This design comes from an exercise in tuning for small area on the open sky130 flow, not from production work. At most, simulation tests tie the RTL to the original design; equivalence was not proved. Not every run is shown, and edits may drop behaviour that the tests do not exercise. For runs 5, 9 and 10, only the layout was checked, not whether the RTL still works.

[flow/design.v]
module integer_mac_pe #(parameter DATA_WIDTH=8)
(
    input clk, rstn,
    input signed [DATA_WIDTH-1:0] in_row,
    input signed [DATA_WIDTH-1:0] in_col,
    output reg signed [DATA_WIDTH-1:0] out_row,
    output reg signed [DATA_WIDTH-1:0] out_col,
    output reg signed [DATA_WIDTH-1:0] out_data
);
  wire p1, p2, p3, p4, p5, p6, p7, p8, p9, p10, p11, p12, p13, p14, p15, p16, p17, p18, p19, p20, p21, p22, p23, p24, p25, p26, p27, p28, p29, p30, p31, p32, p33, p34, p35, p36, s37, c38, s39, c40, s41, c42, s43, c44, s45, c46, s47, c48, s49, c50, s51, c52, s53, c54, s55, c56, s57, c58, s59, c60, s61, c62, s63, c64, s65, c66, s67, c68, s69, c70, s71, c72, s73, c74, s75, c76, s77, c78, s79, c80, s81, c82, s83, c84, s85, c86, s87, c88, s89, c90, s91, c92, s93, s94, s95, s96, s97, s98, s99, s100;
  wire [7:0] sum;
  assign p1 = ~(in_row[0] & in_col[0]);
  assign p2 = ~(in_row[0] & in_col[1]);
  assign p3 = ~(in_row[0] & in_col[2]);
  assign p4 = ~(in_row[0] & in_col[3]);
  assign p5 = ~(in_row[0] & in_col[4]);
  assign p6 = ~(in_row[0] & in_col[5]);
  assign p7 = ~(in_row[0] & in_col[6]);
  assign p8 = ~(in_row[0] & in_col[7]);
  assign p9 = ~(in_row[1] & in_col[0]);
  assign p10 = ~(in_row[1] & in_col[1]);
  assign p11 = ~(in_row[1] & in_col[2]);
  assign p12 = ~(in_row[1] & in_col[3]);
  assign p13 = ~(in_row[1] & in_col[4]);
  assign p14 = ~(in_row[1] & in_col[5]);
  assign p15 = ~(in_row[1] & in_col[6]);
  assign p16 = ~(in_row[2] & in_col[0]);
  assign p17 = ~(in_row[2] & in_col[1]);
  assign p18 = ~(in_row[2] & in_col[2]);
  assign p19 = ~(in_row[2] & in_col[3]);
  assign p20 = ~(in_row[2] & in_col[4]);
  assign p21 = ~(in_row[2] & in_col[5]);
  assign p22 = ~(in_row[3] & in_col[0]);
  assign p23 = ~(in_row[3] & in_col[1]);
  assign p24 = ~(in_row[3] & in_col[2]);
  assign p25 = ~(in_row[3] & in_col[3]);
  assign p26 = ~(in_row[3] & in_col[4]);
  assign p27 = ~(in_row[4] & in_col[0]);
  assign p28 = ~(in_row[4] & in_col[1]);
  assign p29 = ~(in_row[4] & in_col[2]);
  assign p30 = ~(in_row[4] & in_col[3]);
  assign p31 = ~(in_row[5] & in_col[0]);
  assign p32 = ~(in_row[5] & in_col[1]);
  assign p33 = ~(in_row[5] & in_col[2]);
  assign p34 = ~(in_row[6] & in_col[0]);
  assign p35 = ~(in_row[6] & in_col[1]);
  assign p36 = ~(in_row[7] & in_col[0]);
  assign s37 = ~(p1 ^ out_data[0]);
  assign c38 = p1 | out_data[0];
  mac_fa u40 (.a(p2), .b(p9), .c(out_data[1]), .s(s39), .co(c40));
  assign s41 = ~(c38 ^ s39);
  assign c42 = c38 | s39;
  mac_fa u44 (.a(p3), .b(p10), .c(p16), .s(s43), .co(c44));
  mac_fa u46 (.a(out_data[2]), .b(c40), .c(s43), .s(s45), .co(c46));
  assign s47 = ~(c42 ^ s45);
  assign c48 = c42 | s45;
  mac_fa u50 (.a(p4), .b(p11), .c(p17), .s(s49), .co(c50));
  mac_fa u52 (.a(p22), .b(out_data[3]), .c(c44), .s(s51), .co(c52));
  mac_fa u54 (.a(s49), .b(c46), .c(s51), .s(s53), .co(c54));
  assign s55 = ~(c48 ^ s53);
  assign c56 = c48 | s53;
  mac_fa u58 (.a(p5), .b(p12), .c(p18), .s(s57), .co(c58));
  mac_fa u60 (.a(p23), .b(p27), .c(out_data[4]), .s(s59), .co(c60));
  mac_fa u62 (.a(c50), .b(s57), .c(s59), .s(s61), .co(c62));
  mac_fa u64 (.a(c52), .b(s61), .c(c54), .s(s63), .co(c64));
  assign s65 = ~(c56 ^ s63);
  assign c66 = c56 | s63;
  mac_fa u68 (.a(p6), .b(p13), .c(p19), .s(s67), .co(c68));
  mac_fa u70 (.a(p24), .b(p28), .c(p31), .s(s69), .co(c70));
  mac_fa u72 (.a(out_data[5]), .b(c58), .c(c60), .s(s71), .co(c72));
  mac_fa u74 (.a(s67), .b(s69), .c(c62), .s(s73), .co(c74));
  mac_fa u76 (.a(s71), .b(s73), .c(c64), .s(s75), .co(c76));
  assign s77 = ~(c66 ^ s75);
  assign c78 = c66 | s75;
  mac_fa u80 (.a(p7), .b(p14), .c(p20), .s(s79), .co(c80));
  mac_fa u82 (.a(p25), .b(p29), .c(p32), .s(s81), .co(c82));
  mac_fa u84 (.a(p34), .b(out_data[6]), .c(c68), .s(s83), .co(c84));
  mac_fa u86 (.a(c70), .b(s79), .c(s81), .s(s85), .co(c86));
  mac_fa u88 (.a(c72), .b(s83), .c(s85), .s(s87), .co(c88));
  mac_fa u90 (.a(c74), .b(s87), .c(c76), .s(s89), .co(c90));
  assign s91 = ~(c78 ^ s89);
  assign c92 = c78 | s89;
  assign s93 = p8 ^ p15 ^ p21;
  assign s94 = p26 ^ p30 ^ p33;
  assign s95 = p35 ^ p36 ^ out_data[7];
  assign s96 = c80 ^ c82 ^ s93;
  assign s97 = s94 ^ s95 ^ c84;
  assign s98 = c86 ^ s96 ^ c88;
  assign s99 = s97 ^ s98 ^ c90;
  assign s100 = ~(c92 ^ s99);
  assign sum = {s100, s91, s77, s65, s55, s47, s41, s37};
  always @(posedge clk) begin
    out_row <= in_row;
    out_col <= in_col;
    if (!rstn) out_data <= 8'hff;
    else out_data <= sum;
  end
endmodule
module mac_fa (input a, b, c, output s, co);
  assign s = a ^ b ^ c;
  assign co = (a & b) | (c & (a ^ b));
endmodule
module fifo (
    input clk, rstn,
    input w_en, r_en,
    input z,                         
    input [7:0] in_data,
    input [7:0] last_out,            
    output [7:0] out_data,
    output full, empty
);
    reg [2:0] wq, rq;
    reg wx, rx;
    reg popped;
    reg [7:0] mem [1:7];
    wire [2:0] wn = {wq[1:0], wq[2] ^ wq[1]};
    wire [2:0] rn = {rq[1:0], rq[2] ^ rq[1]};
    wire same = (wq == rq);
    assign empty = same & (wx == rx);
    assign full  = same & (wx != rx);
    wire wr = w_en & !full;
    wire rd = r_en & !empty;
    wire [7:0] rs = 8'd1 << rq;
    wire [7:0] ws = 8'd1 << wn;
    genvar b;
    generate
        for (b = 0; b < 8; b = b + 1) begin : rdm
            wire g0, g1, g2;
            aoi222 u0 (.a0(mem[1][b]), .s0(rs[1]), .a1(mem[2][b]), .s1(rs[2]), .a2(mem[3][b]), .s2(rs[3]), .y(g0));
            aoi222 u1 (.a0(mem[4][b]), .s0(rs[4]), .a1(mem[5][b]), .s1(rs[5]), .a2(mem[6][b]), .s2(rs[6]), .y(g1));
            assign g2 = ~(mem[7][b] & rs[7]);
            assign out_data[b] = popped ? ~(g0 & g1 & g2) : (last_out[b] & ~z);
        end
    endgenerate
    always @(posedge clk) begin
        if (!rstn) begin
            wq <= 3'd1; rq <= 3'd1;
            wx <= 1'b0; rx <= 1'b0;
            popped <= 1'b0;
        end else begin
            if (wr) begin wq <= wn; if (wq == 3'd4) wx <= ~wx; end
            if (rd) begin rq <= rn; if (rq == 3'd4) rx <= ~rx; end
            popped <= rd;
        end
    end
    genvar k;
    generate
        for (k = 1; k < 8; k = k + 1) begin : slot
            always @(posedge clk)
                if (wr & ws[k]) mem[k] <= in_data;
        end
    endgenerate
endmodule
`timescale 1ns / 1ps
module demux_1_to_8 #(parameter SELECT_WIDTH=3, DATA_WIDTH=8) 
(
  input [SELECT_WIDTH-1:0] select,
	input signed [DATA_WIDTH-1:0] in_data,
	output reg signed [DATA_WIDTH-1:0] out_data_0,
	output reg signed [DATA_WIDTH-1:0] out_data_1,
	output reg signed [DATA_WIDTH-1:0] out_data_2,
	output reg signed [DATA_WIDTH-1:0] out_data_3,
	output reg signed [DATA_WIDTH-1:0] out_data_4,
	output reg signed [DATA_WIDTH-1:0] out_data_5,
	output reg signed [DATA_WIDTH-1:0] out_data_6,
	output reg signed [DATA_WIDTH-1:0] out_data_7
);
  always @* begin
    {out_data_0, out_data_1, out_data_2, out_data_3,
     out_data_4, out_data_5, out_data_6, out_data_7} = 0;
    case (select)
			3'b000 : out_data_0 = in_data;
			3'b001 : out_data_1 = in_data;
			3'b010 : out_data_2 = in_data;
			3'b011 : out_data_3 = in_data;
			3'b100 : out_data_4 = in_data;
			3'b101 : out_data_5 = in_data;
			3'b110 : out_data_6 = in_data;
			3'b111 : out_data_7 = in_data;
  endcase
end
endmodule
module mux_64_to_1 #(parameter SELECT_WIDTH=6, DATA_WIDTH=8)
(
    input [SELECT_WIDTH-1:0] select,
    input [64*DATA_WIDTH-1:0] in_data,
    output [DATA_WIDTH-1:0] out_data
);
    wire [7:0] hi = 8'd1 << select[5:3];
    wire [7:0] lo = 8'd1 << select[2:0];
    wire [63:0] oh;
    genvar k, b;
    generate
        for (k = 0; k < 64; k = k + 1) begin : dec
            assign oh[k] = hi[k/8] & lo[k%8];
        end
        for (b = 0; b < 8; b = b + 1) begin : bit_
            wire [21:0] g;
            for (k = 0; k < 21; k = k + 1) begin : grp
                aoi222 u (.a0(in_data[(3*k)*8+b]), .s0(oh[3*k]),
                              .a1(in_data[(3*k+1)*8+b]), .s1(oh[3*k+1]),
                              .a2(in_data[(3*k+2)*8+b]), .s2(oh[3*k+2]), .y(g[k]));
            end
            assign g[21] = ~(in_data[63*8+b] & oh[63]);
            assign out_data[b] = &g;
        end
    endgenerate
endmodule
module aoi222 (input a0, s0, a1, s1, a2, s2, output y);
    assign y = ~((a0 & s0) | (a1 & s1) | (a2 & s2));
endmodule
module systolic_array_8x8 #(parameter DEPTH=8, DATA_WIDTH=8, OUT_SELECT_WIDTH=6) (
	input clk, rstn,
	input r_en, w_en,
	input [2:0] row_select,
	input [2:0] col_select,
	input [OUT_SELECT_WIDTH-1:0] out_select,
	input signed [DATA_WIDTH-1:0] in_row,
	input signed [DATA_WIDTH-1:0] in_col,
	output signed [DATA_WIDTH-1:0] mux_data_out,
	output row_fifo_0_full,
	output row_fifo_0_empty,
	output row_fifo_1_full,
	output row_fifo_1_empty,
	output row_fifo_2_full,
	output row_fifo_2_empty,
	output row_fifo_3_full,
	output row_fifo_3_empty,
	output row_fifo_4_full,
	output row_fifo_4_empty,
	output row_fifo_5_full,
	output row_fifo_5_empty,
	output row_fifo_6_full,
	output row_fifo_6_empty,
	output row_fifo_7_full,
	output row_fifo_7_empty,
	output col_fifo_0_full,
	output col_fifo_0_empty,
	output col_fifo_1_full,
	output col_fifo_1_empty,
	output col_fifo_2_full,
	output col_fifo_2_empty,
	output col_fifo_3_full,
	output col_fifo_3_empty,
	output col_fifo_4_full,
	output col_fifo_4_empty,
	output col_fifo_5_full,
	output col_fifo_5_empty,
	output col_fifo_6_full,
	output col_fifo_6_empty,
	output col_fifo_7_full,
	output col_fifo_7_empty
);
	wire [7:0] row_full, row_empty, col_full, col_empty;
	assign row_fifo_0_full = row_full[0];
	assign row_fifo_0_empty = row_empty[0];
	assign row_fifo_1_full = row_full[1];
	assign row_fifo_1_empty = row_empty[1];
	assign row_fifo_2_full = row_full[2];
	assign row_fifo_2_empty = row_empty[2];
	assign row_fifo_3_full = row_full[3];
	assign row_fifo_3_empty = row_empty[3];
	assign row_fifo_4_full = row_full[4];
	assign row_fifo_4_empty = row_empty[4];
	assign row_fifo_5_full = row_full[5];
	assign row_fifo_5_empty = row_empty[5];
	assign row_fifo_6_full = row_full[6];
	assign row_fifo_6_empty = row_empty[6];
	assign row_fifo_7_full = row_full[7];
	assign row_fifo_7_empty = row_empty[7];
	assign col_fifo_0_full = col_full[0];
	assign col_fifo_0_empty = col_empty[0];
	assign col_fifo_1_full = col_full[1];
	assign col_fifo_1_empty = col_empty[1];
	assign col_fifo_2_full = col_full[2];
	assign col_fifo_2_empty = col_empty[2];
	assign col_fifo_3_full = col_full[3];
	assign col_fifo_3_empty = col_empty[3];
	assign col_fifo_4_full = col_full[4];
	assign col_fifo_4_empty = col_empty[4];
	assign col_fifo_5_full = col_full[5];
	assign col_fifo_5_empty = col_empty[5];
	assign col_fifo_6_full = col_full[6];
	assign col_fifo_6_empty = col_empty[6];
	assign col_fifo_7_full = col_full[7];
	assign col_fifo_7_empty = col_empty[7];
	wire [8*9*8-1:0] x;
	wire [9*8*8-1:0] y;
	wire [511:0] acc;
	reg z;
	always @(posedge clk) z <= !rstn;
	genvar i, j;
	generate
		for (i = 0; i < 8; i = i + 1) begin : rf
			fifo row_fifo (
				.clk (clk), .rstn (rstn),
				.w_en (w_en & (row_select == i)), .r_en (r_en),
				.z (z), .in_data (in_row), .last_out (x[(i*9+1)*8 +: 8]), .out_data (x[(i*9)*8 +: 8]),
				.full (row_full[i]), .empty (row_empty[i])
			);
		end
		for (j = 0; j < 8; j = j + 1) begin : cf
			fifo col_fifo (
				.clk (clk), .rstn (rstn),
				.w_en (w_en & (col_select == j)), .r_en (r_en),
				.z (z), .in_data (in_col), .last_out (y[(8+j)*8 +: 8]), .out_data (y[j*8 +: 8]),
				.full (col_full[j]), .empty (col_empty[j])
			);
		end
		for (i = 0; i < 8; i = i + 1) begin : r
			for (j = 0; j < 8; j = j + 1) begin : c
				integer_mac_pe pe (
					.clk (clk), .rstn (rstn),
					.in_row (x[(i*9+j)*8 +: 8]), .in_col (y[(i*8+j)*8 +: 8]),
					.out_row (x[(i*9+j+1)*8 +: 8]), .out_col (y[((i+1)*8+j)*8 +: 8]),
					.out_data (acc[(8*i+j)*8 +: 8])
				);
			end
		end
	endgenerate
	mux_64_to_1 mux (.select (out_select), .in_data (acc), .out_data (mux_data_out));
endmodule
[flow/run.sh]
#!/bin/bash
# synth_recipe.tcl (not shown) runs the flow's synth.tcl, then flattens the netlist and writes it again
# the make line also repeats each setting of config.mk as NAME=value (left out here)
make -C /OpenROAD-flow-scripts/flow DESIGN_CONFIG=/design/flow/config.mk WORK_HOME=/design/flow/orfs CLKGATE_MAP_FILE= SYNTH_SCRIPT=/design/flow/synth_recipe.tcl finish
[flow/config.mk]
export PLATFORM = sky130hd
export DESIGN_NAME = systolic_array_8x8
export DESIGN_NICKNAME = systolic_array_8x8
export VERILOG_FILES = /design/flow/design.v
export SDC_FILE = /design/flow/constraint.sdc
export NUM_CORES = 4
export LEC_CHECK = 0
export CAP_MARGIN = 20
export CORE_MARGIN = 2
export CORE_UTILIZATION = 60
export CTS_BUF_LIST = sky130_fd_sc_hd__clkbuf_16
export CTS_CLUSTER_DIAMETER = 80
export CTS_CLUSTER_SIZE = 24
export SLEW_MARGIN = 20
export SYNTH_HIERARCHICAL = 1
export SYNTH_MINIMUM_KEEP_SIZE = 0
[flow/constraint.sdc]
create_clock -name core_clock -period 10.0 [get_ports {clk}]
set_input_delay 2.0000 -clock core_clock [delete_from_list [all_inputs] [get_ports {clk}]]
set_output_delay 2.0000 -clock core_clock [all_outputs]
set_load 0.01 [all_outputs]
==> flow_metrics.py, run 1 <==
metrics = {
    "critical_path": {
        "cpMaxStageDelayCell": "a2111oi_2",
        "critical_path.max_stage_delay_ns": 1.03,
        "reg2regPathDepth": 17,
        "critPathArrivalTime_ns": 6.69,
        "setup.worst_path.class": "in2out",
        "r2r_slack_ns": 3.29,
        "path_cells": "clkdlybuf4s50_1 > nand3b_1 > nor2_1 > a222oi_1 > nand4_1 > or4_1 > a2111oi_2 > clkdlybuf4s50_1",
        "worst-endpoint-required_ns": 8.00,
        "cp-start-kind": "primary input",
        "worst_setup_path_end_kind": "output pin",
        "worst-path-max-fanout": 8,
        "cpMostUsedCell": "clkdlybuf4s50_1",
    },
    "global_route": {
        "global_route_wire_length_before_repair_um": 523000,
        "track_usage": 0.311,
        "gr-total-overflow": 0,
        "grt_pass1_vias": 84800,
        "antenna_found_initial": 18,
        "grt_start_max_net_pins": 158,
    },
    "drt": {
        "vias_per_cell": 5.94,
        "drt_first_pass_iters": 15,
        "wl_per_cell_um": 24.7,
        "detail_route.iter0.violations": 8734,
        "detailroute.via_count": 81500,
        "final_antenna_net_count": 0,
        "drc_errors": 0,
    },
    "timing": {
        "final_worst_path_period_share": 0.869,
        "finalWorstPathRequiredPeriod_ns": 8.69,
        "final-hold-violation-count": 0,
        "final-setup-viol-count": 0,
        "rsz0062_at_grt": "no",
        "timing.final.max_slew_violations": 0,
        "accumulated_negative_setup_slack_ns": 0,
        "fmax_ghz": 0.115,
        "worst_clock_skew_ns": 0.0216,
        "tightest_slew_margin_relative_to_the_limit": 0.189,
        "max_slew.worst_pin.slew_ns": 1.21,
    },
    "placed_design": {
        "numPortBuffers": 71,
        "dp_hpwl_um": 265000,
        "placedCellCount": 13500,
        "place_congestion": 0.974,
    },
    "clock_tree": {
        "cts_tree": "built",
        "clkLatencyLatePin_ns": 0.82,
        "h-tree-depth": 4,
        "cts.clk_slew.worst_paths_ns": 0.09,
        "post_cts_resize_count": 0,
        "cts_num_sinks": 2449,
        "cts_made_buffers": 141,
        "cts.repair_timing.setup_buffer_count": 0,
        "cts-root-to-sink-buffers": 3,
        "cts_root_buffer": "clkbuf_16",
        "postCtsHoldBufs": 0,
    },
    "cells_and_area": {
        "finish.net_count": 12600,
        "fill_cells": 16700,
        "post_route_cells_drive_above_1_share": 0.0640,
        "area.growth.synth_to_final_pct": 6.44,
        "sequential_cell_area_um2": 58000,
        "multiInputGateArea_um2": 69500,
    },
    "logic_synthesis": {
        "synthesis.area_um2": 131000,
        "synth.net_count": 12500,
        "netlist_instances": 10700,
        "mean_instance_size_in_the_synthesized_netlist_um2": 12.3,
        "yosysWarnings": 11,
    },
    "floorplanning": {
        "dieArea_um2": 222000,
        "core_region_area_um2": 217000,
        "start_util": 0.603,
    },
    "hold_path": {
        "min_path_cells": 0,
        "hold_path_class": "reg2reg",
    },
    "status": {
        "outcome": "timing/DRC/antenna clean",
    },
    "run": {
        "max_cap_violations": 0,
    },
}
==> run 1: final timing paths <==
kind                           start                        to
max                    out_select[2]           mux_data_out[7]
max reg2reg     cf[5].col_fifo.rq[0]  r[0].c[5].pe.out_data[7]
min reg2reg  r[1].c[5].pe.out_col[7]   r[2].c[5].pe.out_col[7]
min          r[1].c[5].pe.out_col[7]   r[2].c[5].pe.out_col[7]
==> run 1: cell usage in the layout, fill, tap and decap left out, types with 63 or more instances in the layout <==
cell	count
nand2_1	2858
dfxtp_1	1552
fa_1	1344
edfxtp_1	896
xnor2_1	576
inv_1	516
ha_1	448
a222oi_1	424
xor2_1	240
nor2_1	177
nand3_1	170
nand4_1	153
clkbuf_16	145
buf_4	134
a22o_1	112
mux2i_1	96
xnor2_2	80
and2_1	64
nand2_2	64
xnor3_1	64
nor4b_1	63
==> run 1: layer usage <==
metal  GRT usage  vias up  share of wire
li1            -    36600              -
met1       0.402    41600           0.39
met2       0.516     2647           0.49
met3      0.0384      661          0.053
met4       0.167       14          0.062
met5           0        -        0.00030
==> run 1: layout make-up <==
cell class	count	share of cell area
timing repair buffer	204	0.0120
clock buffer	145	0.0261
antenna	9	0.000162
inverter	481	0.0130
tap	2854	0.0256
multi-input combinational	7466	0.499
clock inverter	111	0.00780
sequential	2449	0.417
==> run 1: state kept, by name, summed over array words and instances, names as in the netlist, 24 cells and up <==
name             flops
r.c.pe.out_data    512
cf.col_fifo.mem    448
r.c.pe.out_col     448
r.c.pe.out_row     448
rf.row_fifo.mem    448
cf.col_fifo.rq      24
cf.col_fifo.wq      24
rf.row_fifo.rq      24
rf.row_fifo.wq      24
==> run 1: metrics by stage <==
stage          hold slack (ns)  instance area [um^2]  setup slack (ns)  utilization
2_1_floorplan            0.331                131000              3.93            -
3_3_place_gp             0.338                134000              1.36        0.620
3_5_place_dp             0.338                134000              1.39        0.620
4_1_cts                  0.355                139000              1.38        0.642
5_1_grt                  0.368                139000              1.37        0.642
6_report                 0.353                139000              1.31        0.642
==> run 1: worst max-delay path: cells and delay by family <==
kind | cells | cell delay (ns)
AND/OR/NAND/NOR | 4 | 1.80
AO/OA/AOI/OAI | 2 | 1.57
buffers and inverters | 2 | 1.31
Figure 1. Gate families picked out (run 1).
(1.5 px per um)
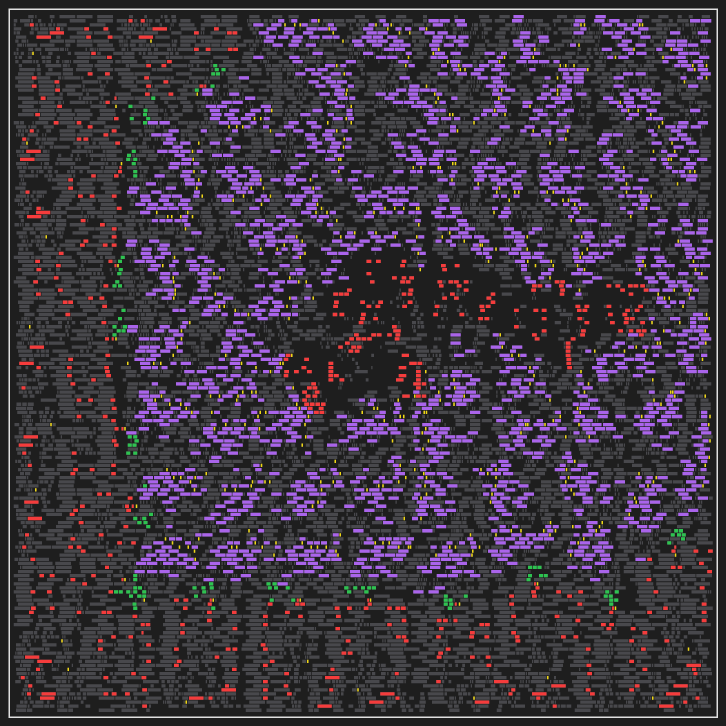
legend:
  yellow:
    family: inverters
    cells: 481
    most_used: inv_1
    where: widely spread
  red:
    family: inverting AOI/OAI gates
    cells: 528
    most_used: a222oi_1
    where: widely spread
  green:
    family: AND-OR and OR-AND gates
    cells: 112
    most_used: a22o_1
    where: widely spread
  purple:
    family: adder and majority cells
    cells: 1,792
    most_used: fa_1
    where: widely spread
commonest non-fill, non-tap cell in the layout: nand2_1
non-filler instance count after layout: 13.7k
multi-input combinational area share: 0.499

Figure 2. Full-chip view from the flow's report step (run 1).
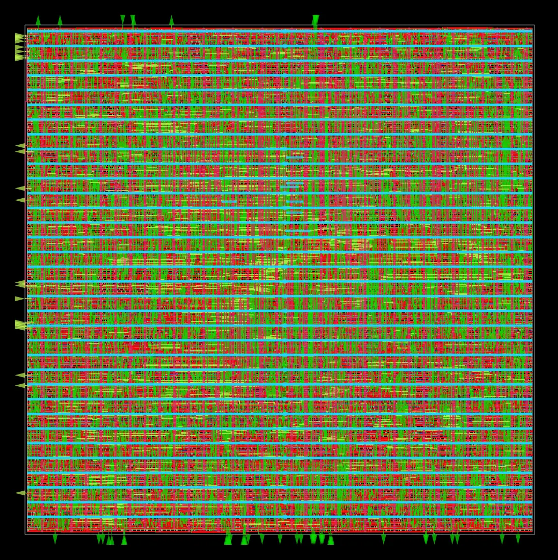
total I/O pin count: 72
die width: 471 um
Post-Route WL: 339,000 um
placement row count: 171

Figure 3. Routed clock nets over the placement (run 1).
(1.5 px per um)
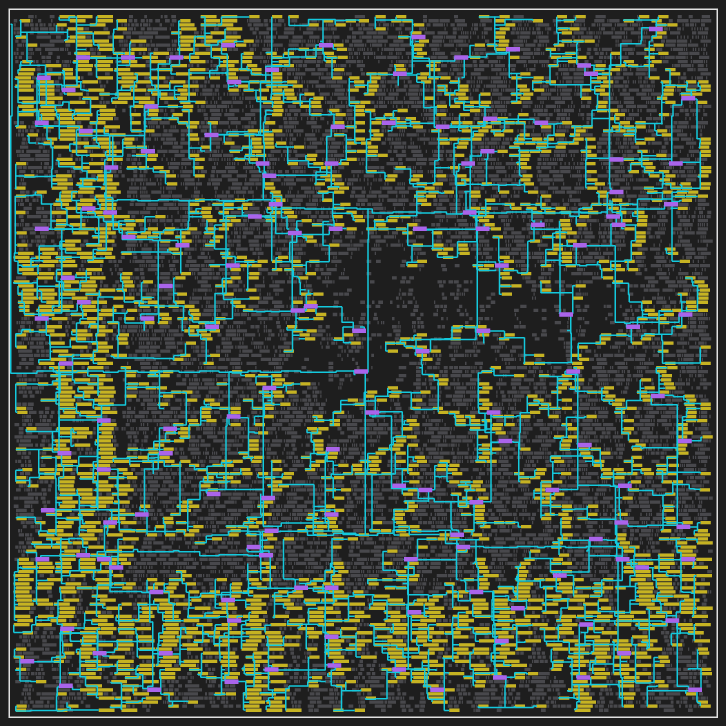
legend:
  yellow:
    item: flip-flops
    count: 2,449
  cyan:
    item: clock wires
    length: 25.6 mm
  purple:
    item: cells driving clock nets
    count: 141
flops lie: widely spread
routed clock nets: 142

Figure 4. Register map, names as in the netlist (run 1).
(1 px per um) Other sequential cells in the stronger gray, the rest of the logic in the fainter gray.
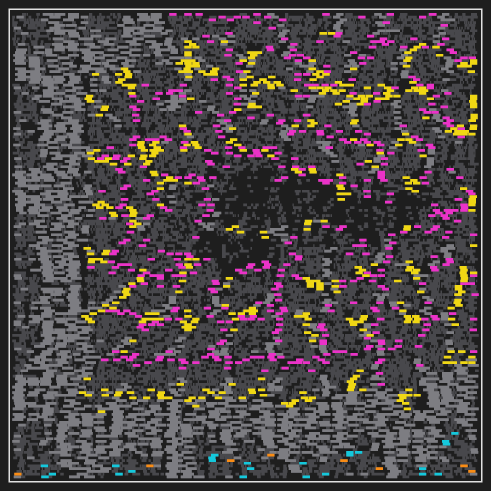

## Run 2: what changed since run 1
==> flow/flow/run.sh (new file) <==
#!/bin/bash
# The standard layout, with power recovery (downsizing of gates off the
# critical paths) after global routing. ORFS's logs stay under orfs/logs.
set -euo pipefail
bash standard.sh RECOVER_POWER=100 finish > standard.log 2>&1
==> flow/standard.sh (new file) <==
#!/bin/bash
# synth_recipe.tcl (not shown) runs the flow's synth.tcl, then flattens the netlist and writes it again
# the make line also repeats each setting of config.mk as NAME=value (left out here)
make -C /OpenROAD-flow-scripts/flow DESIGN_CONFIG=/design/flow/config.mk WORK_HOME=/design/flow/orfs CLKGATE_MAP_FILE= SYNTH_SCRIPT=/design/flow/synth_recipe.tcl "${@:-finish}"
removed: flow/run.sh
Figure 5. Register map, names as in the netlist (run 2).
(1 px per um) Other sequential cells in the stronger gray, the rest of the logic in the fainter gray.
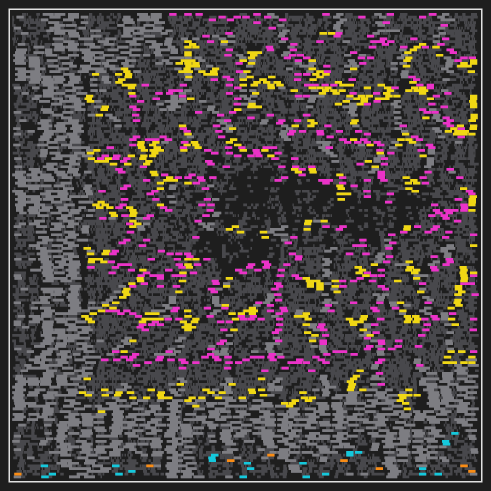
legend:
  magenta:
    netlist_name: `r.c.pe.out_data`
    placed_flops: 512
    where: widely spread
  orange:
    netlist_name: `rf.row_fifo.rx`
    placed_flops: 8
  cyan:
    netlist_name: `rf.row_fifo.wq`
    placed_flops: 24
  yellow:
    netlist_name: `r.c.pe.out_row`
    placed_flops: 448
    where: widely spread
not colored: 1,457

Figure 6. Gate families picked out (run 2).
(1.5 px per um)
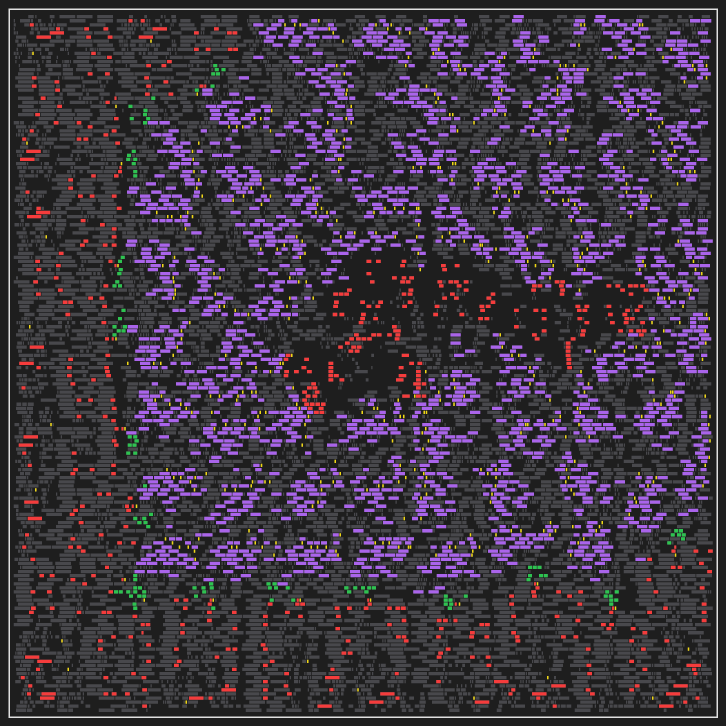
non-filler instance count after layout: 13.7k
multi-input combinational area share: 0.498

==> run 2 against run 1 <==
  * Global-route usage unchanged
  * The layout now fails its checks (max-capacitance violations, max-slew violations)
  * Synthesized area unchanged
  * Non-clock buffer count unchanged
  * Worst hold slack about the same
  * Critical path depth unchanged
  * Worst setup slack worse by 0.70 ns
  * Clock skew up 0.0028 ns
  * Flip-flop and latch count unchanged
  * Cell count about the same
  * Highest routed layer unchanged
  * Via count up 0.26%
==> flow_metrics.py, run 2 <==
metrics = {
    "critical_path": {
        "critical_path.max_stage_delay_ns": 1.60,
        "critPathArrivalTime_ns": 7.39,
        "cpMaxStageDelayCell": "a2111oi_1",
        "setup.worst_path.class": "in2out",
        "cpMostUsedCell": "clkdlybuf4s50_1",
        "worst-endpoint-required_ns": 8.00,
        "cp-start-kind": "primary input",
        "path_cells": "clkdlybuf4s50_1 > nand3b_1 > nor2_1 > a222oi_1 > nand4_1 > or4_1 > a2111oi_1 > clkdlybuf4s50_1",
        "worst_setup_path_end_kind": "output pin",
        "worst-path-max-fanout": 8,
    },
    "placed_design": {
        "dp_hpwl_um": 265000,
        "place_congestion": 0.974,
        "numPortBuffers": 71,
    },
    "timing": {
        "timing.final.max_slew_violations": 1586,
        "accumulated_negative_setup_slack_ns": 0,
        "finalWorstPathRequiredPeriod_ns": 9.39,
        "tightest_slew_margin_relative_to_the_limit": -1.88,
        "final-hold-violation-count": 0,
        "max_slew.worst_pin.slew_ns": 4.32,
        "rsz0062_at_grt": "no",
        "final-setup-viol-count": 0,
        "fmax_ghz": 0.106,
        "worst_clock_skew_ns": 0.0243,
        "holdWs_ns": 0.353,
        "final_worst_path_period_share": 0.939,
    },
    "cells_and_area": {
        "largest_register_ffs": 512,
        "finish.net_count": 12600,
        "regMostFlops": "r.c.pe.out_data",
        "finish.utilization": 0.637,
        "mostFrequentLayoutCell": "nand2_1",
        "sequential_cell_area_um2": 58000,
        "fill_cells": 16900,
        "area.growth.synth_to_final_pct": 5.64,
        "post_route_cells_drive_above_1_share": 0.0485,
        "layout.cells.most_common_list": "nand2_1 (2,858), dfxtp_1 (1,552), fa_1 (1,344), edfxtp_1 (896), xnor2_1 (576)",
        "multiInputGateArea_um2": 68900,
    },
    "floorplanning": {
        "die_h_um": 471,
        "die_width_um": 471,
        "dieArea_um2": 222000,
        "boundaryPins": 72,
        "fp-row-count": 171,
        "core_region_area_um2": 217000,
        "start_util": 0.603,
    },
    "clock_tree": {
        "postCtsHoldBufs": 0,
        "clkLatencyLatePin_ns": 0.83,
        "cts_num_sinks": 2449,
        "cts_made_buffers": 141,
        "cts.clk_slew.worst_paths_ns": 0.09,
        "cts_root_buffer": "clkbuf_16",
        "h-tree-depth": 4,
        "cts.repair_timing.setup_buffer_count": 0,
        "cts-root-to-sink-buffers": 3,
        "post_cts_resize_count": 0,
        "cts_tree": "built",
    },
    "logic_synthesis": {
        "synthesis.area_um2": 131000,
        "netlist_instances": 10700,
        "yosysWarnings": 11,
        "mean_instance_size_in_the_synthesized_netlist_um2": 12.3,
        "synth.net_count": 12500,
    },
    "drt": {
        "wl_per_cell_um": 24.7,
        "drt-total-wl_um": 339000,
        "vias_per_cell": 5.96,
        "drc_errors": 0,
        "detailroute.via_count": 81800,
        "final_antenna_net_count": 0,
        "detail_route.iter0.violations": 8634,
        "drt_first_pass_iters": 17,
    },
    "global_route": {
        "grt_start_max_net_pins": 158,
        "track_usage": 0.311,
        "grt_pass1_vias": 84800,
        "global_route_wire_length_before_repair_um": 523000,
        "antenna_found_initial": 19,
        "gr-total-overflow": 0,
    },
    "status": {
        "layout.failed_checks": "max-capacitance violations, max-slew violations",
        "outcome": "failed layout checks",
    },
    "hold_path": {
        "hold_path_class": "reg2reg",
    },
    "run": {
        "max_cap_violations": 28,
    },
}
[run 2: cell types whose count changed in the layout (fill, tap and decap cells not counted), moves of 3 or more]
cell      delta
nor4_1      +16
nor4b_1      +3
clkbuf_1   +119
xor2_4      -15
and4bb_2    -14
clkbuf_2     +4
buf_4      -119
xor2_1      +15
diode_2      +3
and4bb_1    +14
nor4_4      -16
[run 2: metrics by stage]
step | setup slack (ns) | instances | instance area, um^2
finish | 0.606 | 13700 | 138000
global route | 0.775 | 13700 | 138000
CTS | 1.38 | 13700 | 139000
detailed placement | 1.39 | 13500 | 134000
global placement | 1.36 | 13500 | 134000
floorplan | 3.93 | 10700 | 131000
[run 2: final cells by class]
class | instances | share of cell area
multi-input combinational | 7466 | 0.498
clock buffer | 145 | 0.0263
tap | 2854 | 0.0258
clock inverter | 111 | 0.00786
antenna | 12 | 0.000217
timing repair buffer | 204 | 0.00861
inverter | 481 | 0.0131
sequential | 2449 | 0.420
[run 2: critical path: cells and delay by family]
kind | cells | cell delay [ns]
AOI/OAI and AO/OA | 2 | 2.16
and+or+nand+nor | 4 | 1.84
buffers and inverters | 2 | 1.37
[run 2: worst paths after layout]
path,startpoint,end,slack [ns],depth (start not counted)
worst min-delay path,r[1].c[5].pe.out_col[7],r[2].c[5].pe.out_col[7],0.35,0
worst max register to register,cf[5].col_fifo.rq[0],r[0].c[5].pe.out_data[7],3.18,17
worst min register to register,r[1].c[5].pe.out_col[7],r[2].c[5].pe.out_col[7],0.35,0
worst max-delay path,out_select[2],mux_data_out[7],0.61,8
[run 2: metal layers]
layer | vias to the layer above | GRT usage | routed length, um
met5 | - | 0 | 87
met4 | 12 | 0.167 | 20900
met3 | 662 | 0.0384 | 19000
met2 | 2718 | 0.516 | 167000
met1 | 41700 | 0.402 | 133000
li1 | 36600 | - | -
Figure 7. Hierarchy map of the flops (run 2).
(1 px per um) Other sequential cells in the stronger gray, the rest of the logic in the fainter gray.
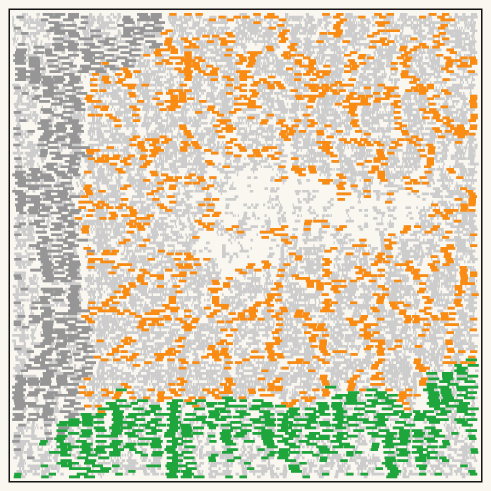

## Run 3: what changed since run 2
==> flow/flow/run.sh (replaced) <==
#!/bin/bash
# The standard layout, except that synthesis maps the logic with
# flow/abc.script: synth_recipe.tcl with an abc wrapper (flow/abc_proc.tcl)
# inserted after its first line. Everything else, registers included, is
# the standard synthesis and layout. make's output goes to standard.log,
# each ORFS step's log to orfs/logs/.
set -euo pipefail
export FLOW_ABC_SCRIPT="$PWD/flow/abc.script"
{ head -n 1 synth_recipe.tcl; cat flow/abc_proc.tcl; tail -n +2 synth_recipe.tcl; } > synth_abc.tcl
bash standard.sh SYNTH_SCRIPT="$PWD/synth_abc.tcl" finish > standard.log 2>&1
==> flow/flow/abc.script (new file) <==
&get -n
&st
&dch
&nf -R 1000
&st
&syn2
&if -g -K 6
&synch2
&nf -R 1000
&st
&syn2
&if -g -K 6
&synch2
&nf -R 1000
&st
&syn2
&if -g -K 6
&synch2
&nf -R 1000
&st
&syn2
&if -g -K 6
&synch2
&nf -R 1000
&st
&syn2
&if -g -K 6
&synch2
&nf -R 1000
&put
==> flow/flow/abc_proc.tcl (new file) <==
# Use this flow's ABC script (ORFS's speed script without its final buffering
# and gate upsizing, with more area recovery) for the technology mapping.
proc abc {args} {
  set i [lsearch -exact $args -script]
  if { $i >= 0 } {
    set args [lreplace $args [expr {$i + 1}] [expr {$i + 1}] $::env(FLOW_ABC_SCRIPT)]
  }
  yosys abc {*}$args
}
Figure 8. Hierarchy map of the flops (run 3).
(1 px per um) Other sequential cells in the stronger gray, the rest of the logic in the fainter gray.
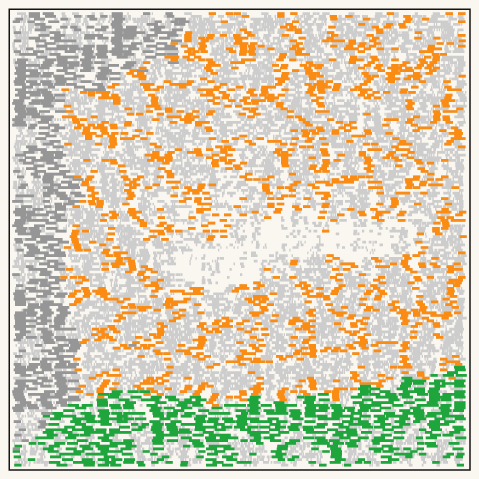
legend:
  orange:
    scope: `r`
    placed_flops: 1,408
    where: widely spread
  green:
    scope: `rf`
    placed_flops: 520
    where: a horizontal strip, bottom

Figure 9. Gate families picked out (run 3).
(1.5 px per um)
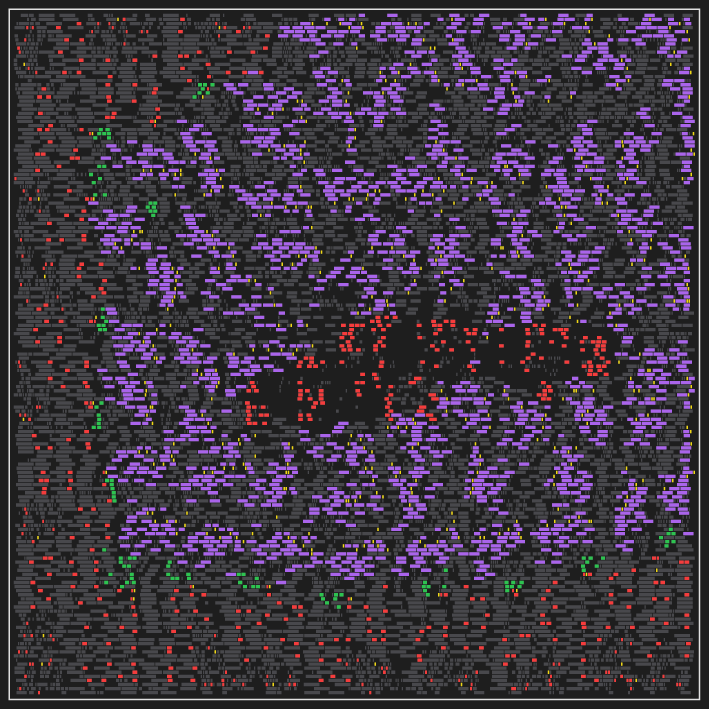
legend:
  purple:
    family: adder and majority cells
    cells: 1,792
    most_used: fa_1
    where: widely spread
  red:
    family: inverting AOI/OAI gates
    cells: 576
    most_used: a222oi_1
    where: widely spread
  yellow:
    family: inverters
    cells: 481
    most_used: clkinv_1
    where: widely spread
  green:
    family: AND-OR and OR-AND gates
    cells: 112
    most_used: a22o_1
    where: widely spread

==> run 3 against run 2 <==
  * Now clean on timing, DRC and antenna
  * Worst setup slack better by 0.90 ns
  * Via count down 2.1%
  * Register-to-register slack better by 0.49 ns
  * Critical path type unchanged
  * Die area down 4.9%
  * Sequential share of layout area up 1.3 points
  * Worst hold slack worse by 0.0056 ns
==> flow_metrics.py, run 3 <==
metrics = {
    "hold_path": {
        "hold_path_class": "reg2reg",
    },
    "critical_path": {
        "cpMaxStageDelayCell": "a2111oi_2",
        "cp_top_family": "simple AND/OR/NAND/NOR gates",
        "worst_setup_path_end_kind": "output pin",
        "cp-start-kind": "primary input",
        "cpMostUsedCell": "clkdlybuf4s50_1",
        "setup.worst_path.class": "in2out",
        "critical_path.max_stage_delay_ns": 0.88,
        "worst-path-max-fanout": 8,
        "critPathArrivalTime_ns": 6.49,
        "worst-endpoint-required_ns": 8.00,
        "crit_buf_inv": 2,
        "path_cells": "clkdlybuf4s50_1 > nand3b_1 > nor2_1 > a222oi_1 > nand4_1 > or4_1 > a2111oi_2 > clkdlybuf4s50_1",
    },
    "cells_and_area": {
        "fin_cells": 13600,
        "largest_register_ffs": 512,
        "post_route_cells_drive_above_1_share": 0.0334,
        "mostFrequentLayoutCell": "nand2_1",
        "finish.net_count": 12500,
        "area.growth.synth_to_final_pct": 7.85,
        "layout.cells.most_common_list": "nand2_1 (3,070), dfxtp_1 (1,552), fa_1 (1,344), edfxtp_1 (896), xnor2_1 (832)",
        "regMostFlops": "r.c.pe.out_data",
        "finalInstanceArea_um2": 134000,
        "finish.utilization": 0.649,
    },
    "timing": {
        "finalWorstPathRequiredPeriod_ns": 8.49,
        "timing.final.max_slew_violations": 0,
        "holdWs_ns": 0.347,
        "rsz0062_at_grt": "no",
        "max_slew.worst_pin.slew_ns": 1.09,
        "accumulated_negative_setup_slack_ns": 0,
        "worst_clock_skew_ns": 0.0279,
        "tightest_slew_margin_relative_to_the_limit": 0.275,
        "final-setup-viol-count": 0,
        "final_worst_path_period_share": 0.849,
        "fmax_ghz": 0.118,
        "final-hold-violation-count": 0,
    },
    "placed_design": {
        "dp_hpwl_um": 261000,
        "numPortBuffers": 71,
        "placed_cell_area_um2": 129000,
        "place_congestion": 0.987,
        "placedCellCount": 13300,
    },
    "floorplanning": {
        "dieArea_um2": 211000,
        "die_width_um": 459,
        "core_region_area_um2": 206000,
        "die_h_um": 459,
        "fp-row-count": 167,
        "boundaryPins": 72,
        "start_util": 0.602,
    },
    "clock_tree": {
        "cts-root-to-sink-buffers": 3,
        "cts.repair_timing.setup_buffer_count": 0,
        "clkLatencyLatePin_ns": 0.84,
        "cts_root_buffer": "clkbuf_16",
        "cts_made_buffers": 142,
        "cts_num_sinks": 2449,
        "postCtsHoldBufs": 0,
        "post_cts_resize_count": 0,
        "cts.clk_slew.worst_paths_ns": 0.09,
        "cts_tree": "built",
        "h-tree-depth": 4,
    },
    "run": {
        "max_cap_violations": 0,
    },
    "drt": {
        "detailroute.via_count": 80000,
        "drt-total-wl_um": 331000,
        "drt_first_pass_iters": 15,
        "final_antenna_net_count": 0,
        "detail_route.iter0.violations": 8621,
        "drc_errors": 0,
        "vias_per_cell": 5.91,
        "wl_per_cell_um": 24.4,
    },
    "global_route": {
        "track_usage": 0.320,
        "antenna_found_initial": 13,
        "grt_start_max_net_pins": 163,
        "gr-total-overflow": 0,
        "global_route_wire_length_before_repair_um": 508000,
        "grt_pass1_vias": 82200,
    },
    "logic_synthesis": {
        "netlist_instances": 10400,
        "synth.net_count": 12200,
        "mean_instance_size_in_the_synthesized_netlist_um2": 11.9,
        "synthesis.area_um2": 124000,
        "yosysWarnings": 11,
    },
    "status": {
        "outcome": "timing/DRC/antenna clean",
    },
}
[run 3: cell count changes in the layout (fill, tap and decap cells not counted), moves of 80 or more]
cell	before	now
clkbuf_1	119	0
clkinv_1	4	482
inv_1	516	36
nand2_1	2858	3070
buf_4	15	96
xnor2_2	80	0
and2_0	0	80
nand4_1	153	48
xnor2_1	576	832
[run 3: per-stage QoR]
stage	worst slack (ns)
floorplan	4.00
global placement	1.71
detailed placement	1.67
CTS	1.67
global route	1.56
finish	1.51
[run 3: worst register-to-register path: stages, from the launching register on]
cell      delay (ns)
dfxtp_1         0.51
nor3b_1         0.88
a222oi_1        0.30
a41oi_1         0.81
nand2_1         0.19
fa_1            0.49
fa_1            0.40
fa_1            0.42
fa_1            0.39
fa_1            0.39
fa_1            0.49
clkinv_1        0.06
ha_1            0.19
xnor2_1         0.19
xnor2_1         0.16
xnor2_1         0.15
xnor2_1         0.13
nand2_1         0.06
[run 3: path summary, 6_finish.rpt]
| path | from | endpoint | slack, ns | cells past startpoint |
|---|---|---|---|---|
| hold reg to reg | r[5].c[1].pe.out_row[7] | r[5].c[2].pe.out_row[7] | 0.35 | 0 |
| hold / removal | r[5].c[1].pe.out_row[7] | r[5].c[2].pe.out_row[7] | 0.35 | 0 |
| setup / recovery | out_select[2] | mux_data_out[5] | 1.51 | 8 |
| setup reg to reg | cf[3].col_fifo.rq[0] | r[0].c[3].pe.out_data[7] | 3.67 | 17 |
[run 3: area by class of cell]
cell class	instances	area, um^2
diodes	6	15.0
clock buffers	145	3630
clock inverters	116	1220
fillers	15800	72400
inverters	481	1810
multi-input cells	7492	64700
flip-flops and latches	2449	58000
well taps	2704	3380
repair buffers	159	1340
[run 3: metal layers]
metal,vias to the layer above,part of all wire,track usage
met4,6,0.066,0.184
met5,-,0.00012,0
met3,641,0.063,0.0437
met1,40500,0.39,0.409
met2,2981,0.48,0.526
li1,35900,-,-
Figure 10. Full-chip view from the flow's report step (run 3).
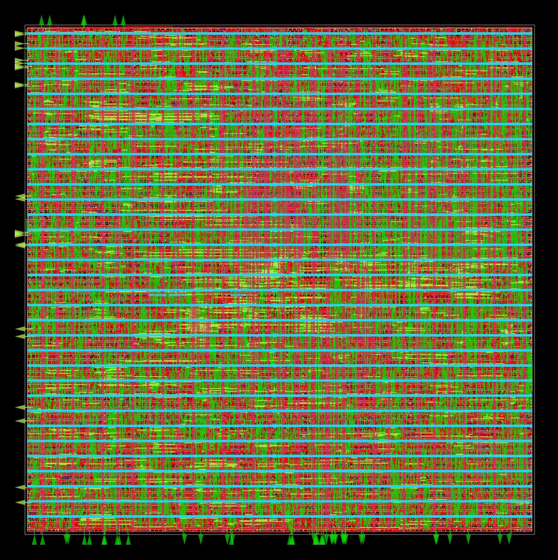

## Run 4: what changed since run 3
==> flow/flow/run.sh (replaced) <==
#!/bin/bash
# The standard layout (standard.sh) with three changes:
# - synthesis maps the logic with flow/abc.script: synth_recipe.tcl with an
#   abc wrapper (flow/abc_proc.tcl) inserted after its first line; the rest,
#   registers included, is the standard synthesis;
# - port buffers are buf_1 cells;
# - clock tree synthesis without dummy loads (same clustering as config.mk).
# make's output goes to standard.log, each ORFS step's log to orfs/logs/.
set -euo pipefail
export FLOW_ABC_SCRIPT="$PWD/flow/abc.script"
{ head -n 1 synth_recipe.tcl; cat flow/abc_proc.tcl; tail -n +2 synth_recipe.tcl; } > synth_abc.tcl
bash standard.sh SYNTH_SCRIPT="$PWD/synth_abc.tcl" \
  BUFFER_PORTS_ARGS="-buffer_cell sky130_fd_sc_hd__buf_1" \
  CTS_ARGS="-sink_clustering_enable -repair_clock_nets -sink_clustering_size 24 -sink_clustering_max_diameter 100 -buf_list sky130_fd_sc_hd__clkbuf_16 -dont_use_dummy_load" \
  finish > standard.log 2>&1
--- a/flow/config.mk
+++ b/flow/config.mk
@@ -7,9 +7,9 @@
 export LEC_CHECK = 0
 export CAP_MARGIN = 20
 export CORE_MARGIN = 2
-export CORE_UTILIZATION = 60
+export CORE_UTILIZATION = 70
 export CTS_BUF_LIST = sky130_fd_sc_hd__clkbuf_16
-export CTS_CLUSTER_DIAMETER = 80
+export CTS_CLUSTER_DIAMETER = 100
 export CTS_CLUSTER_SIZE = 24
 export SLEW_MARGIN = 20
 export SYNTH_HIERARCHICAL = 1
Figure 11. Full-chip view from the flow's report step (run 4).
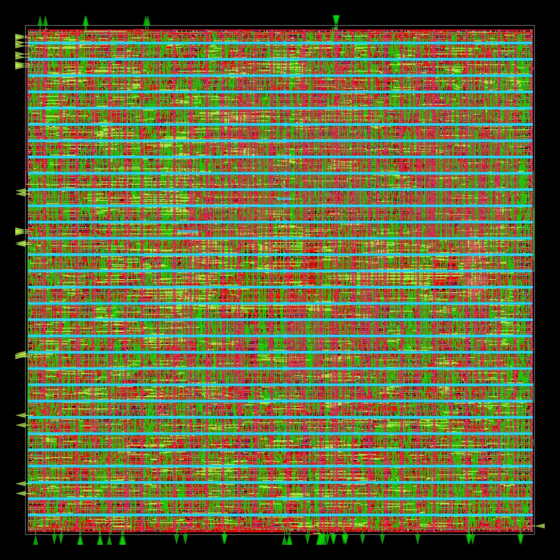
die height: 425 um
area enclosed by the die boundary: 181,000 um^2
placement row count: 154
non-filler instance count after layout: 13.1k

==> run 4 against run 3 <==
  * Critical path depth stayed put
  * Largest cell class unchanged
  * Cell count fell by 3.7%
  * Wire length is 3.4% lower
  * Die area shrank 14%
  * Flip-flop and latch count unchanged
  * Critical path type unchanged
  * Register-to-register slack got worse by 0.05 ns
  * Synthesized cell count unchanged
  * Still clean on timing, DRC and antenna
  * Global-route usage rose by 4.2 points
  * Clock-buffer cell count down 33
  * Highest routed layer unchanged
==> flow_metrics.py, run 4 <==
metrics = {
    "cells_and_area": {
        "largest_register_ffs": 512,
        "layout.cells.most_common_list": "nand2_1 (3,070), dfxtp_1 (1,552), fa_1 (1,344), edfxtp_1 (896), xnor2_1 (832)",
        "finish.net_count": 12500,
        "fill_cells": 11600,
        "regMostFlops": "r.c.pe.out_data",
        "mostFrequentLayoutCell": "nand2_1",
        "area.growth.synth_to_final_pct": 5.56,
        "post_route_cells_drive_above_1_share": 0.0235,
    },
    "critical_path": {
        "crit_buf_inv": 2,
        "setup.worst_path.class": "in2out",
        "worst_setup_path_end_kind": "output pin",
        "cp_top_family": "simple AND/OR/NAND/NOR gates",
        "cp-start-kind": "primary input",
        "worst-path-max-fanout": 8,
        "worst-endpoint-required_ns": 8.00,
        "cpMostUsedCell": "buf_1",
        "critPathArrivalTime_ns": 5.69,
        "critical_path.max_stage_delay_ns": 0.96,
        "cpMaxStageDelayCell": "a2111oi_2",
        "path_cells": "buf_1 > or3_1 > nor2_1 > a222oi_1 > nand4_1 > or4_1 > a2111oi_2 > buf_1",
    },
    "timing": {
        "holdWs_ns": 0.329,
        "accumulated_negative_setup_slack_ns": 0,
        "final_worst_path_period_share": 0.769,
        "worst_clock_skew_ns": 0.0652,
        "fmax_ghz": 0.130,
        "max_slew.worst_pin.slew_ns": 1.09,
        "finalWorstPathRequiredPeriod_ns": 7.69,
        "final-setup-viol-count": 0,
        "rsz0062_at_grt": "no",
        "tightest_slew_margin_relative_to_the_limit": 0.267,
        "timing.final.max_slew_violations": 0,
        "final-hold-violation-count": 0,
    },
    "clock_tree": {
        "cts-root-to-sink-buffers": 3,
        "cts.repair_timing.setup_buffer_count": 0,
        "cts_made_buffers": 112,
        "cts.clk_slew.worst_paths_ns": 0.09,
        "cts_num_sinks": 2449,
        "clkLatencyLatePin_ns": 0.80,
        "post_cts_resize_count": 0,
        "cts_tree": "built",
        "postCtsHoldBufs": 0,
        "cts_root_buffer": "clkbuf_16",
        "h-tree-depth": 3,
    },
    "global_route": {
        "global_route_wire_length_before_repair_um": 493000,
        "gr-total-overflow": 0,
        "track_usage": 0.362,
        "grt_pass1_vias": 83400,
        "grt_start_max_net_pins": 137,
        "antenna_found_initial": 21,
    },
    "drt": {
        "vias_per_cell": 6.20,
        "detailroute.via_count": 80900,
        "final_antenna_net_count": 0,
        "drc_errors": 0,
        "detail_route.iter0.violations": 8492,
        "wl_per_cell_um": 24.5,
        "drt_first_pass_iters": 14,
        "drt-total-wl_um": 320000,
    },
    "placed_design": {
        "placedCellCount": 12900,
        "place_congestion": 1.03,
        "dp_hpwl_um": 250000,
        "numPortBuffers": 71,
    },
    "logic_synthesis": {
        "yosysWarnings": 11,
        "netlist_instances": 10400,
        "synthesis.area_um2": 124000,
        "mean_instance_size_in_the_synthesized_netlist_um2": 11.9,
        "synth.net_count": 12200,
    },
    "status": {
        "outcome": "timing/DRC/antenna clean",
    },
    "floorplanning": {
        "core_region_area_um2": 176000,
        "die_width_um": 425,
        "boundaryPins": 72,
        "start_util": 0.705,
    },
    "hold_path": {
        "hold_path_class": "reg2reg",
    },
    "run": {
        "max_cap_violations": 0,
    },
}
Figure 12. Register map, names as in the netlist (run 4).
(1.5 px per um) Other sequential cells in the stronger gray, the rest of the logic in the fainter gray.
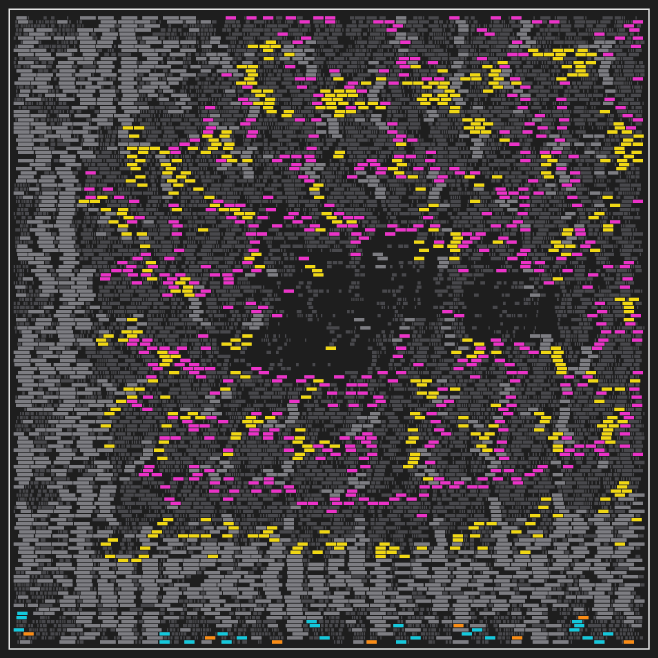
legend:
  orange:
    netlist_name: `rf.row_fifo.rx`
    placed_flops: 8
  magenta:
    netlist_name: `r.c.pe.out_data`
    placed_flops: 512
    where: widely spread
  cyan:
    netlist_name: `rf.row_fifo.wq`
    placed_flops: 24
  yellow:
    netlist_name: `r.c.pe.out_row`
    placed_flops: 448
    where: widely spread
not colored: 1,457

run 4: cell type report:
cell class	instances	area, um^2	area share
diodes	10	25.0	0.000191
multi-input cells	7492	64600	0.493
clock buffers	112	2800	0.0214
well taps	2340	2930	0.0223
flip-flops and latches	2449	58000	0.442
repair buffers	167	1030	0.00787
inverters	481	1810	0.0138
run 4: stage by stage:
stage | instance area (um^2) | utilization | setup WS, ns
after floorplan | 124000 | - | 4.00
after global placement | 128000 | 0.728 | 2.56
after detailed placement | 128000 | 0.728 | 2.55
after CTS | 131000 | 0.744 | 2.54
after global routing | 131000 | 0.744 | 2.46
final | 131000 | 0.744 | 2.31
run 4: path summary, 6_finish.rpt:
path | from | endpoint | slack (ns) | depth (start not counted)
hold / removal | r[1].c[5].pe.out_row[7] | r[1].c[6].pe.out_row[7] | 0.33 | 0
setup reg to reg | cf[6].col_fifo.rq[1] | r[0].c[6].pe.out_data[7] | 3.62 | 17
setup / recovery | out_select[2] | mux_data_out[1] | 2.31 | 8
hold reg to reg | r[1].c[5].pe.out_row[7] | r[1].c[6].pe.out_row[7] | 0.33 | 0
run 4: metal layers:
| layer | up-vias | share of wire | global-route usage | wire (um) |
|---|---|---|---|---|
| met5 | - | 0.000075 | 0 | 24 |
| met4 | 4 | 0.085 | 0.252 | 27300 |
| met3 | 897 | 0.072 | 0.0517 | 23100 |
| met2 | 3808 | 0.48 | 0.585 | 153000 |
| met1 | 40500 | 0.36 | 0.454 | 116000 |
| li1 | 35700 | - | - | - |
Figure 13. Routed clock nets over the placement (run 4).
(1.5 px per um)
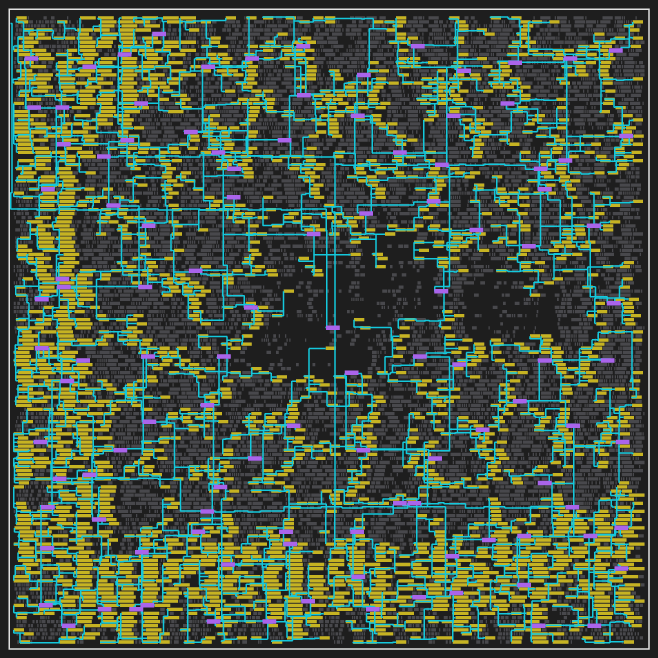

## Run 5: what changed since run 4
--- a/flow/design.v
+++ b/flow/design.v
@@ -120,7 +120,8 @@
     assign full  = same & (wx != rx);
     wire wr = w_en & !full;
     wire rd = r_en & !empty;
-    wire [7:0] rs = 8'd1 << rq;
+    wire [7:0] rs = popped ? (8'd1 << rq) : 8'd0;
+    wire keep = ~popped & ~z;
     wire [7:0] ws = 8'd1 << wn;
     genvar b;
     generate
@@ -128,8 +129,8 @@
             wire g0, g1, g2;
             aoi222 u0 (.a0(mem[1][b]), .s0(rs[1]), .a1(mem[2][b]), .s1(rs[2]), .a2(mem[3][b]), .s2(rs[3]), .y(g0));
             aoi222 u1 (.a0(mem[4][b]), .s0(rs[4]), .a1(mem[5][b]), .s1(rs[5]), .a2(mem[6][b]), .s2(rs[6]), .y(g1));
-            assign g2 = ~(mem[7][b] & rs[7]);
-            assign out_data[b] = popped ? ~(g0 & g1 & g2) : (last_out[b] & ~z);
+            assign g2 = ~((mem[7][b] & rs[7]) | (last_out[b] & keep));
+            assign out_data[b] = ~(g0 & g1 & g2);
         end
     endgenerate
     always @(posedge clk) begin
Figure 14. Routed clock nets over the placement (run 5).
(1.5 px per um)
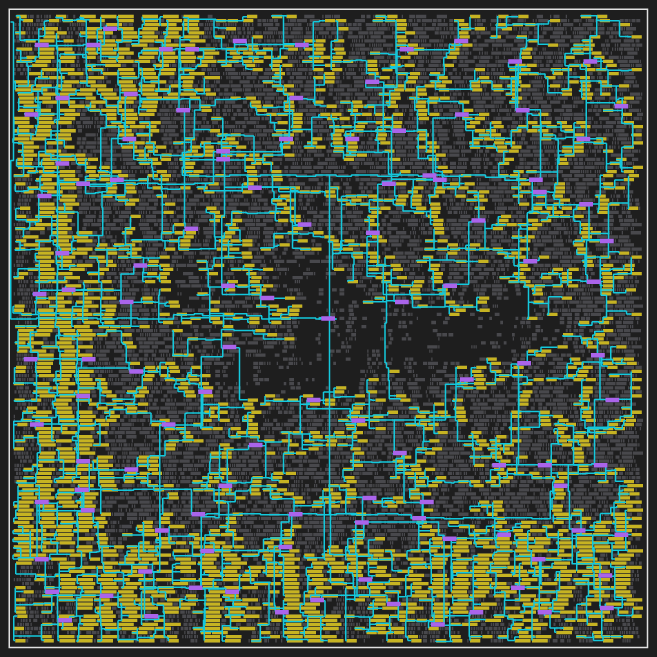
legend:
  purple:
    item: cells driving clock nets
    count: 113
  cyan:
    item: clock wires
    length: 23.3 mm
  yellow:
    item: flip-flops
    count: 2,449
flops lie: widely spread
routed clock nets: 114
Max Clock Skew: 0.0571 ns
clock latency on the worst-skew pair: 0.80 ns

Figure 15. Hierarchy map of the flops (run 5).
(1 px per um) Other sequential cells in the stronger gray, the rest of the logic in the fainter gray.
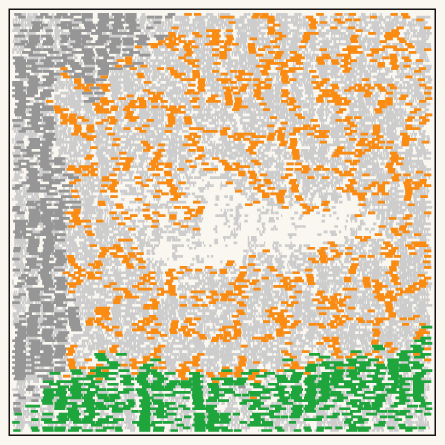
legend:
  green:
    scope: `rf`
    placed_flops: 520
    where: a horizontal strip, bottom
  orange:
    scope: `r`
    placed_flops: 1,408
    where: widely spread
final design utilization: 0.741
area enclosed by the die boundary: 180,000 um^2
non-filler instance count after layout: 13.0k

==> run 5 against run 4 <==
  * Still clean on timing, DRC and antenna
  * Global-route usage increased by 0.25 points
  * Die area decreased by 0.40%
  * Register-to-register slack improved by 0.23 ns
  * Wire length increased by 0.10%
  * Worst hold slack improved by 0.022 ns
  * Sequential share of layout area increased by 0.32 points
  * Cell count decreased by 0.64%
  * Via count decreased by 0.67%
  * Critical path depth unchanged
  * Maximum frequency increased by 1.5%
  * Clock-buffer cell count increased by 1
  * Largest cell class unchanged
  * Highest routed layer unchanged
==> flow_metrics.py, run 5 <==
metrics = {
    "floorplanning": {
        "die_width_um": 425,
        "core_region_area_um2": 176000,
        "start_util": 0.704,
        "fp-row-count": 154,
        "boundaryPins": 72,
        "die_h_um": 425,
    },
    "placed_design": {
        "numPortBuffers": 71,
        "dp_hpwl_um": 250000,
        "placedCellCount": 12800,
        "place_congestion": 0.984,
        "pre_cts_ws_ns": 2.55,
    },
    "global_route": {
        "antenna_found_initial": 18,
        "gr-total-overflow": 0,
        "global_route_wire_length_before_repair_um": 495000,
        "grt_pass1_vias": 83800,
        "track_usage": 0.364,
        "grt_start_max_net_pins": 200,
    },
    "cells_and_area": {
        "mostFrequentLayoutCell": "nand2_1",
        "largest_register_ffs": 512,
        "fill_cells": 11600,
        "finish.net_count": 12400,
        "layout.cells.most_common_list": "nand2_1 (3,102), dfxtp_1 (1,553), fa_1 (1,344), edfxtp_1 (896), xnor2_1 (832)",
        "post_route_cells_drive_above_1_share": 0.0180,
        "area.growth.synth_to_final_pct": 5.23,
        "regMostFlops": "r.c.pe.out_data",
    },
    "critical_path": {
        "critPathArrivalTime_ns": 5.58,
        "setup.worst_path.class": "in2out",
        "cp-start-kind": "primary input",
        "worst_setup_path_end_kind": "output pin",
        "crit-reg2reg-capture": "r[4].c[0].pe.out_data[7]",
        "worst-path-max-fanout": 8,
        "reg2regPathDepth": 19,
        "r2r_slack_ns": 3.85,
        "startpoint": "out_select[0]",
        "startpoint_of_the_lowest_slack_register_to_register_path": "rf[4].row_fifo.rq[2]",
        "worst-endpoint-required_ns": 8.00,
    },
    "drt": {
        "final_antenna_net_count": 0,
        "vias_per_cell": 6.20,
        "detailroute.via_count": 80300,
        "drc_errors": 0,
        "detail_route.iter0.violations": 9027,
        "wl_per_cell_um": 24.7,
        "drt-total-wl_um": 320000,
        "drt_first_pass_iters": 15,
    },
    "timing": {
        "accumulated_negative_setup_slack_ns": 0,
        "finalWorstPathRequiredPeriod_ns": 7.58,
        "final_worst_path_period_share": 0.758,
        "final-hold-violation-count": 0,
        "tightest_slew_margin_relative_to_the_limit": 0.261,
        "worst_slack_ns": 2.42,
        "timing.final.max_slew_violations": 0,
        "fmax_ghz": 0.132,
        "final-setup-viol-count": 0,
        "rsz0062_at_grt": "no",
        "max_slew.worst_pin.slew_ns": 1.11,
        "holdWs_ns": 0.351,
    },
    "logic_synthesis": {
        "mean_instance_size_in_the_synthesized_netlist_um2": 11.9,
        "yosysWarnings": 11,
        "synthesis.area_um2": 124000,
        "synth.net_count": 12200,
        "netlist_instances": 10400,
    },
    "clock_tree": {
        "cts_root_buffer": "clkbuf_16",
        "postCtsHoldBufs": 0,
        "cts-root-to-sink-buffers": 3,
        "post_cts_resize_count": 0,
        "cts.clk_slew.worst_paths_ns": 0.09,
        "cts_num_sinks": 2449,
        "cts_tree": "built",
        "h-tree-depth": 3,
        "cts_made_buffers": 113,
        "cts.repair_timing.setup_buffer_count": 0,
    },
    "run": {
        "max_cap_violations": 0,
    },
    "status": {
        "outcome": "timing/DRC/antenna clean",
    },
    "hold_path": {
        "hold_path.startpoint": "r[4].c[5].pe.out_row[7]",
        "worstHoldEndpoint": "r[4].c[6].pe.out_row[7]",
        "min_path_cells": 0,
        "hold_path_class": "reg2reg",
    },
}
-- run 5: critical path: stages --
cell       delay (ns)
buf_1            0.21
nand3b_1         0.65
nor2_1           0.34
a222oi_1         0.41
nand3_1          0.31
or4_1            0.51
a2111oi_2        0.91
buf_1            0.22
-- run 5: metal layers --
layer  GRT usage  up-vias  share of wire
li1            -    35400              -
met1       0.450    40300           0.36
met4       0.242       14          0.081
met5           0        -        0.00032
met2       0.600     3728           0.49
met3      0.0547      864          0.076
-- run 5: cell type report --
type,instances,area (um^2),share of cell area
timing repair buffer,99,537,0.00412
antenna,9,22.5,0.000173
sequential,2449,58000,0.445
multi-input combinational,7460,64100,0.492
clock buffer,113,2830,0.0217
tap,2340,2930,0.0225
inverter,497,1870,0.0143
-- run 5: worst max path at each step --
| stage | to | slack [ns] | cells past startpoint |
|---|---|---|---|
| floorplan | mux_data_out[1] | 4.00 | 6 |
| global placement | mux_data_out[3] | 2.61 | 8 |
| detailed placement | mux_data_out[1] | 2.55 | 8 |
| CTS | mux_data_out[1] | 2.52 | 8 |
| global route | mux_data_out[3] | 2.45 | 8 |
| finish | mux_data_out[3] | 2.42 | 8 |
-- run 5: metrics by stage --
stage / area (um^2)
3_5_place_dp: 127000
3_3_place_gp: 127000
5_1_grt: 130000
4_1_cts: 130000
6_report: 130000
2_1_floorplan: 124000
Figure 16. Full-chip view from the flow's report step (run 5).
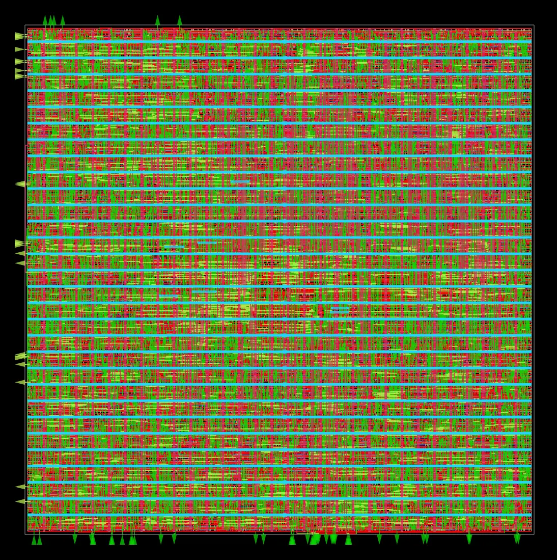

## Run 6: what changed since run 5
--- a/flow/design.v
+++ b/flow/design.v
@@ -147,11 +147,16 @@
     genvar k;
     generate
         for (k = 1; k < 8; k = k + 1) begin : slot
-            always @(posedge clk)
-                if (wr & ws[k]) mem[k] <= in_data;
+            wire load = wr & ws[k];
+            wire [7:0] d;
+            hold_mux8 hm (.a(in_data), .sa(load), .b(mem[k]), .sb(~load), .y(d));
+            always @(posedge clk) mem[k] <= d;
         end
     endgenerate
 endmodule
+module hold_mux8 (input [7:0] a, input sa, input [7:0] b, input sb, output [7:0] y);
+    assign y = (a & {8{sa}}) | (b & {8{sb}});
+endmodule
 `timescale 1ns / 1ps
 module demux_1_to_8 #(parameter SELECT_WIDTH=3, DATA_WIDTH=8) 
 (
==> flow/flow/abc.script (replaced) <==
&get -n
&st
&dch
&nf -R 1000
&st
&syn2
&dch
&nf -R 1000
&st
&synch2
&nf -R 1000
&put
==> flow/flow/abc_proc.tcl (replaced) <==
# Use this flow's ABC script (area-recovering mapping rounds, without the final
# buffering and gate upsizing of ORFS's speed script) for the technology mapping.
proc abc {args} {
  set i [lsearch -exact $args -script]
  if { $i >= 0 } {
    set args [lreplace $args [expr {$i + 1}] [expr {$i + 1}] $::env(FLOW_ABC_SCRIPT)]
  }
  yosys abc {*}$args
}
Figure 17. Full-chip view from the flow's report step (run 6).
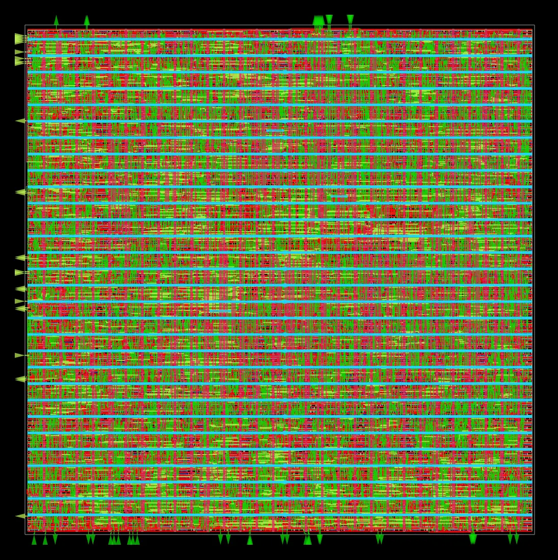
final design utilization: 0.742
Post-Route WL: 332,000 um
die height: 423 um
die width: 423 um

Figure 18. Register map, names as in the netlist (run 6).
(1.5 px per um) Other sequential cells in the stronger gray, the rest of the logic in the fainter gray.
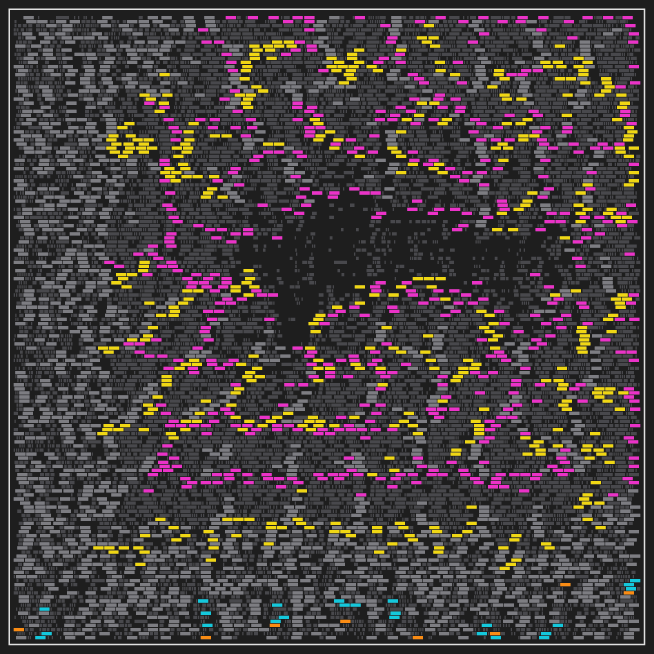
legend:
  orange:
    netlist_name: `rf.row_fifo.rx`
    placed_flops: 8
  cyan:
    netlist_name: `rf.row_fifo.wq`
    placed_flops: 24
  yellow:
    netlist_name: `r.c.pe.out_row`
    placed_flops: 448
    where: widely spread
  magenta:
    netlist_name: `r.c.pe.out_data`
    placed_flops: 512
    where: widely spread
Seq area share: 0.380
area taken by flip-flops and latches: 49,000 um^2

==> run 6 against run 5 <==
  * Still clean on timing, DRC and antenna
  * Global-route usage is 0.97 points higher
  * Register-to-register slack better by 0.03 ns
  * Largest cell class unchanged
==> flow_metrics.py, run 6 <==
metrics = {
    "clock_tree": {
        "clkLatencyLatePin_ns": 0.80,
        "cts-root-to-sink-buffers": 3,
        "cts.repair_timing.setup_buffer_count": 0,
        "postCtsHoldBufs": 0,
        "cts_tree": "built",
        "cts_num_sinks": 2449,
        "h-tree-depth": 3,
        "cts_made_buffers": 113,
        "cts.clk_slew.worst_paths_ns": 0.10,
        "post_cts_resize_count": 0,
        "cts_root_buffer": "clkbuf_16",
    },
    "cells_and_area": {
        "finalInstanceArea_um2": 129000,
        "regMostFlops": "r.c.pe.out_data",
        "layout.cells.most_common_list": "nand2_1 (3,086), dfxtp_1 (2,449), fa_1 (1,344), xnor2_1 (912), a22o_1 (896)",
        "mostFrequentLayoutCell": "nand2_1",
        "area.growth.synth_to_final_pct": 5.32,
        "finish.net_count": 13300,
        "post_route_cells_drive_above_1_share": 0.0167,
        "fill_cells": 11900,
        "largest_register_ffs": 512,
    },
    "placed_design": {
        "dp_hpwl_um": 258000,
        "numPortBuffers": 71,
        "placed_cell_area_um2": 126000,
        "place_congestion": 1.00,
        "pre_cts_ws_ns": 2.47,
    },
    "logic_synthesis": {
        "netlist_instances": 11300,
        "synth.net_count": 13100,
        "synthesis.area_um2": 123000,
        "mean_instance_size_in_the_synthesized_netlist_um2": 10.9,
        "yosysWarnings": 11,
    },
    "timing": {
        "fmax_ghz": 0.128,
        "max_slew.worst_pin.slew_ns": 1.13,
        "final-setup-viol-count": 0,
        "timing.final.max_slew_violations": 0,
        "finalWorstPathRequiredPeriod_ns": 7.84,
        "final-hold-violation-count": 0,
        "accumulated_negative_setup_slack_ns": 0,
        "worst_slack_ns": 2.16,
        "worst_clock_skew_ns": 0.0763,
        "tightest_slew_margin_relative_to_the_limit": 0.236,
        "rsz0062_at_grt": "no",
        "final_worst_path_period_share": 0.784,
        "holdWs_ns": 0.307,
    },
    "floorplanning": {
        "core_region_area_um2": 174000,
        "boundaryPins": 72,
        "dieArea_um2": 179000,
        "fp-row-count": 153,
        "start_util": 0.705,
    },
    "drt": {
        "detailroute.via_count": 87600,
        "wl_per_cell_um": 24.0,
        "drt_first_pass_iters": 15,
        "drc_errors": 0,
        "final_antenna_net_count": 0,
        "vias_per_cell": 6.33,
        "detail_route.iter0.violations": 9577,
    },
    "critical_path": {
        "critPathArrivalTime_ns": 5.84,
        "worst-path-max-fanout": 8,
        "worst-endpoint-required_ns": 8.00,
        "worst_setup_path_end_kind": "output pin",
        "r2r_slack_ns": 3.88,
        "cp-start-kind": "primary input",
        "setup.worst_path.class": "in2out",
    },
    "hold_path": {
        "hold_path_class": "reg2reg",
    },
    "global_route": {
        "grt_pass1_vias": 89300,
        "antenna_found_initial": 13,
        "track_usage": 0.374,
        "global_route_wire_length_before_repair_um": 518000,
        "gr-total-overflow": 0,
        "grt_start_max_net_pins": 188,
    },
    "run": {
        "max_cap_violations": 0,
    },
    "status": {
        "outcome": "timing/DRC/antenna clean",
    },
}
## run 6: area by class of cell
type	instances	area, um^2	area share
Antenna cell	8	20.0	0.000155
Clock buffer	113	2830	0.0219
Inverter	625	2350	0.0182
Tap cell	2325	2910	0.0225
Sequential cell	2449	49000	0.380
Multi-Input combinational cell	8212	71300	0.552
Timing Repair Buffer	120	684	0.00530
## run 6: final timing paths
| check | start | depth (start not counted) | endpoint |
|---|---|---|---|
| worst max-delay path | out_select[2] | 9 | mux_data_out[2] |
| worst min-delay path | r[1].c[5].pe.out_row[7] | 0 | r[1].c[6].pe.out_row[7] |
| worst max register to register | rf[7].row_fifo.rq[2] | 18 | r[7].c[0].pe.out_data[7] |
| worst min register to register | r[1].c[5].pe.out_row[7] | 0 | r[1].c[6].pe.out_row[7] |
## run 6: routing by layer
| layer | track usage | up-vias | wire, um |
|---|---|---|---|
| met1 | 0.473 | 43700 | 125000 |
| met2 | 0.604 | 4043 | 156000 |
| met5 | 0 | - | 40 |
| met4 | 0.242 | 6 | 24700 |
| met3 | 0.0554 | 930 | 25400 |
| li1 | - | 38900 | - |
## run 6: worst max-delay path, cell delays in order
cell and delay [ns]:
buf_1 0.22, or3b_1 0.51, nor2_1 0.25, a222oi_1 0.64
nand4_1 0.32, or4_1 0.67, a2111oi_1 0.82, buf_4 0.26
buf_1 0.15
## run 6: metrics by stage
step / utilization / std cells
after floorplan: - / 11300
after global placement: 0.726 / 13700
after detailed placement: 0.726 / 13700
after CTS: 0.742 / 13800
after global routing: 0.742 / 13900
final: 0.742 / 13900
Figure 19. Routed clock nets over the placement (run 6).
(1.5 px per um)
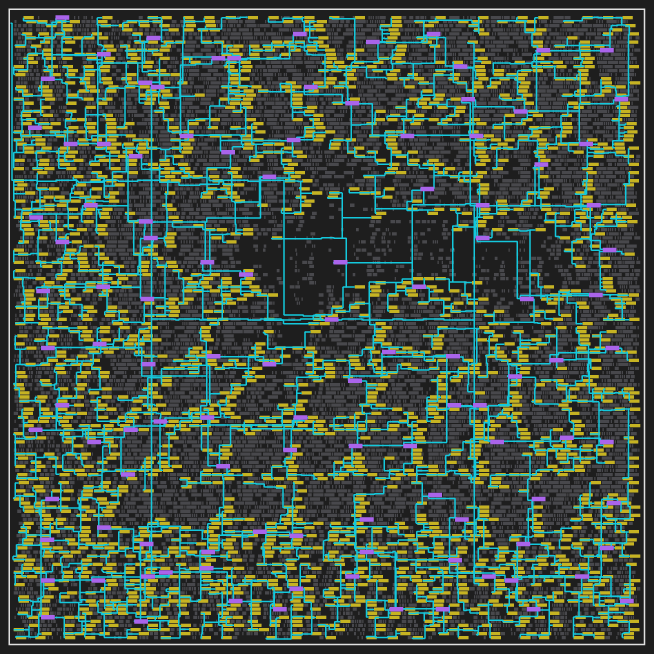

## Run 7: what changed since run 6
--- a/flow/design.v
+++ b/flow/design.v
@@ -109,47 +109,44 @@
     output [7:0] out_data,
     output full, empty
 );
-    reg [2:0] wq, rq;
-    reg wx, rx;
-    reg popped;
-    reg [7:0] mem [1:7];
-    wire [2:0] wn = {wq[1:0], wq[2] ^ wq[1]};
-    wire [2:0] rn = {rq[1:0], rq[2] ^ rq[1]};
-    wire same = (wq == rq);
-    assign empty = same & (wx == rx);
-    assign full  = same & (wx != rx);
+    reg [2:0] n;                     
+    reg popped;                      
+    reg [7:0] mem [0:6];
+    assign full  = (n == 3'd7);
+    assign empty = (n == 3'd0);
     wire wr = w_en & !full;
     wire rd = r_en & !empty;
-    wire [7:0] rs = popped ? (8'd1 << rq) : 8'd0;
+    always @(posedge clk) begin
+        if (!rstn) begin
+            n <= 3'd0;
+            popped <= 1'b0;
+        end else begin
+            if (wr & !rd) n <= n + 3'd1;
+            else if (rd & !wr) n <= n - 3'd1;
+            popped <= rd;
+        end
+    end
+    wire [7:0] rs = popped ? (8'd1 << n) : 8'd0;
     wire keep = ~popped & ~z;
-    wire [7:0] ws = 8'd1 << wn;
     genvar b;
     generate
         for (b = 0; b < 8; b = b + 1) begin : rdm
             wire g0, g1, g2;
-            aoi222 u0 (.a0(mem[1][b]), .s0(rs[1]), .a1(mem[2][b]), .s1(rs[2]), .a2(mem[3][b]), .s2(rs[3]), .y(g0));
-            aoi222 u1 (.a0(mem[4][b]), .s0(rs[4]), .a1(mem[5][b]), .s1(rs[5]), .a2(mem[6][b]), .s2(rs[6]), .y(g1));
-            assign g2 = ~((mem[7][b] & rs[7]) | (last_out[b] & keep));
+            aoi222 u0 (.a0(mem[0][b]), .s0(rs[0]), .a1(mem[1][b]), .s1(rs[1]), .a2(mem[2][b]), .s2(rs[2]), .y(g0));
+            aoi222 u1 (.a0(mem[3][b]), .s0(rs[3]), .a1(mem[4][b]), .s1(rs[4]), .a2(mem[5][b]), .s2(rs[5]), .y(g1));
+            assign g2 = ~((mem[6][b] & rs[6]) | (last_out[b] & keep));
             assign out_data[b] = ~(g0 & g1 & g2);
         end
     endgenerate
-    always @(posedge clk) begin
-        if (!rstn) begin
-            wq <= 3'd1; rq <= 3'd1;
-            wx <= 1'b0; rx <= 1'b0;
-            popped <= 1'b0;
-        end else begin
-            if (wr) begin wq <= wn; if (wq == 3'd4) wx <= ~wx; end
-            if (rd) begin rq <= rn; if (rq == 3'd4) rx <= ~rx; end
-            popped <= rd;
-        end
-    end
     genvar k;
     generate
-        for (k = 1; k < 8; k = k + 1) begin : slot
-            wire load = wr & ws[k];
+        for (k = 0; k < 7; k = k + 1) begin : slot
             wire [7:0] d;
-            hold_mux8 hm (.a(in_data), .sa(load), .b(mem[k]), .sb(~load), .y(d));
+            if (k == 0) begin : first
+                hold_mux8 hm (.a(in_data), .sa(wr), .b(mem[0]), .sb(~wr), .y(d));
+            end else begin : next
+                hold_mux8 hm (.a(mem[k-1]), .sa(wr), .b(mem[k]), .sb(~wr), .y(d));
+            end
             always @(posedge clk) mem[k] <= d;
         end
     endgenerate
Figure 20. Routed clock nets over the placement (run 7).
(1.5 px per um)
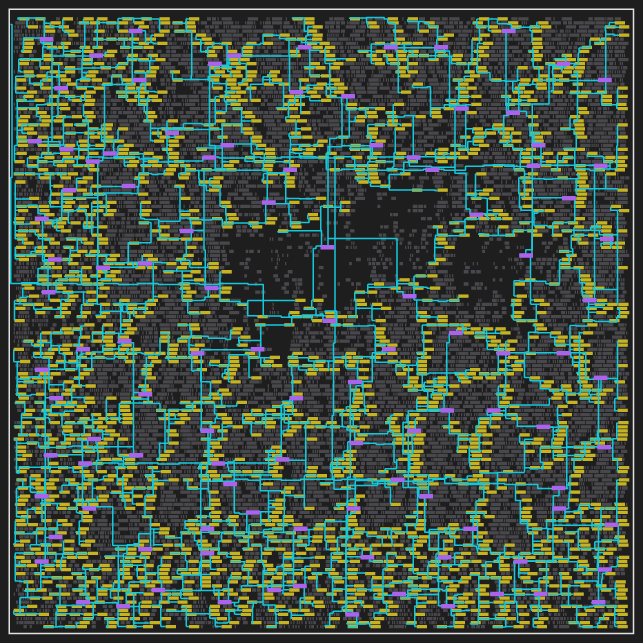
legend:
  cyan:
    item: clock wires
    length: 22.8 mm
  purple:
    item: cells driving clock nets
    count: 109
  yellow:
    item: flip-flops
    count: 2,369
flops lie: widely spread
routed clock nets: 110

==> run 7 against run 6 <==
  * Non-clock buffer count increased by 7
  * Worst setup slack better by 0.31 ns
  * Largest cell class unchanged
  * Synthesized area decreased by 3.5%
  * Core utilization up 0.13 points
  * Via count fell by 4.9%
  * Sequential share of layout area rose by 0.10 points
  * Critical endpoint is now mux_data_out[1]
  * Clock-buffer cell count shrank 4
==> flow_metrics.py, run 7 <==
metrics = {
    "status": {
        "outcome": "timing/DRC/antenna clean",
    },
    "drt": {
        "vias_per_cell": 6.35,
        "detail_route.iter0.violations": 10200,
        "drt-total-wl_um": 316000,
        "wl_per_cell_um": 24.1,
        "final_antenna_net_count": 0,
        "detailroute.via_count": 83300,
        "drc_errors": 0,
        "drt_first_pass_iters": 14,
    },
    "global_route": {
        "gr-total-overflow": 0,
        "global_route.usage.met3": 0.0547,
        "track_usage": 0.370,
        "grtUsageMet1": 0.470,
        "grt_pass1_vias": 84400,
        "global_route.peak_usage_layer": "met2",
        "global_route_wire_length_before_repair_um": 493000,
        "antenna_found_initial": 17,
        "grt_start_max_net_pins": 86,
        "gr-usage-met2": 0.593,
    },
    "cells_and_area": {
        "mostFrequentLayoutCell": "nand2_1",
        "finish.net_count": 12800,
        "finalInstanceArea_um2": 125000,
        "layout.cells.most_common_list": "nand2_1 (2,973), dfxtp_1 (2,369), fa_1 (1,360), a22o_1 (896), xnor2_1 (832)",
        "post_route_cells_drive_above_1_share": 0.0156,
        "regMostFlops": "r.c.pe.out_data",
        "largest_register_ffs": 512,
        "area.growth.synth_to_final_pct": 5.27,
    },
    "floorplanning": {
        "start_util": 0.706,
        "boundaryPins": 72,
        "core_region_area_um2": 168000,
        "die_h_um": 415,
        "fp-row-count": 150,
        "die_width_um": 415,
    },
    "timing": {
        "tightest_slew_margin_relative_to_the_limit": 0.216,
        "holdWs_ns": 0.356,
        "max_slew.worst_pin.slew_ns": 1.18,
        "rsz0062_at_grt": "no",
        "fmax_ghz": 0.133,
        "final-setup-viol-count": 0,
        "final_worst_path_period_share": 0.753,
        "worst_slack_ns": 2.47,
        "accumulated_negative_setup_slack_ns": 0,
        "timing.final.max_slew_violations": 0,
        "final-hold-violation-count": 0,
        "finalWorstPathRequiredPeriod_ns": 7.53,
        "worst_clock_skew_ns": 0.0780,
    },
    "hold_path": {
        "min_path_cells": 0,
        "hold_path_class": "reg2reg",
    },
    "clock_tree": {
        "cts.clk_slew.worst_paths_ns": 0.09,
        "cts.repair_timing.setup_buffer_count": 0,
        "cts_root_buffer": "clkbuf_16",
        "clkLatencyLatePin_ns": 0.80,
        "cts_tree": "built",
        "cts_num_sinks": 2369,
        "cts-root-to-sink-buffers": 3,
        "h-tree-depth": 3,
        "post_cts_resize_count": 0,
        "postCtsHoldBufs": 0,
        "cts_made_buffers": 109,
    },
    "critical_path": {
        "worst_setup_path_end_kind": "output pin",
        "worst-path-max-fanout": 8,
        "critPathArrivalTime_ns": 5.53,
        "cp-start-kind": "primary input",
        "worst-endpoint-required_ns": 8.00,
        "r2r_slack_ns": 3.98,
        "setup.worst_path.class": "in2out",
        "reg2regPathDepth": 20,
    },
    "logic_synthesis": {
        "synthesis.area_um2": 118000,
        "yosysWarnings": 11,
        "mean_instance_size_in_the_synthesized_netlist_um2": 11.1,
        "netlist_instances": 10700,
        "synth.net_count": 12500,
    },
    "placed_design": {
        "place_congestion": 0.982,
        "placed_cell_area_um2": 122000,
        "dp_hpwl_um": 247000,
        "pre_cts_ws_ns": 2.61,
        "numPortBuffers": 71,
    },
    "run": {
        "max_cap_violations": 0,
    },
}
Figure 21. Hierarchy map of the flops (run 7).
(1 px per um) Other sequential cells in the stronger gray, the rest of the logic in the fainter gray.
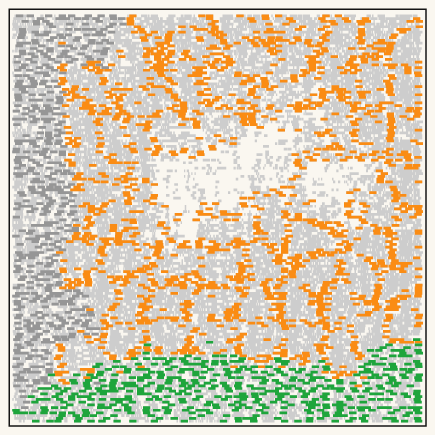
legend:
  green:
    scope: `rf`
    placed_flops: 480
    where: a horizontal strip, bottom
  orange:
    scope: `r`
    placed_flops: 1,408
    where: widely spread
area enclosed by the die boundary: 172,000 um^2
non-filler instance count after layout: 13.1k
final design utilization: 0.743

[run 7: layer usage]
| metal | wire length [um] | vias up | share of wire |
|---|---|---|---|
| met5 | 54 | - | 0.00017 |
| li1 | - | 36900 | - |
| met3 | 23100 | 870 | 0.073 |
| met4 | 25500 | 8 | 0.081 |
| met1 | 119000 | 41700 | 0.38 |
| met2 | 149000 | 3820 | 0.47 |
[run 7: per-stage QoR]
stage | cells | utilization
floorplan | 10700 | -
global placement | 13000 | 0.727
detailed placement | 13000 | 0.727
CTS | 13100 | 0.743
global route | 13100 | 0.743
finish | 13100 | 0.743
[run 7: final cells by class]
type	count	area (um^2)
multi-input combinational	7764	68900
clock buffer	109	2730
sequential	2369	47400
tap	2204	2760
antenna	14	35.0
inverter	545	2050
timing repair buffer	127	692
fill	11300	43000
[run 7: worst paths after layout]
path                                 from                  endpoint
hold reg to reg   r[4].c[5].pe.out_row[7]   r[4].c[6].pe.out_row[7]
setup / recovery            out_select[0]           mux_data_out[1]
hold / removal    r[4].c[5].pe.out_row[7]   r[4].c[6].pe.out_row[7]
setup reg to reg      cf[5].col_fifo.n[0]  r[0].c[5].pe.out_data[7]
[run 7: critical path: stages]
cell,delay (ns)
buf_1,0.23
or3b_1,0.53
nor2_1,0.28
a222oi_1,0.57
nand4_1,0.22
or4_1,0.60
a2111oi_2,0.86
buf_1,0.23
Figure 22. Register map, names as in the netlist (run 7).
(1.5 px per um) Other sequential cells in the stronger gray, the rest of the logic in the fainter gray.
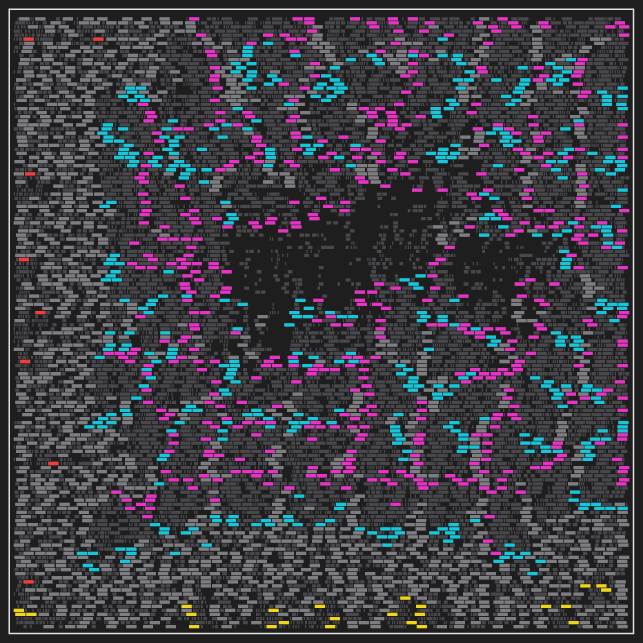

## Run 8: what changed since run 7
--- a/flow/design.v
+++ b/flow/design.v
@@ -45,32 +45,32 @@
   assign p34 = ~(in_row[6] & in_col[0]);
   assign p35 = ~(in_row[6] & in_col[1]);
   assign p36 = ~(in_row[7] & in_col[0]);
-  assign s37 = ~(p1 ^ out_data[0]);
+  mac_x u38 (.a(p1), .b(out_data[0]), .y(s37));
   assign c38 = p1 | out_data[0];
   mac_fa u40 (.a(p2), .b(p9), .c(out_data[1]), .s(s39), .co(c40));
-  assign s41 = ~(c38 ^ s39);
+  mac_x u42 (.a(c38), .b(s39), .y(s41));
   assign c42 = c38 | s39;
   mac_fa u44 (.a(p3), .b(p10), .c(p16), .s(s43), .co(c44));
   mac_fa u46 (.a(out_data[2]), .b(c40), .c(s43), .s(s45), .co(c46));
-  assign s47 = ~(c42 ^ s45);
+  mac_x u48 (.a(c42), .b(s45), .y(s47));
   assign c48 = c42 | s45;
   mac_fa u50 (.a(p4), .b(p11), .c(p17), .s(s49), .co(c50));
   mac_fa u52 (.a(p22), .b(out_data[3]), .c(c44), .s(s51), .co(c52));
   mac_fa u54 (.a(s49), .b(c46), .c(s51), .s(s53), .co(c54));
-  assign s55 = ~(c48 ^ s53);
+  mac_x u56 (.a(c48), .b(s53), .y(s55));
   assign c56 = c48 | s53;
   mac_fa u58 (.a(p5), .b(p12), .c(p18), .s(s57), .co(c58));
   mac_fa u60 (.a(p23), .b(p27), .c(out_data[4]), .s(s59), .co(c60));
   mac_fa u62 (.a(c50), .b(s57), .c(s59), .s(s61), .co(c62));
   mac_fa u64 (.a(c52), .b(s61), .c(c54), .s(s63), .co(c64));
-  assign s65 = ~(c56 ^ s63);
+  mac_x u66 (.a(c56), .b(s63), .y(s65));
   assign c66 = c56 | s63;
   mac_fa u68 (.a(p6), .b(p13), .c(p19), .s(s67), .co(c68));
   mac_fa u70 (.a(p24), .b(p28), .c(p31), .s(s69), .co(c70));
   mac_fa u72 (.a(out_data[5]), .b(c58), .c(c60), .s(s71), .co(c72));
   mac_fa u74 (.a(s67), .b(s69), .c(c62), .s(s73), .co(c74));
   mac_fa u76 (.a(s71), .b(s73), .c(c64), .s(s75), .co(c76));
-  assign s77 = ~(c66 ^ s75);
+  mac_x u78 (.a(c66), .b(s75), .y(s77));
   assign c78 = c66 | s75;
   mac_fa u80 (.a(p7), .b(p14), .c(p20), .s(s79), .co(c80));
   mac_fa u82 (.a(p25), .b(p29), .c(p32), .s(s81), .co(c82));
@@ -78,7 +78,7 @@
   mac_fa u86 (.a(c70), .b(s79), .c(s81), .s(s85), .co(c86));
   mac_fa u88 (.a(c72), .b(s83), .c(s85), .s(s87), .co(c88));
   mac_fa u90 (.a(c74), .b(s87), .c(c76), .s(s89), .co(c90));
-  assign s91 = ~(c78 ^ s89);
+  mac_x u92 (.a(c78), .b(s89), .y(s91));
   assign c92 = c78 | s89;
   assign s93 = p8 ^ p15 ^ p21;
   assign s94 = p26 ^ p30 ^ p33;
@@ -93,13 +93,16 @@
     out_row <= in_row;
     out_col <= in_col;
     if (!rstn) out_data <= 8'hff;
-    else out_data <= sum;
+    else out_data <= sum ^ 8'h7f;   
   end
 endmodule
 module mac_fa (input a, b, c, output s, co);
   assign s = a ^ b ^ c;
   assign co = (a & b) | (c & (a ^ b));
 endmodule
+module mac_x (input a, b, output y);
+  assign y = a ^ b;
+endmodule
 module fifo (
     input clk, rstn,
     input w_en, r_en,
Figure 23. Register map, names as in the netlist (run 8).
(1.5 px per um) Other sequential cells in the stronger gray, the rest of the logic in the fainter gray.
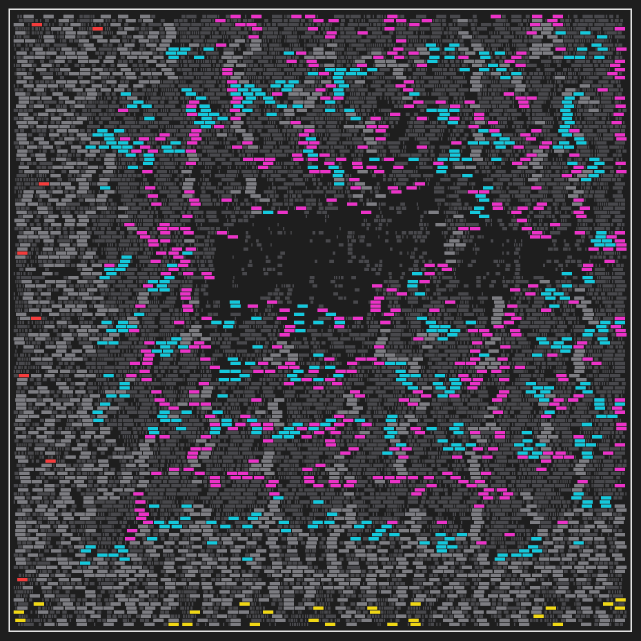
legend:
  yellow:
    netlist_name: `rf.row_fifo.n`
    placed_flops: 24
  red:
    netlist_name: `cf.col_fifo.popped`
    placed_flops: 8
  cyan:
    netlist_name: `r.c.pe.out_row`
    placed_flops: 448
    where: widely spread
  magenta:
    netlist_name: `r.c.pe.out_data`
    placed_flops: 512
    where: widely spread
not colored: 1,377

Figure 24. Hierarchy map of the flops (run 8).
(1 px per um) Other sequential cells in the stronger gray, the rest of the logic in the fainter gray.
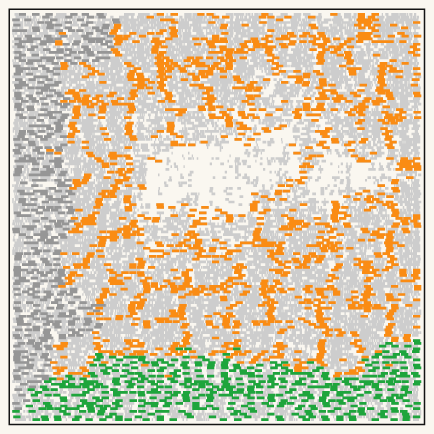
legend:
  orange:
    scope: `r`
    placed_flops: 1,408
    where: widely spread
  green:
    scope: `rf`
    placed_flops: 480
    where: a horizontal strip, bottom
non-filler instance count after layout: 13.1k
final design utilization: 0.741
area enclosed by the die boundary: 171,000 um^2

==> run 8 against run 7 <==
  * Still clean
  * Clock-buffer cell count stayed put
  * Worst hold slack got worse by 0.034 ns
  * Synthesized area decreased by 0.74%
  * First-iteration DRC count about the same
  * Cell count barely moved
  * Flip-flop and latch count is the same
  * Maximum frequency shrank 6.7%
  * Wire length rose by 2.1%
  * Die area shrank 0.74%
  * Design area down 0.73%
  * Register-to-register slack improved by 0.19 ns
==> flow_metrics.py, run 8 <==
metrics = {
    "status": {
        "outcome": "timing/DRC/antenna clean",
    },
    "timing": {
        "rsz0062_at_grt": "no",
        "tightest_slew_margin_relative_to_the_limit": 0.176,
        "final-hold-violation-count": 0,
        "worst_clock_skew_ns": 0.0824,
        "finalWorstPathRequiredPeriod_ns": 8.07,
        "fmax_ghz": 0.124,
    },
    "placed_design": {
        "place_congestion": 0.995,
        "dp_hpwl_um": 249000,
        "numPortBuffers": 71,
    },
    "critical_path": {
        "cpMostUsedCell": "buf_1",
        "path_cells": "buf_1 > or3b_1 > nor2_1 > a222oi_1 > nand4_1 > or4_1 > a2111oi_1 > buf_4 > buf_1",
        "worst-endpoint-required_ns": 8.00,
        "worst-path-max-fanout": 8,
        "cp-start-kind": "primary input",
        "crit-reg2reg-capture": "r[4].c[0].pe.out_data[7]",
        "reg2regPathDepth": 18,
        "cpMaxStageDelayCell": "a2111oi_1",
        "crit_buf_inv": 3,
        "worst_setup_path_end_kind": "output pin",
        "critical_path.max_stage_delay_ns": 1.09,
        "setup.worst_path.class": "in2out",
        "startpoint_of_the_lowest_slack_register_to_register_path": "rf[4].row_fifo.n[2]",
        "r2r_slack_ns": 4.17,
        "cp_top_family": "simple AND/OR/NAND/NOR gates",
    },
    "floorplanning": {
        "die_h_um": 414,
        "boundaryPins": 72,
        "start_util": 0.704,
        "fp-row-count": 150,
        "die_width_um": 414,
    },
    "drt": {
        "detailroute.via_count": 84600,
        "drc_errors": 0,
        "vias_per_cell": 6.45,
        "wl_per_cell_um": 24.6,
        "final_antenna_net_count": 0,
    },
    "global_route": {
        "gr-usage-met2": 0.609,
        "grt_start_max_net_pins": 161,
        "antenna_found_initial": 16,
        "track_usage": 0.379,
        "gr-total-overflow": 0,
        "global_route.peak_usage_layer": "met2",
        "grt_pass1_vias": 85300,
        "global_route_wire_length_before_repair_um": 498000,
    },
    "clock_tree": {
        "cts_made_buffers": 109,
        "cts_root_buffer": "clkbuf_16",
        "cts.repair_timing.setup_buffer_count": 0,
        "clkLatencyLatePin_ns": 0.82,
        "h-tree-depth": 3,
        "post_cts_resize_count": 0,
    },
    "hold_path": {
        "min_path_cells": 0,
        "hold_path_class": "reg2reg",
    },
    "cells_and_area": {
        "regMostFlops": "r.c.pe.out_data",
        "area.growth.synth_to_final_pct": 5.28,
        "post_route_cells_drive_above_1_share": 0.0150,
        "mostFrequentLayoutCell": "nand2_1",
        "layout.cells.most_common_list": "nand2_1 (3,038), dfxtp_1 (2,369), fa_1 (1,360), a22o_1 (896), xor2_1 (720)",
        "finish.net_count": 12300,
        "largest_register_ffs": 512,
    },
    "logic_synthesis": {
        "yosysWarnings": 11,
        "netlist_instances": 10700,
        "synth.net_count": 12100,
    },
    "run": {
        "max_cap_violations": 0,
    },
}
[run 8: cell count changes in the layout (fill, tap and decap cells not counted), sizes merged, moves of 128 or more]
cell / previous run / this run
xor2: 144 / 720
clkinv: 545 / 97
ha: 464 / 16
or3: 18 / 274
or2: 0 / 128
xnor2: 832 / 704
[run 8: final cells by class]
class / instances / area (um^2)
Timing Repair Buffer: 123 / 687
Tap cell: 2204 / 2760
Clock buffer: 109 / 2730
Antenna cell: 6 / 15.0
Multi-Input combinational cell: 8212 / 69700
Inverter: 97 / 364
Fill cell: 11300 / 43200
Sequential cell: 2369 / 47400
[run 8: worst max path at each step]
stage,start,to,slack (ns),cells after the start
finish,out_select[2],mux_data_out[3],1.93,9
global route,out_select[2],mux_data_out[3],2.05,9
CTS,out_select[0],mux_data_out[3],2.11,9
detailed placement,out_select[0],mux_data_out[3],2.12,9
global placement,out_select[1],mux_data_out[3],2.10,9
floorplan,out_select[1],mux_data_out[1],4.00,6
[run 8: metrics by stage]
| step | worst slack, ns | instances | instance area (um^2) |
|---|---|---|---|
| after floorplan | 4.00 | 10700 | 117000 |
| after global placement | 2.10 | 13000 | 121000 |
| after detailed placement | 2.12 | 13000 | 121000 |
| after CTS | 2.11 | 13100 | 124000 |
| after global routing | 2.05 | 13100 | 124000 |
| final | 1.93 | 13100 | 124000 |
[run 8: metal layers]
layer,vias up,part of all wire
li1,37200,-
met1,42600,0.37
met2,3903,0.47
met3,906,0.073
met4,10,0.083
met5,-,0.00053
Figure 25. Routed clock nets over the placement (run 8).
(1.5 px per um)
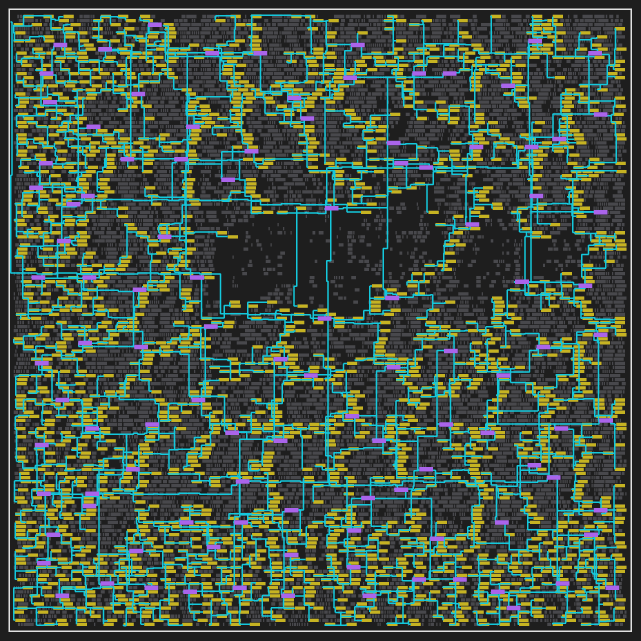

## Run 9: what changed since run 8
--- a/flow/design.v
+++ b/flow/design.v
@@ -45,32 +45,32 @@
   assign p34 = ~(in_row[6] & in_col[0]);
   assign p35 = ~(in_row[6] & in_col[1]);
   assign p36 = ~(in_row[7] & in_col[0]);
-  mac_x u38 (.a(p1), .b(out_data[0]), .y(s37));
+  assign s37 = ~(p1 ^ out_data[0]);
   assign c38 = p1 | out_data[0];
   mac_fa u40 (.a(p2), .b(p9), .c(out_data[1]), .s(s39), .co(c40));
-  mac_x u42 (.a(c38), .b(s39), .y(s41));
+  assign s41 = ~(c38 ^ s39);
   assign c42 = c38 | s39;
   mac_fa u44 (.a(p3), .b(p10), .c(p16), .s(s43), .co(c44));
   mac_fa u46 (.a(out_data[2]), .b(c40), .c(s43), .s(s45), .co(c46));
-  mac_x u48 (.a(c42), .b(s45), .y(s47));
+  assign s47 = ~(c42 ^ s45);
   assign c48 = c42 | s45;
   mac_fa u50 (.a(p4), .b(p11), .c(p17), .s(s49), .co(c50));
   mac_fa u52 (.a(p22), .b(out_data[3]), .c(c44), .s(s51), .co(c52));
   mac_fa u54 (.a(s49), .b(c46), .c(s51), .s(s53), .co(c54));
-  mac_x u56 (.a(c48), .b(s53), .y(s55));
+  assign s55 = ~(c48 ^ s53);
   assign c56 = c48 | s53;
   mac_fa u58 (.a(p5), .b(p12), .c(p18), .s(s57), .co(c58));
   mac_fa u60 (.a(p23), .b(p27), .c(out_data[4]), .s(s59), .co(c60));
   mac_fa u62 (.a(c50), .b(s57), .c(s59), .s(s61), .co(c62));
   mac_fa u64 (.a(c52), .b(s61), .c(c54), .s(s63), .co(c64));
-  mac_x u66 (.a(c56), .b(s63), .y(s65));
+  assign s65 = ~(c56 ^ s63);
   assign c66 = c56 | s63;
   mac_fa u68 (.a(p6), .b(p13), .c(p19), .s(s67), .co(c68));
   mac_fa u70 (.a(p24), .b(p28), .c(p31), .s(s69), .co(c70));
   mac_fa u72 (.a(out_data[5]), .b(c58), .c(c60), .s(s71), .co(c72));
   mac_fa u74 (.a(s67), .b(s69), .c(c62), .s(s73), .co(c74));
   mac_fa u76 (.a(s71), .b(s73), .c(c64), .s(s75), .co(c76));
-  mac_x u78 (.a(c66), .b(s75), .y(s77));
+  assign s77 = ~(c66 ^ s75);
   assign c78 = c66 | s75;
   mac_fa u80 (.a(p7), .b(p14), .c(p20), .s(s79), .co(c80));
   mac_fa u82 (.a(p25), .b(p29), .c(p32), .s(s81), .co(c82));
@@ -78,7 +78,7 @@
   mac_fa u86 (.a(c70), .b(s79), .c(s81), .s(s85), .co(c86));
   mac_fa u88 (.a(c72), .b(s83), .c(s85), .s(s87), .co(c88));
   mac_fa u90 (.a(c74), .b(s87), .c(c76), .s(s89), .co(c90));
-  mac_x u92 (.a(c78), .b(s89), .y(s91));
+  assign s91 = ~(c78 ^ s89);
   assign c92 = c78 | s89;
   assign s93 = p8 ^ p15 ^ p21;
   assign s94 = p26 ^ p30 ^ p33;
@@ -93,69 +93,58 @@
     out_row <= in_row;
     out_col <= in_col;
     if (!rstn) out_data <= 8'hff;
-    else out_data <= sum ^ 8'h7f;   
+    else out_data <= sum;
   end
 endmodule
 module mac_fa (input a, b, c, output s, co);
   assign s = a ^ b ^ c;
   assign co = (a & b) | (c & (a ^ b));
 endmodule
-module mac_x (input a, b, output y);
-  assign y = a ^ b;
-endmodule
 module fifo (
     input clk, rstn,
     input w_en, r_en,
-    input z,                         
     input [7:0] in_data,
-    input [7:0] last_out,            
+    input [7:0] in_data_z,
     output [7:0] out_data,
     output full, empty
 );
-    reg [2:0] n;                     
-    reg popped;                      
-    reg [7:0] mem [0:6];
-    assign full  = (n == 3'd7);
-    assign empty = (n == 3'd0);
+    reg [2:0] wq, rq;
+    reg [7:0] mem [0:7];
+    wire [2:0] wn = {wq[1:0], wq[2] ^ (wq[1] | ~wq[0])};
+    wire [2:0] rn = {rq[1:0], rq[2] ^ (rq[1] | ~rq[0])};
+    assign full  = (wn == rq);
+    assign empty = (wq == rq);
     wire wr = w_en & !full;
-    wire rd = r_en & !empty;
-    always @(posedge clk) begin
-        if (!rstn) begin
-            n <= 3'd0;
-            popped <= 1'b0;
-        end else begin
-            if (wr & !rd) n <= n + 3'd1;
-            else if (rd & !wr) n <= n - 3'd1;
-            popped <= rd;
-        end
-    end
-    wire [7:0] rs = popped ? (8'd1 << n) : 8'd0;
-    wire keep = ~popped & ~z;
+    wire [7:0] rs = 8'd1 << rq;
+    wire [7:0] ws = 8'd1 << wn;
     genvar b;
     generate
-        for (b = 0; b < 8; b = b + 1) begin : rdm
+        for (b = 0; b < 8; b = b + 1) begin : rd
             wire g0, g1, g2;
             aoi222 u0 (.a0(mem[0][b]), .s0(rs[0]), .a1(mem[1][b]), .s1(rs[1]), .a2(mem[2][b]), .s2(rs[2]), .y(g0));
             aoi222 u1 (.a0(mem[3][b]), .s0(rs[3]), .a1(mem[4][b]), .s1(rs[4]), .a2(mem[5][b]), .s2(rs[5]), .y(g1));
-            assign g2 = ~((mem[6][b] & rs[6]) | (last_out[b] & keep));
+            assign g2 = ~((mem[6][b] & rs[6]) | (mem[7][b] & rs[7]));
             assign out_data[b] = ~(g0 & g1 & g2);
         end
     endgenerate
+    always @(posedge clk) begin
+        if (!rstn) begin
+            wq <= 3'd7;
+            rq <= 3'd7;
+        end else begin
+            if (wr) wq <= wn;
+            if (r_en & !empty) rq <= rn;
+        end
+    end
     genvar k;
     generate
         for (k = 0; k < 7; k = k + 1) begin : slot
-            wire [7:0] d;
-            if (k == 0) begin : first
-                hold_mux8 hm (.a(in_data), .sa(wr), .b(mem[0]), .sb(~wr), .y(d));
-            end else begin : next
-                hold_mux8 hm (.a(mem[k-1]), .sa(wr), .b(mem[k]), .sb(~wr), .y(d));
-            end
-            always @(posedge clk) mem[k] <= d;
+            always @(posedge clk)
+                if (wr & ws[k]) mem[k] <= in_data;
         end
     endgenerate
-endmodule
-module hold_mux8 (input [7:0] a, input sa, input [7:0] b, input sb, output [7:0] y);
-    assign y = (a & {8{sa}}) | (b & {8{sb}});
+    always @(posedge clk)
+        if (!rstn | (wr & ws[7])) mem[7] <= in_data_z;
 endmodule
 `timescale 1ns / 1ps
 module demux_1_to_8 #(parameter SELECT_WIDTH=3, DATA_WIDTH=8) 
@@ -293,15 +282,15 @@
 	wire [8*9*8-1:0] x;
 	wire [9*8*8-1:0] y;
 	wire [511:0] acc;
-	reg z;
-	always @(posedge clk) z <= !rstn;
+	wire [7:0] in_row_z = in_row & {8{rstn}};
+	wire [7:0] in_col_z = in_col & {8{rstn}};
 	genvar i, j;
 	generate
 		for (i = 0; i < 8; i = i + 1) begin : rf
 			fifo row_fifo (
 				.clk (clk), .rstn (rstn),
 				.w_en (w_en & (row_select == i)), .r_en (r_en),
-				.z (z), .in_data (in_row), .last_out (x[(i*9+1)*8 +: 8]), .out_data (x[(i*9)*8 +: 8]),
+				.in_data (in_row), .in_data_z (in_row_z), .out_data (x[(i*9)*8 +: 8]),
 				.full (row_full[i]), .empty (row_empty[i])
 			);
 		end
@@ -309,7 +298,7 @@
 			fifo col_fifo (
 				.clk (clk), .rstn (rstn),
 				.w_en (w_en & (col_select == j)), .r_en (r_en),
-				.z (z), .in_data (in_col), .last_out (y[(8+j)*8 +: 8]), .out_data (y[j*8 +: 8]),
+				.in_data (in_col), .in_data_z (in_col_z), .out_data (y[j*8 +: 8]),
 				.full (col_full[j]), .empty (col_empty[j])
 			);
 		end
==> flow/run.sh (new file) <==
#!/bin/bash
# synth_recipe.tcl (not shown) runs the flow's synth.tcl, then flattens the netlist and writes it again
# the make line also repeats each setting of config.mk as NAME=value (left out here)
make -C /OpenROAD-flow-scripts/flow DESIGN_CONFIG=/design/flow/config.mk WORK_HOME=/design/flow/orfs CLKGATE_MAP_FILE= SYNTH_SCRIPT=/design/flow/synth_recipe.tcl finish
--- a/flow/config.mk
+++ b/flow/config.mk
@@ -7,10 +7,10 @@
 export LEC_CHECK = 0
 export CAP_MARGIN = 20
 export CORE_MARGIN = 2
-export CORE_UTILIZATION = 70
+export CORE_UTILIZATION = 60
 export CTS_BUF_LIST = sky130_fd_sc_hd__clkbuf_16
 export CTS_CLUSTER_DIAMETER = 100
-export CTS_CLUSTER_SIZE = 24
+export CTS_CLUSTER_SIZE = 30
 export SLEW_MARGIN = 20
 export SYNTH_HIERARCHICAL = 1
 export SYNTH_MINIMUM_KEEP_SIZE = 0
removed: flow/flow/run.sh
removed: flow/flow/abc.script
removed: flow/flow/abc_proc.tcl
removed: flow/standard.sh
Figure 26. Routed clock nets over the placement (run 9).
(1.5 px per um)
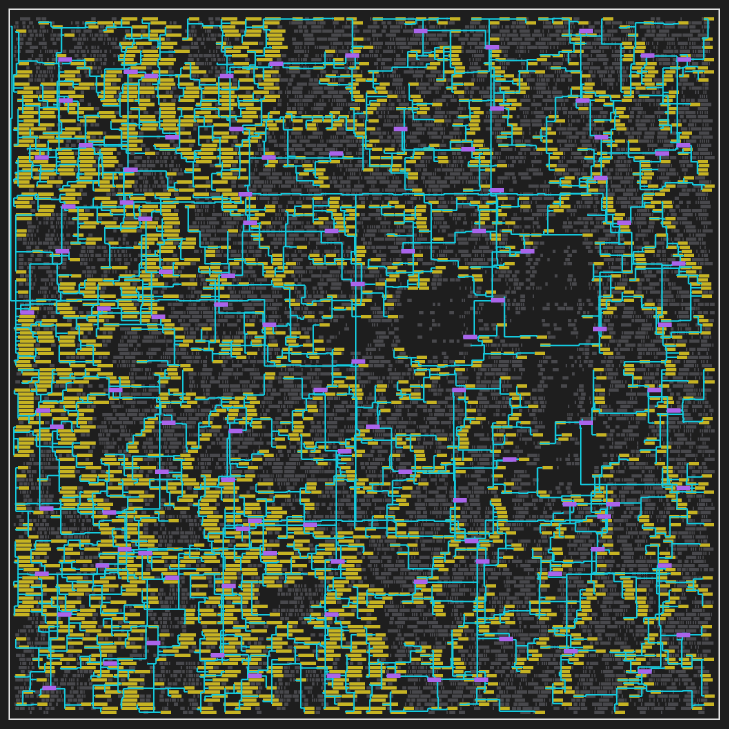
legend:
  purple:
    item: cells driving clock nets
    count: 108
  cyan:
    item: clock wires
    length: 26.2 mm
  yellow:
    item: flip-flops
    count: 2,528
flops lie: widely spread
routed clock nets: 109

Figure 27. Register map, names as in the netlist (run 9).
(1 px per um) Other sequential cells in the stronger gray, the rest of the logic in the fainter gray.
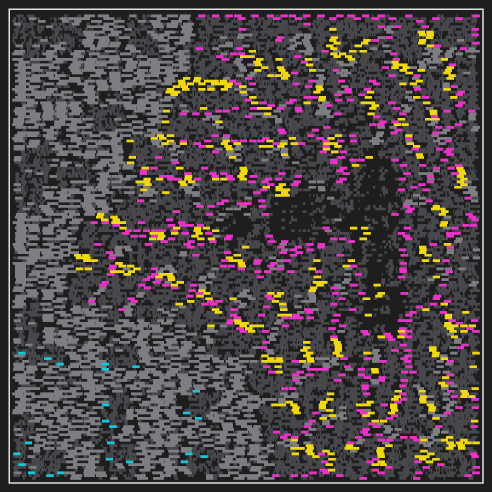
legend:
  cyan:
    netlist_name: `rf.row_fifo.wq`
    placed_flops: 24
    where: south-west
  yellow:
    netlist_name: `r.c.pe.out_row`
    placed_flops: 448
  magenta:
    netlist_name: `r.c.pe.out_data`
    placed_flops: 512

==> run 9 against run 8 <==
  * Cell count rose by 4.0%
  * Clock-buffer cell count did not move
  * Synthesized area rose by 12%
  * Clock skew fell by 0.045 ns
  * Worst setup slack got worse by 0.062 ns
  * Via count fell by 2.1%
  * First-iteration DRC count fell by 5.2%
  * Sequential share of layout area rose by 5.4 points
  * Critical path type unchanged
  * Highest routed layer unchanged
==> flow_metrics.py, run 9 <==
metrics = {
    "logic_synthesis": {
        "mean_instance_size_in_the_synthesized_netlist_um2": 12.4,
        "synth.net_count": 12500,
        "synthesis.area_um2": 132000,
        "yosysWarnings": 10,
        "netlist_instances": 10600,
    },
    "global_route": {
        "global_route_wire_length_before_repair_um": 544000,
        "grt_start_max_net_pins": 159,
        "gr-total-overflow": 0,
        "grt_pass1_vias": 85300,
        "track_usage": 0.326,
        "antenna_found_initial": 12,
    },
    "placed_design": {
        "numPortBuffers": 71,
        "place_congestion": 0.965,
        "dp_hpwl_um": 278000,
        "placedCellCount": 13400,
    },
    "floorplanning": {
        "die_width_um": 472,
        "fp-row-count": 171,
        "start_util": 0.605,
        "die_h_um": 472,
        "boundaryPins": 72,
        "dieArea_um2": 223000,
        "core_region_area_um2": 218000,
    },
    "critical_path": {
        "critPathArrivalTime_ns": 6.13,
        "setup.worst_path.class": "in2out",
        "crit-reg2reg-capture": "r[3].c[0].pe.out_data[7]",
        "r2r_slack_ns": 3.36,
        "reg2regPathDepth": 18,
        "worst_setup_path_end_kind": "output pin",
        "worst-path-max-fanout": 8,
        "cp-start-kind": "primary input",
        "worst-endpoint-required_ns": 8.00,
        "startpoint_of_the_lowest_slack_register_to_register_path": "rf[3].row_fifo.rq[0]",
    },
    "clock_tree": {
        "cts_tree": "built",
        "h-tree-depth": 3,
        "cts_num_sinks": 2528,
        "clkLatencyLatePin_ns": 0.84,
        "post_cts_resize_count": 0,
        "cts.clk_slew.worst_paths_ns": 0.11,
        "postCtsHoldBufs": 0,
        "cts.repair_timing.setup_buffer_count": 0,
        "cts_made_buffers": 108,
        "cts-root-to-sink-buffers": 3,
        "cts_root_buffer": "clkbuf_16",
    },
    "timing": {
        "tightest_slew_margin_relative_to_the_limit": 0.198,
        "max_slew.worst_pin.slew_ns": 1.19,
        "accumulated_negative_setup_slack_ns": 0,
        "fmax_ghz": 0.123,
        "finalWorstPathRequiredPeriod_ns": 8.13,
        "worst_clock_skew_ns": 0.0371,
        "final-hold-violation-count": 0,
        "final_worst_path_period_share": 0.813,
        "rsz0062_at_grt": "no",
        "final-setup-viol-count": 0,
        "timing.final.max_slew_violations": 0,
    },
    "drt": {
        "detailroute.via_count": 82800,
        "final_antenna_net_count": 0,
        "detail_route.iter0.violations": 9652,
        "drc_errors": 0,
        "drt_first_pass_iters": 15,
        "vias_per_cell": 6.07,
        "drt-total-wl_um": 357000,
        "wl_per_cell_um": 26.2,
    },
    "cells_and_area": {
        "fin_cells": 13600,
        "finish.net_count": 12600,
        "top_regs": "cf.col_fifo.mem: 512 flops, r.c.pe.out_data: 512 flops, rf.row_fifo.mem: 512 flops",
        "area.growth.synth_to_final_pct": 5.62,
        "layout.cells.most_common_list": "nand2_1 (2,826), dfxtp_1 (1,504), fa_1 (1,344), edfxtp_1 (1,024), xnor2_1 (608)",
        "post_route_cells_drive_above_1_share": 0.0523,
        "mostFrequentLayoutCell": "nand2_1",
    },
    "status": {
        "outcome": "timing/DRC/antenna clean",
    },
    "hold_path": {
        "hold_path_class": "reg2reg",
        "worstHoldEndpoint": "r[1].c[6].pe.out_row[7]",
        "hold_path.startpoint": "r[1].c[5].pe.out_row[7]",
        "min_path_cells": 0,
    },
    "run": {
        "max_cap_violations": 0,
    },
}
## run 9: metrics by stage
stage                     cell area [um^2]   util  setup WS [ns]  hold slack [ns]
after floorplan                     132000      -           3.93            0.331
after global placement              135000  0.621           2.11            0.343
after detailed placement            135000  0.622           2.00            0.345
after CTS                           139000  0.638           1.98            0.361
after global routing                139000  0.639           1.80            0.365
final                               139000  0.639           1.87            0.348
## run 9: worst max-delay path by stage
stage                   from         endpoint
2_1_floorplan  out_select[1]  mux_data_out[1]
3_3_place_gp   out_select[2]  mux_data_out[2]
3_5_place_dp   out_select[1]  mux_data_out[5]
4_1_cts        out_select[1]  mux_data_out[5]
5_1_grt        out_select[1]  mux_data_out[1]
6_report       out_select[1]  mux_data_out[2]
## run 9: layer usage
metal	global-route usage	vias up	part of all wire
met4	0.147	10	0.054
met5	0	-	0.00017
li1	-	36300	-
met3	0.0471	614	0.068
met1	0.435	42600	0.40
met2	0.532	3249	0.48
## run 9: area by class of cell
| cell class | count | area, um^2 |
|---|---|---|
| multi-input combinational | 7354 | 67500 |
| antenna | 10 | 25.0 |
| timing repair buffer | 175 | 1430 |
| tap | 2854 | 3570 |
| clock inverter | 81 | 885 |
| fill | 16800 | 78600 |
| inverter | 528 | 1980 |
| sequential | 2528 | 60900 |
| clock buffer | 109 | 2730 |
## run 9: worst max-delay path, stage by stage
cell and delay [ns]:
clkdlybuf4s50_1 0.61, or3b_1 0.53, nor2_1 0.27, a222oi_1 0.54
nand4_1 0.23, or4_1 0.58, a2111oi_2 0.70, clkdlybuf4s50_1 0.66
Figure 28. Full-chip view from the flow's report step (run 9).
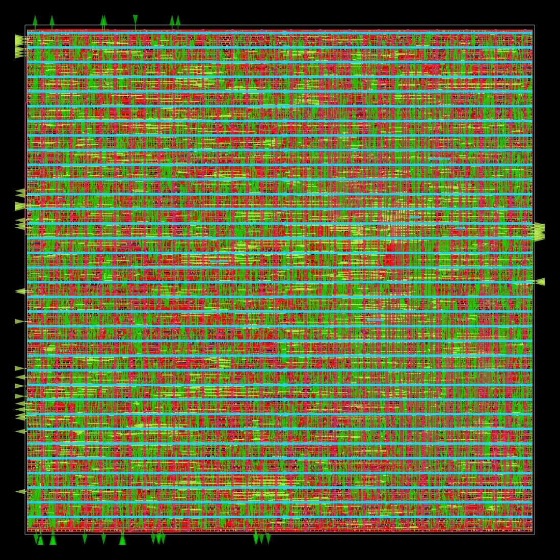

## Run 10: what changed since run 9
--- a/flow/config.mk
+++ b/flow/config.mk
@@ -8,9 +8,9 @@
 export CAP_MARGIN = 20
 export CORE_MARGIN = 2
 export CORE_UTILIZATION = 60
-export CTS_BUF_LIST = sky130_fd_sc_hd__clkbuf_16
-export CTS_CLUSTER_DIAMETER = 100
-export CTS_CLUSTER_SIZE = 30
+export CTS_BUF_LIST = sky130_fd_sc_hd__clkbuf_8
+export CTS_CLUSTER_DIAMETER = 60
+export CTS_CLUSTER_SIZE = 16
 export SLEW_MARGIN = 20
 export SYNTH_HIERARCHICAL = 1
 export SYNTH_MINIMUM_KEEP_SIZE = 0
Figure 29. Full-chip view from the flow's report step (run 10).
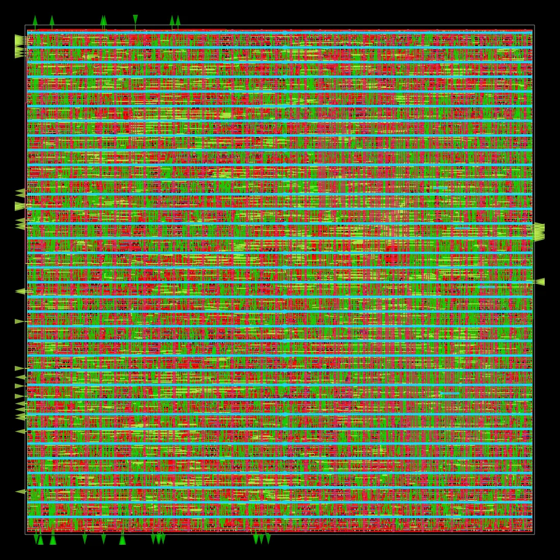
Post-Route WL: 359,000 um
area enclosed by the die boundary: 223,000 um^2
placement row count: 171

Figure 30. Routed clock nets over the placement (run 10).
(1.5 px per um)
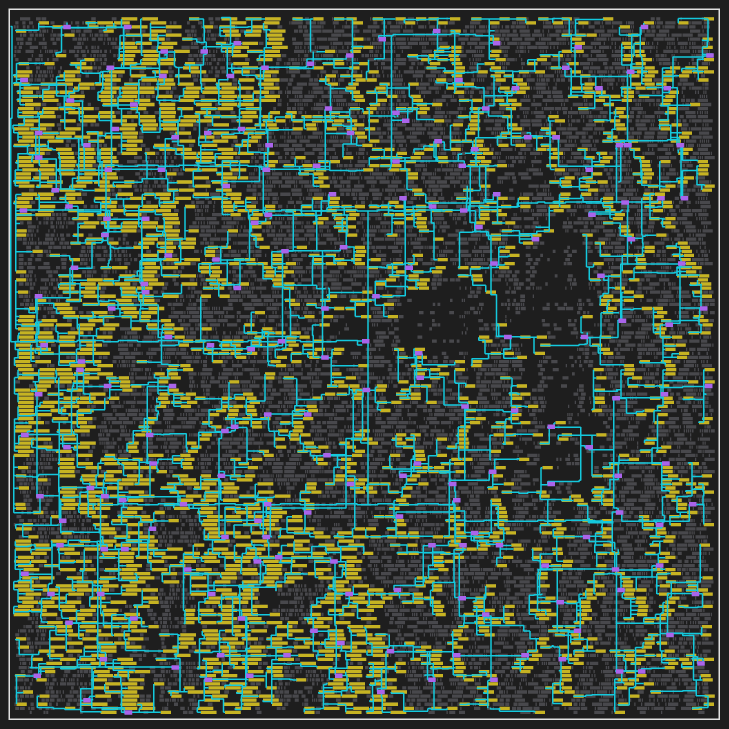
legend:
  cyan:
    item: clock wires
    length: 28.3 mm
  purple:
    item: cells driving clock nets
    count: 205
  yellow:
    item: flip-flops
    count: 2,528
flops lie: widely spread
Max Clock Skew: 0.0450 ns

==> run 10 against run 9 <==
  * Sequential share of layout area is 0.17 points lower
  * Maximum frequency is 0.30% lower
  * Core utilization is 0.24 points higher
  * Worst hold slack better by 0.013 ns
  * Highest routed layer unchanged
==> flow_metrics.py, run 10 <==
metrics = {
    "status": {
        "outcome": "timing/DRC/antenna clean",
    },
    "clock_tree": {
        "postCtsHoldBufs": 0,
        "post_cts_resize_count": 0,
        "cts_root_buffer": "clkbuf_8",
        "cts_num_sinks": 2528,
        "h-tree-depth": 4,
        "cts.repair_timing.setup_buffer_count": 0,
        "clkLatencyLatePin_ns": 1.03,
    },
    "critical_path": {
        "worst-endpoint-required_ns": 8.00,
        "worst-path-max-fanout": 8,
        "path_cells": "clkdlybuf4s50_1 > or3b_1 > nor2_1 > a222oi_1 > nand3_1 > or4_1 > a2111oi_2 > clkdlybuf4s50_1",
        "cpMostUsedCell": "clkdlybuf4s50_1",
        "worst_setup_path_end_kind": "output pin",
        "cpMaxStageDelayCell": "a2111oi_2",
        "setup.worst_path.class": "in2out",
        "cp-start-kind": "primary input",
    },
    "floorplanning": {
        "boundaryPins": 72,
        "start_util": 0.605,
        "die_width_um": 472,
        "die_h_um": 472,
    },
    "timing": {
        "final_worst_path_period_share": 0.816,
        "final-hold-violation-count": 0,
        "worst_slack_ns": 1.84,
        "finalWorstPathRequiredPeriod_ns": 8.16,
        "timing.final.max_slew_violations": 0,
        "accumulated_negative_setup_slack_ns": 0,
        "holdWs_ns": 0.361,
        "final-setup-viol-count": 0,
        "rsz0062_at_grt": "no",
    },
    "global_route": {
        "track_usage": 0.328,
        "antenna_found_initial": 13,
        "grt_pass1_vias": 86200,
        "global_route_wire_length_before_repair_um": 547000,
    },
    "placed_design": {
        "dp_hpwl_um": 278000,
        "numPortBuffers": 71,
        "pre_cts_ws_ns": 2.00,
        "placed_cell_area_um2": 135000,
        "placedCellCount": 13400,
        "place_congestion": 0.965,
    },
    "cells_and_area": {
        "sequential_cell_area_um2": 60900,
        "top_regs": "cf.col_fifo.mem: 512 flops, r.c.pe.out_data: 512 flops, rf.row_fifo.mem: 512 flops",
        "finish.utilization": 0.641,
        "multiInputGateArea_um2": 67500,
        "layout.cells.most_common_list": "nand2_1 (2,826), dfxtp_1 (1,504), fa_1 (1,344), edfxtp_1 (1,024), xnor2_1 (608)",
        "mostFrequentLayoutCell": "nand2_1",
        "post_route_cells_drive_above_1_share": 0.0646,
        "fill_cells": 16800,
        "finish.net_count": 12600,
    },
    "logic_synthesis": {
        "yosysWarnings": 10,
        "synthesis.area_um2": 132000,
        "mean_instance_size_in_the_synthesized_netlist_um2": 12.4,
        "netlist_instances": 10600,
        "synth.net_count": 12500,
    },
    "drt": {
        "drt_first_pass_iters": 17,
        "detailroute.via_count": 83200,
        "wl_per_cell_um": 26.0,
        "final_antenna_net_count": 0,
    },
    "run": {
        "max_cap_violations": 0,
    },
}
[run 10: path summary, 6_finish.rpt]
check | from | to | slack [ns] | cells past startpoint
worst max register to register | rf[3].row_fifo.rq[0] | r[3].c[0].pe.out_data[7] | 3.41 | 18
worst min register to register | r[3].c[0].pe.out_col[7] | r[4].c[0].pe.out_col[7] | 0.36 | 0
worst min-delay path | r[3].c[0].pe.out_col[7] | r[4].c[0].pe.out_col[7] | 0.36 | 0
worst max-delay path | out_select[1] | mux_data_out[7] | 1.84 | 8
[run 10: layout make-up]
class	count	share of cell area
Antenna cell	13	0.000233
Clock buffer	212	0.0209
Clock inverter	150	0.00874
Inverter	528	0.0142
Multi-Input combinational cell	7354	0.484
Sequential cell	2528	0.436
Tap cell	2854	0.0256
Timing Repair Buffer	176	0.0103
[run 10: worst max-delay path: cells and delay by family]
| kind | cells | cell delay [ns] |
|---|---|---|
| and+or+nand+nor | 4 | 1.65 |
| buffers and inverters | 2 | 1.29 |
| AOI/OAI and AO/OA | 2 | 1.22 |
[run 10: routing by layer]
metal / part of all wire / GRT usage
met3: 0.071 / 0.0504
met2: 0.47 / 0.530
met5: 0.00014 / 0
met4: 0.057 / 0.158
met1: 0.40 / 0.436

==> separate check: timing with driven ports <==
How much do the figures lean on ideal ports? The routed layouts below were timed once more, with nothing changed but the port constraints. Step 1 assumes that a clkbuf_16 drives the clock port and a buf_2 every other input. Step 2 also shifts input and output timing later by t, the mid clock arrival at the registers, as if the neighbouring blocks saw the same clock. a / b / c = ideal / step 1 / step 2; a / b = the first two.
run	t (ns)	setup slack, ns	worst setup path at the end
run 1	0.901	1.310 / 1.099 / 1.099	input to output
run 2	0.901	0.606 / 0.391 / 0.391	input to output
run 3	0.925	1.508 / 1.344 / 1.344	input to output
run 4	0.866	2.306 / 2.122 / 2.122	input to output
run 5	0.867	2.417 / 2.248 / 2.248	input to output
run 6	0.860	2.161 / 2.008 / 2.008	input to output
run 7	0.857	2.470 / 2.313 / 2.313	input to output
run 8	0.859	1.929 / 1.779 / 1.779	input to output
run 9	0.911	1.866 / 1.772 / 1.772	input to output
run 10	1.103	1.842 / 1.754 / 1.754	input to output
For run 2, which loses most, drivers alone change the setup slack by -0.215 ns; drivers and shift together by -0.215 ns.
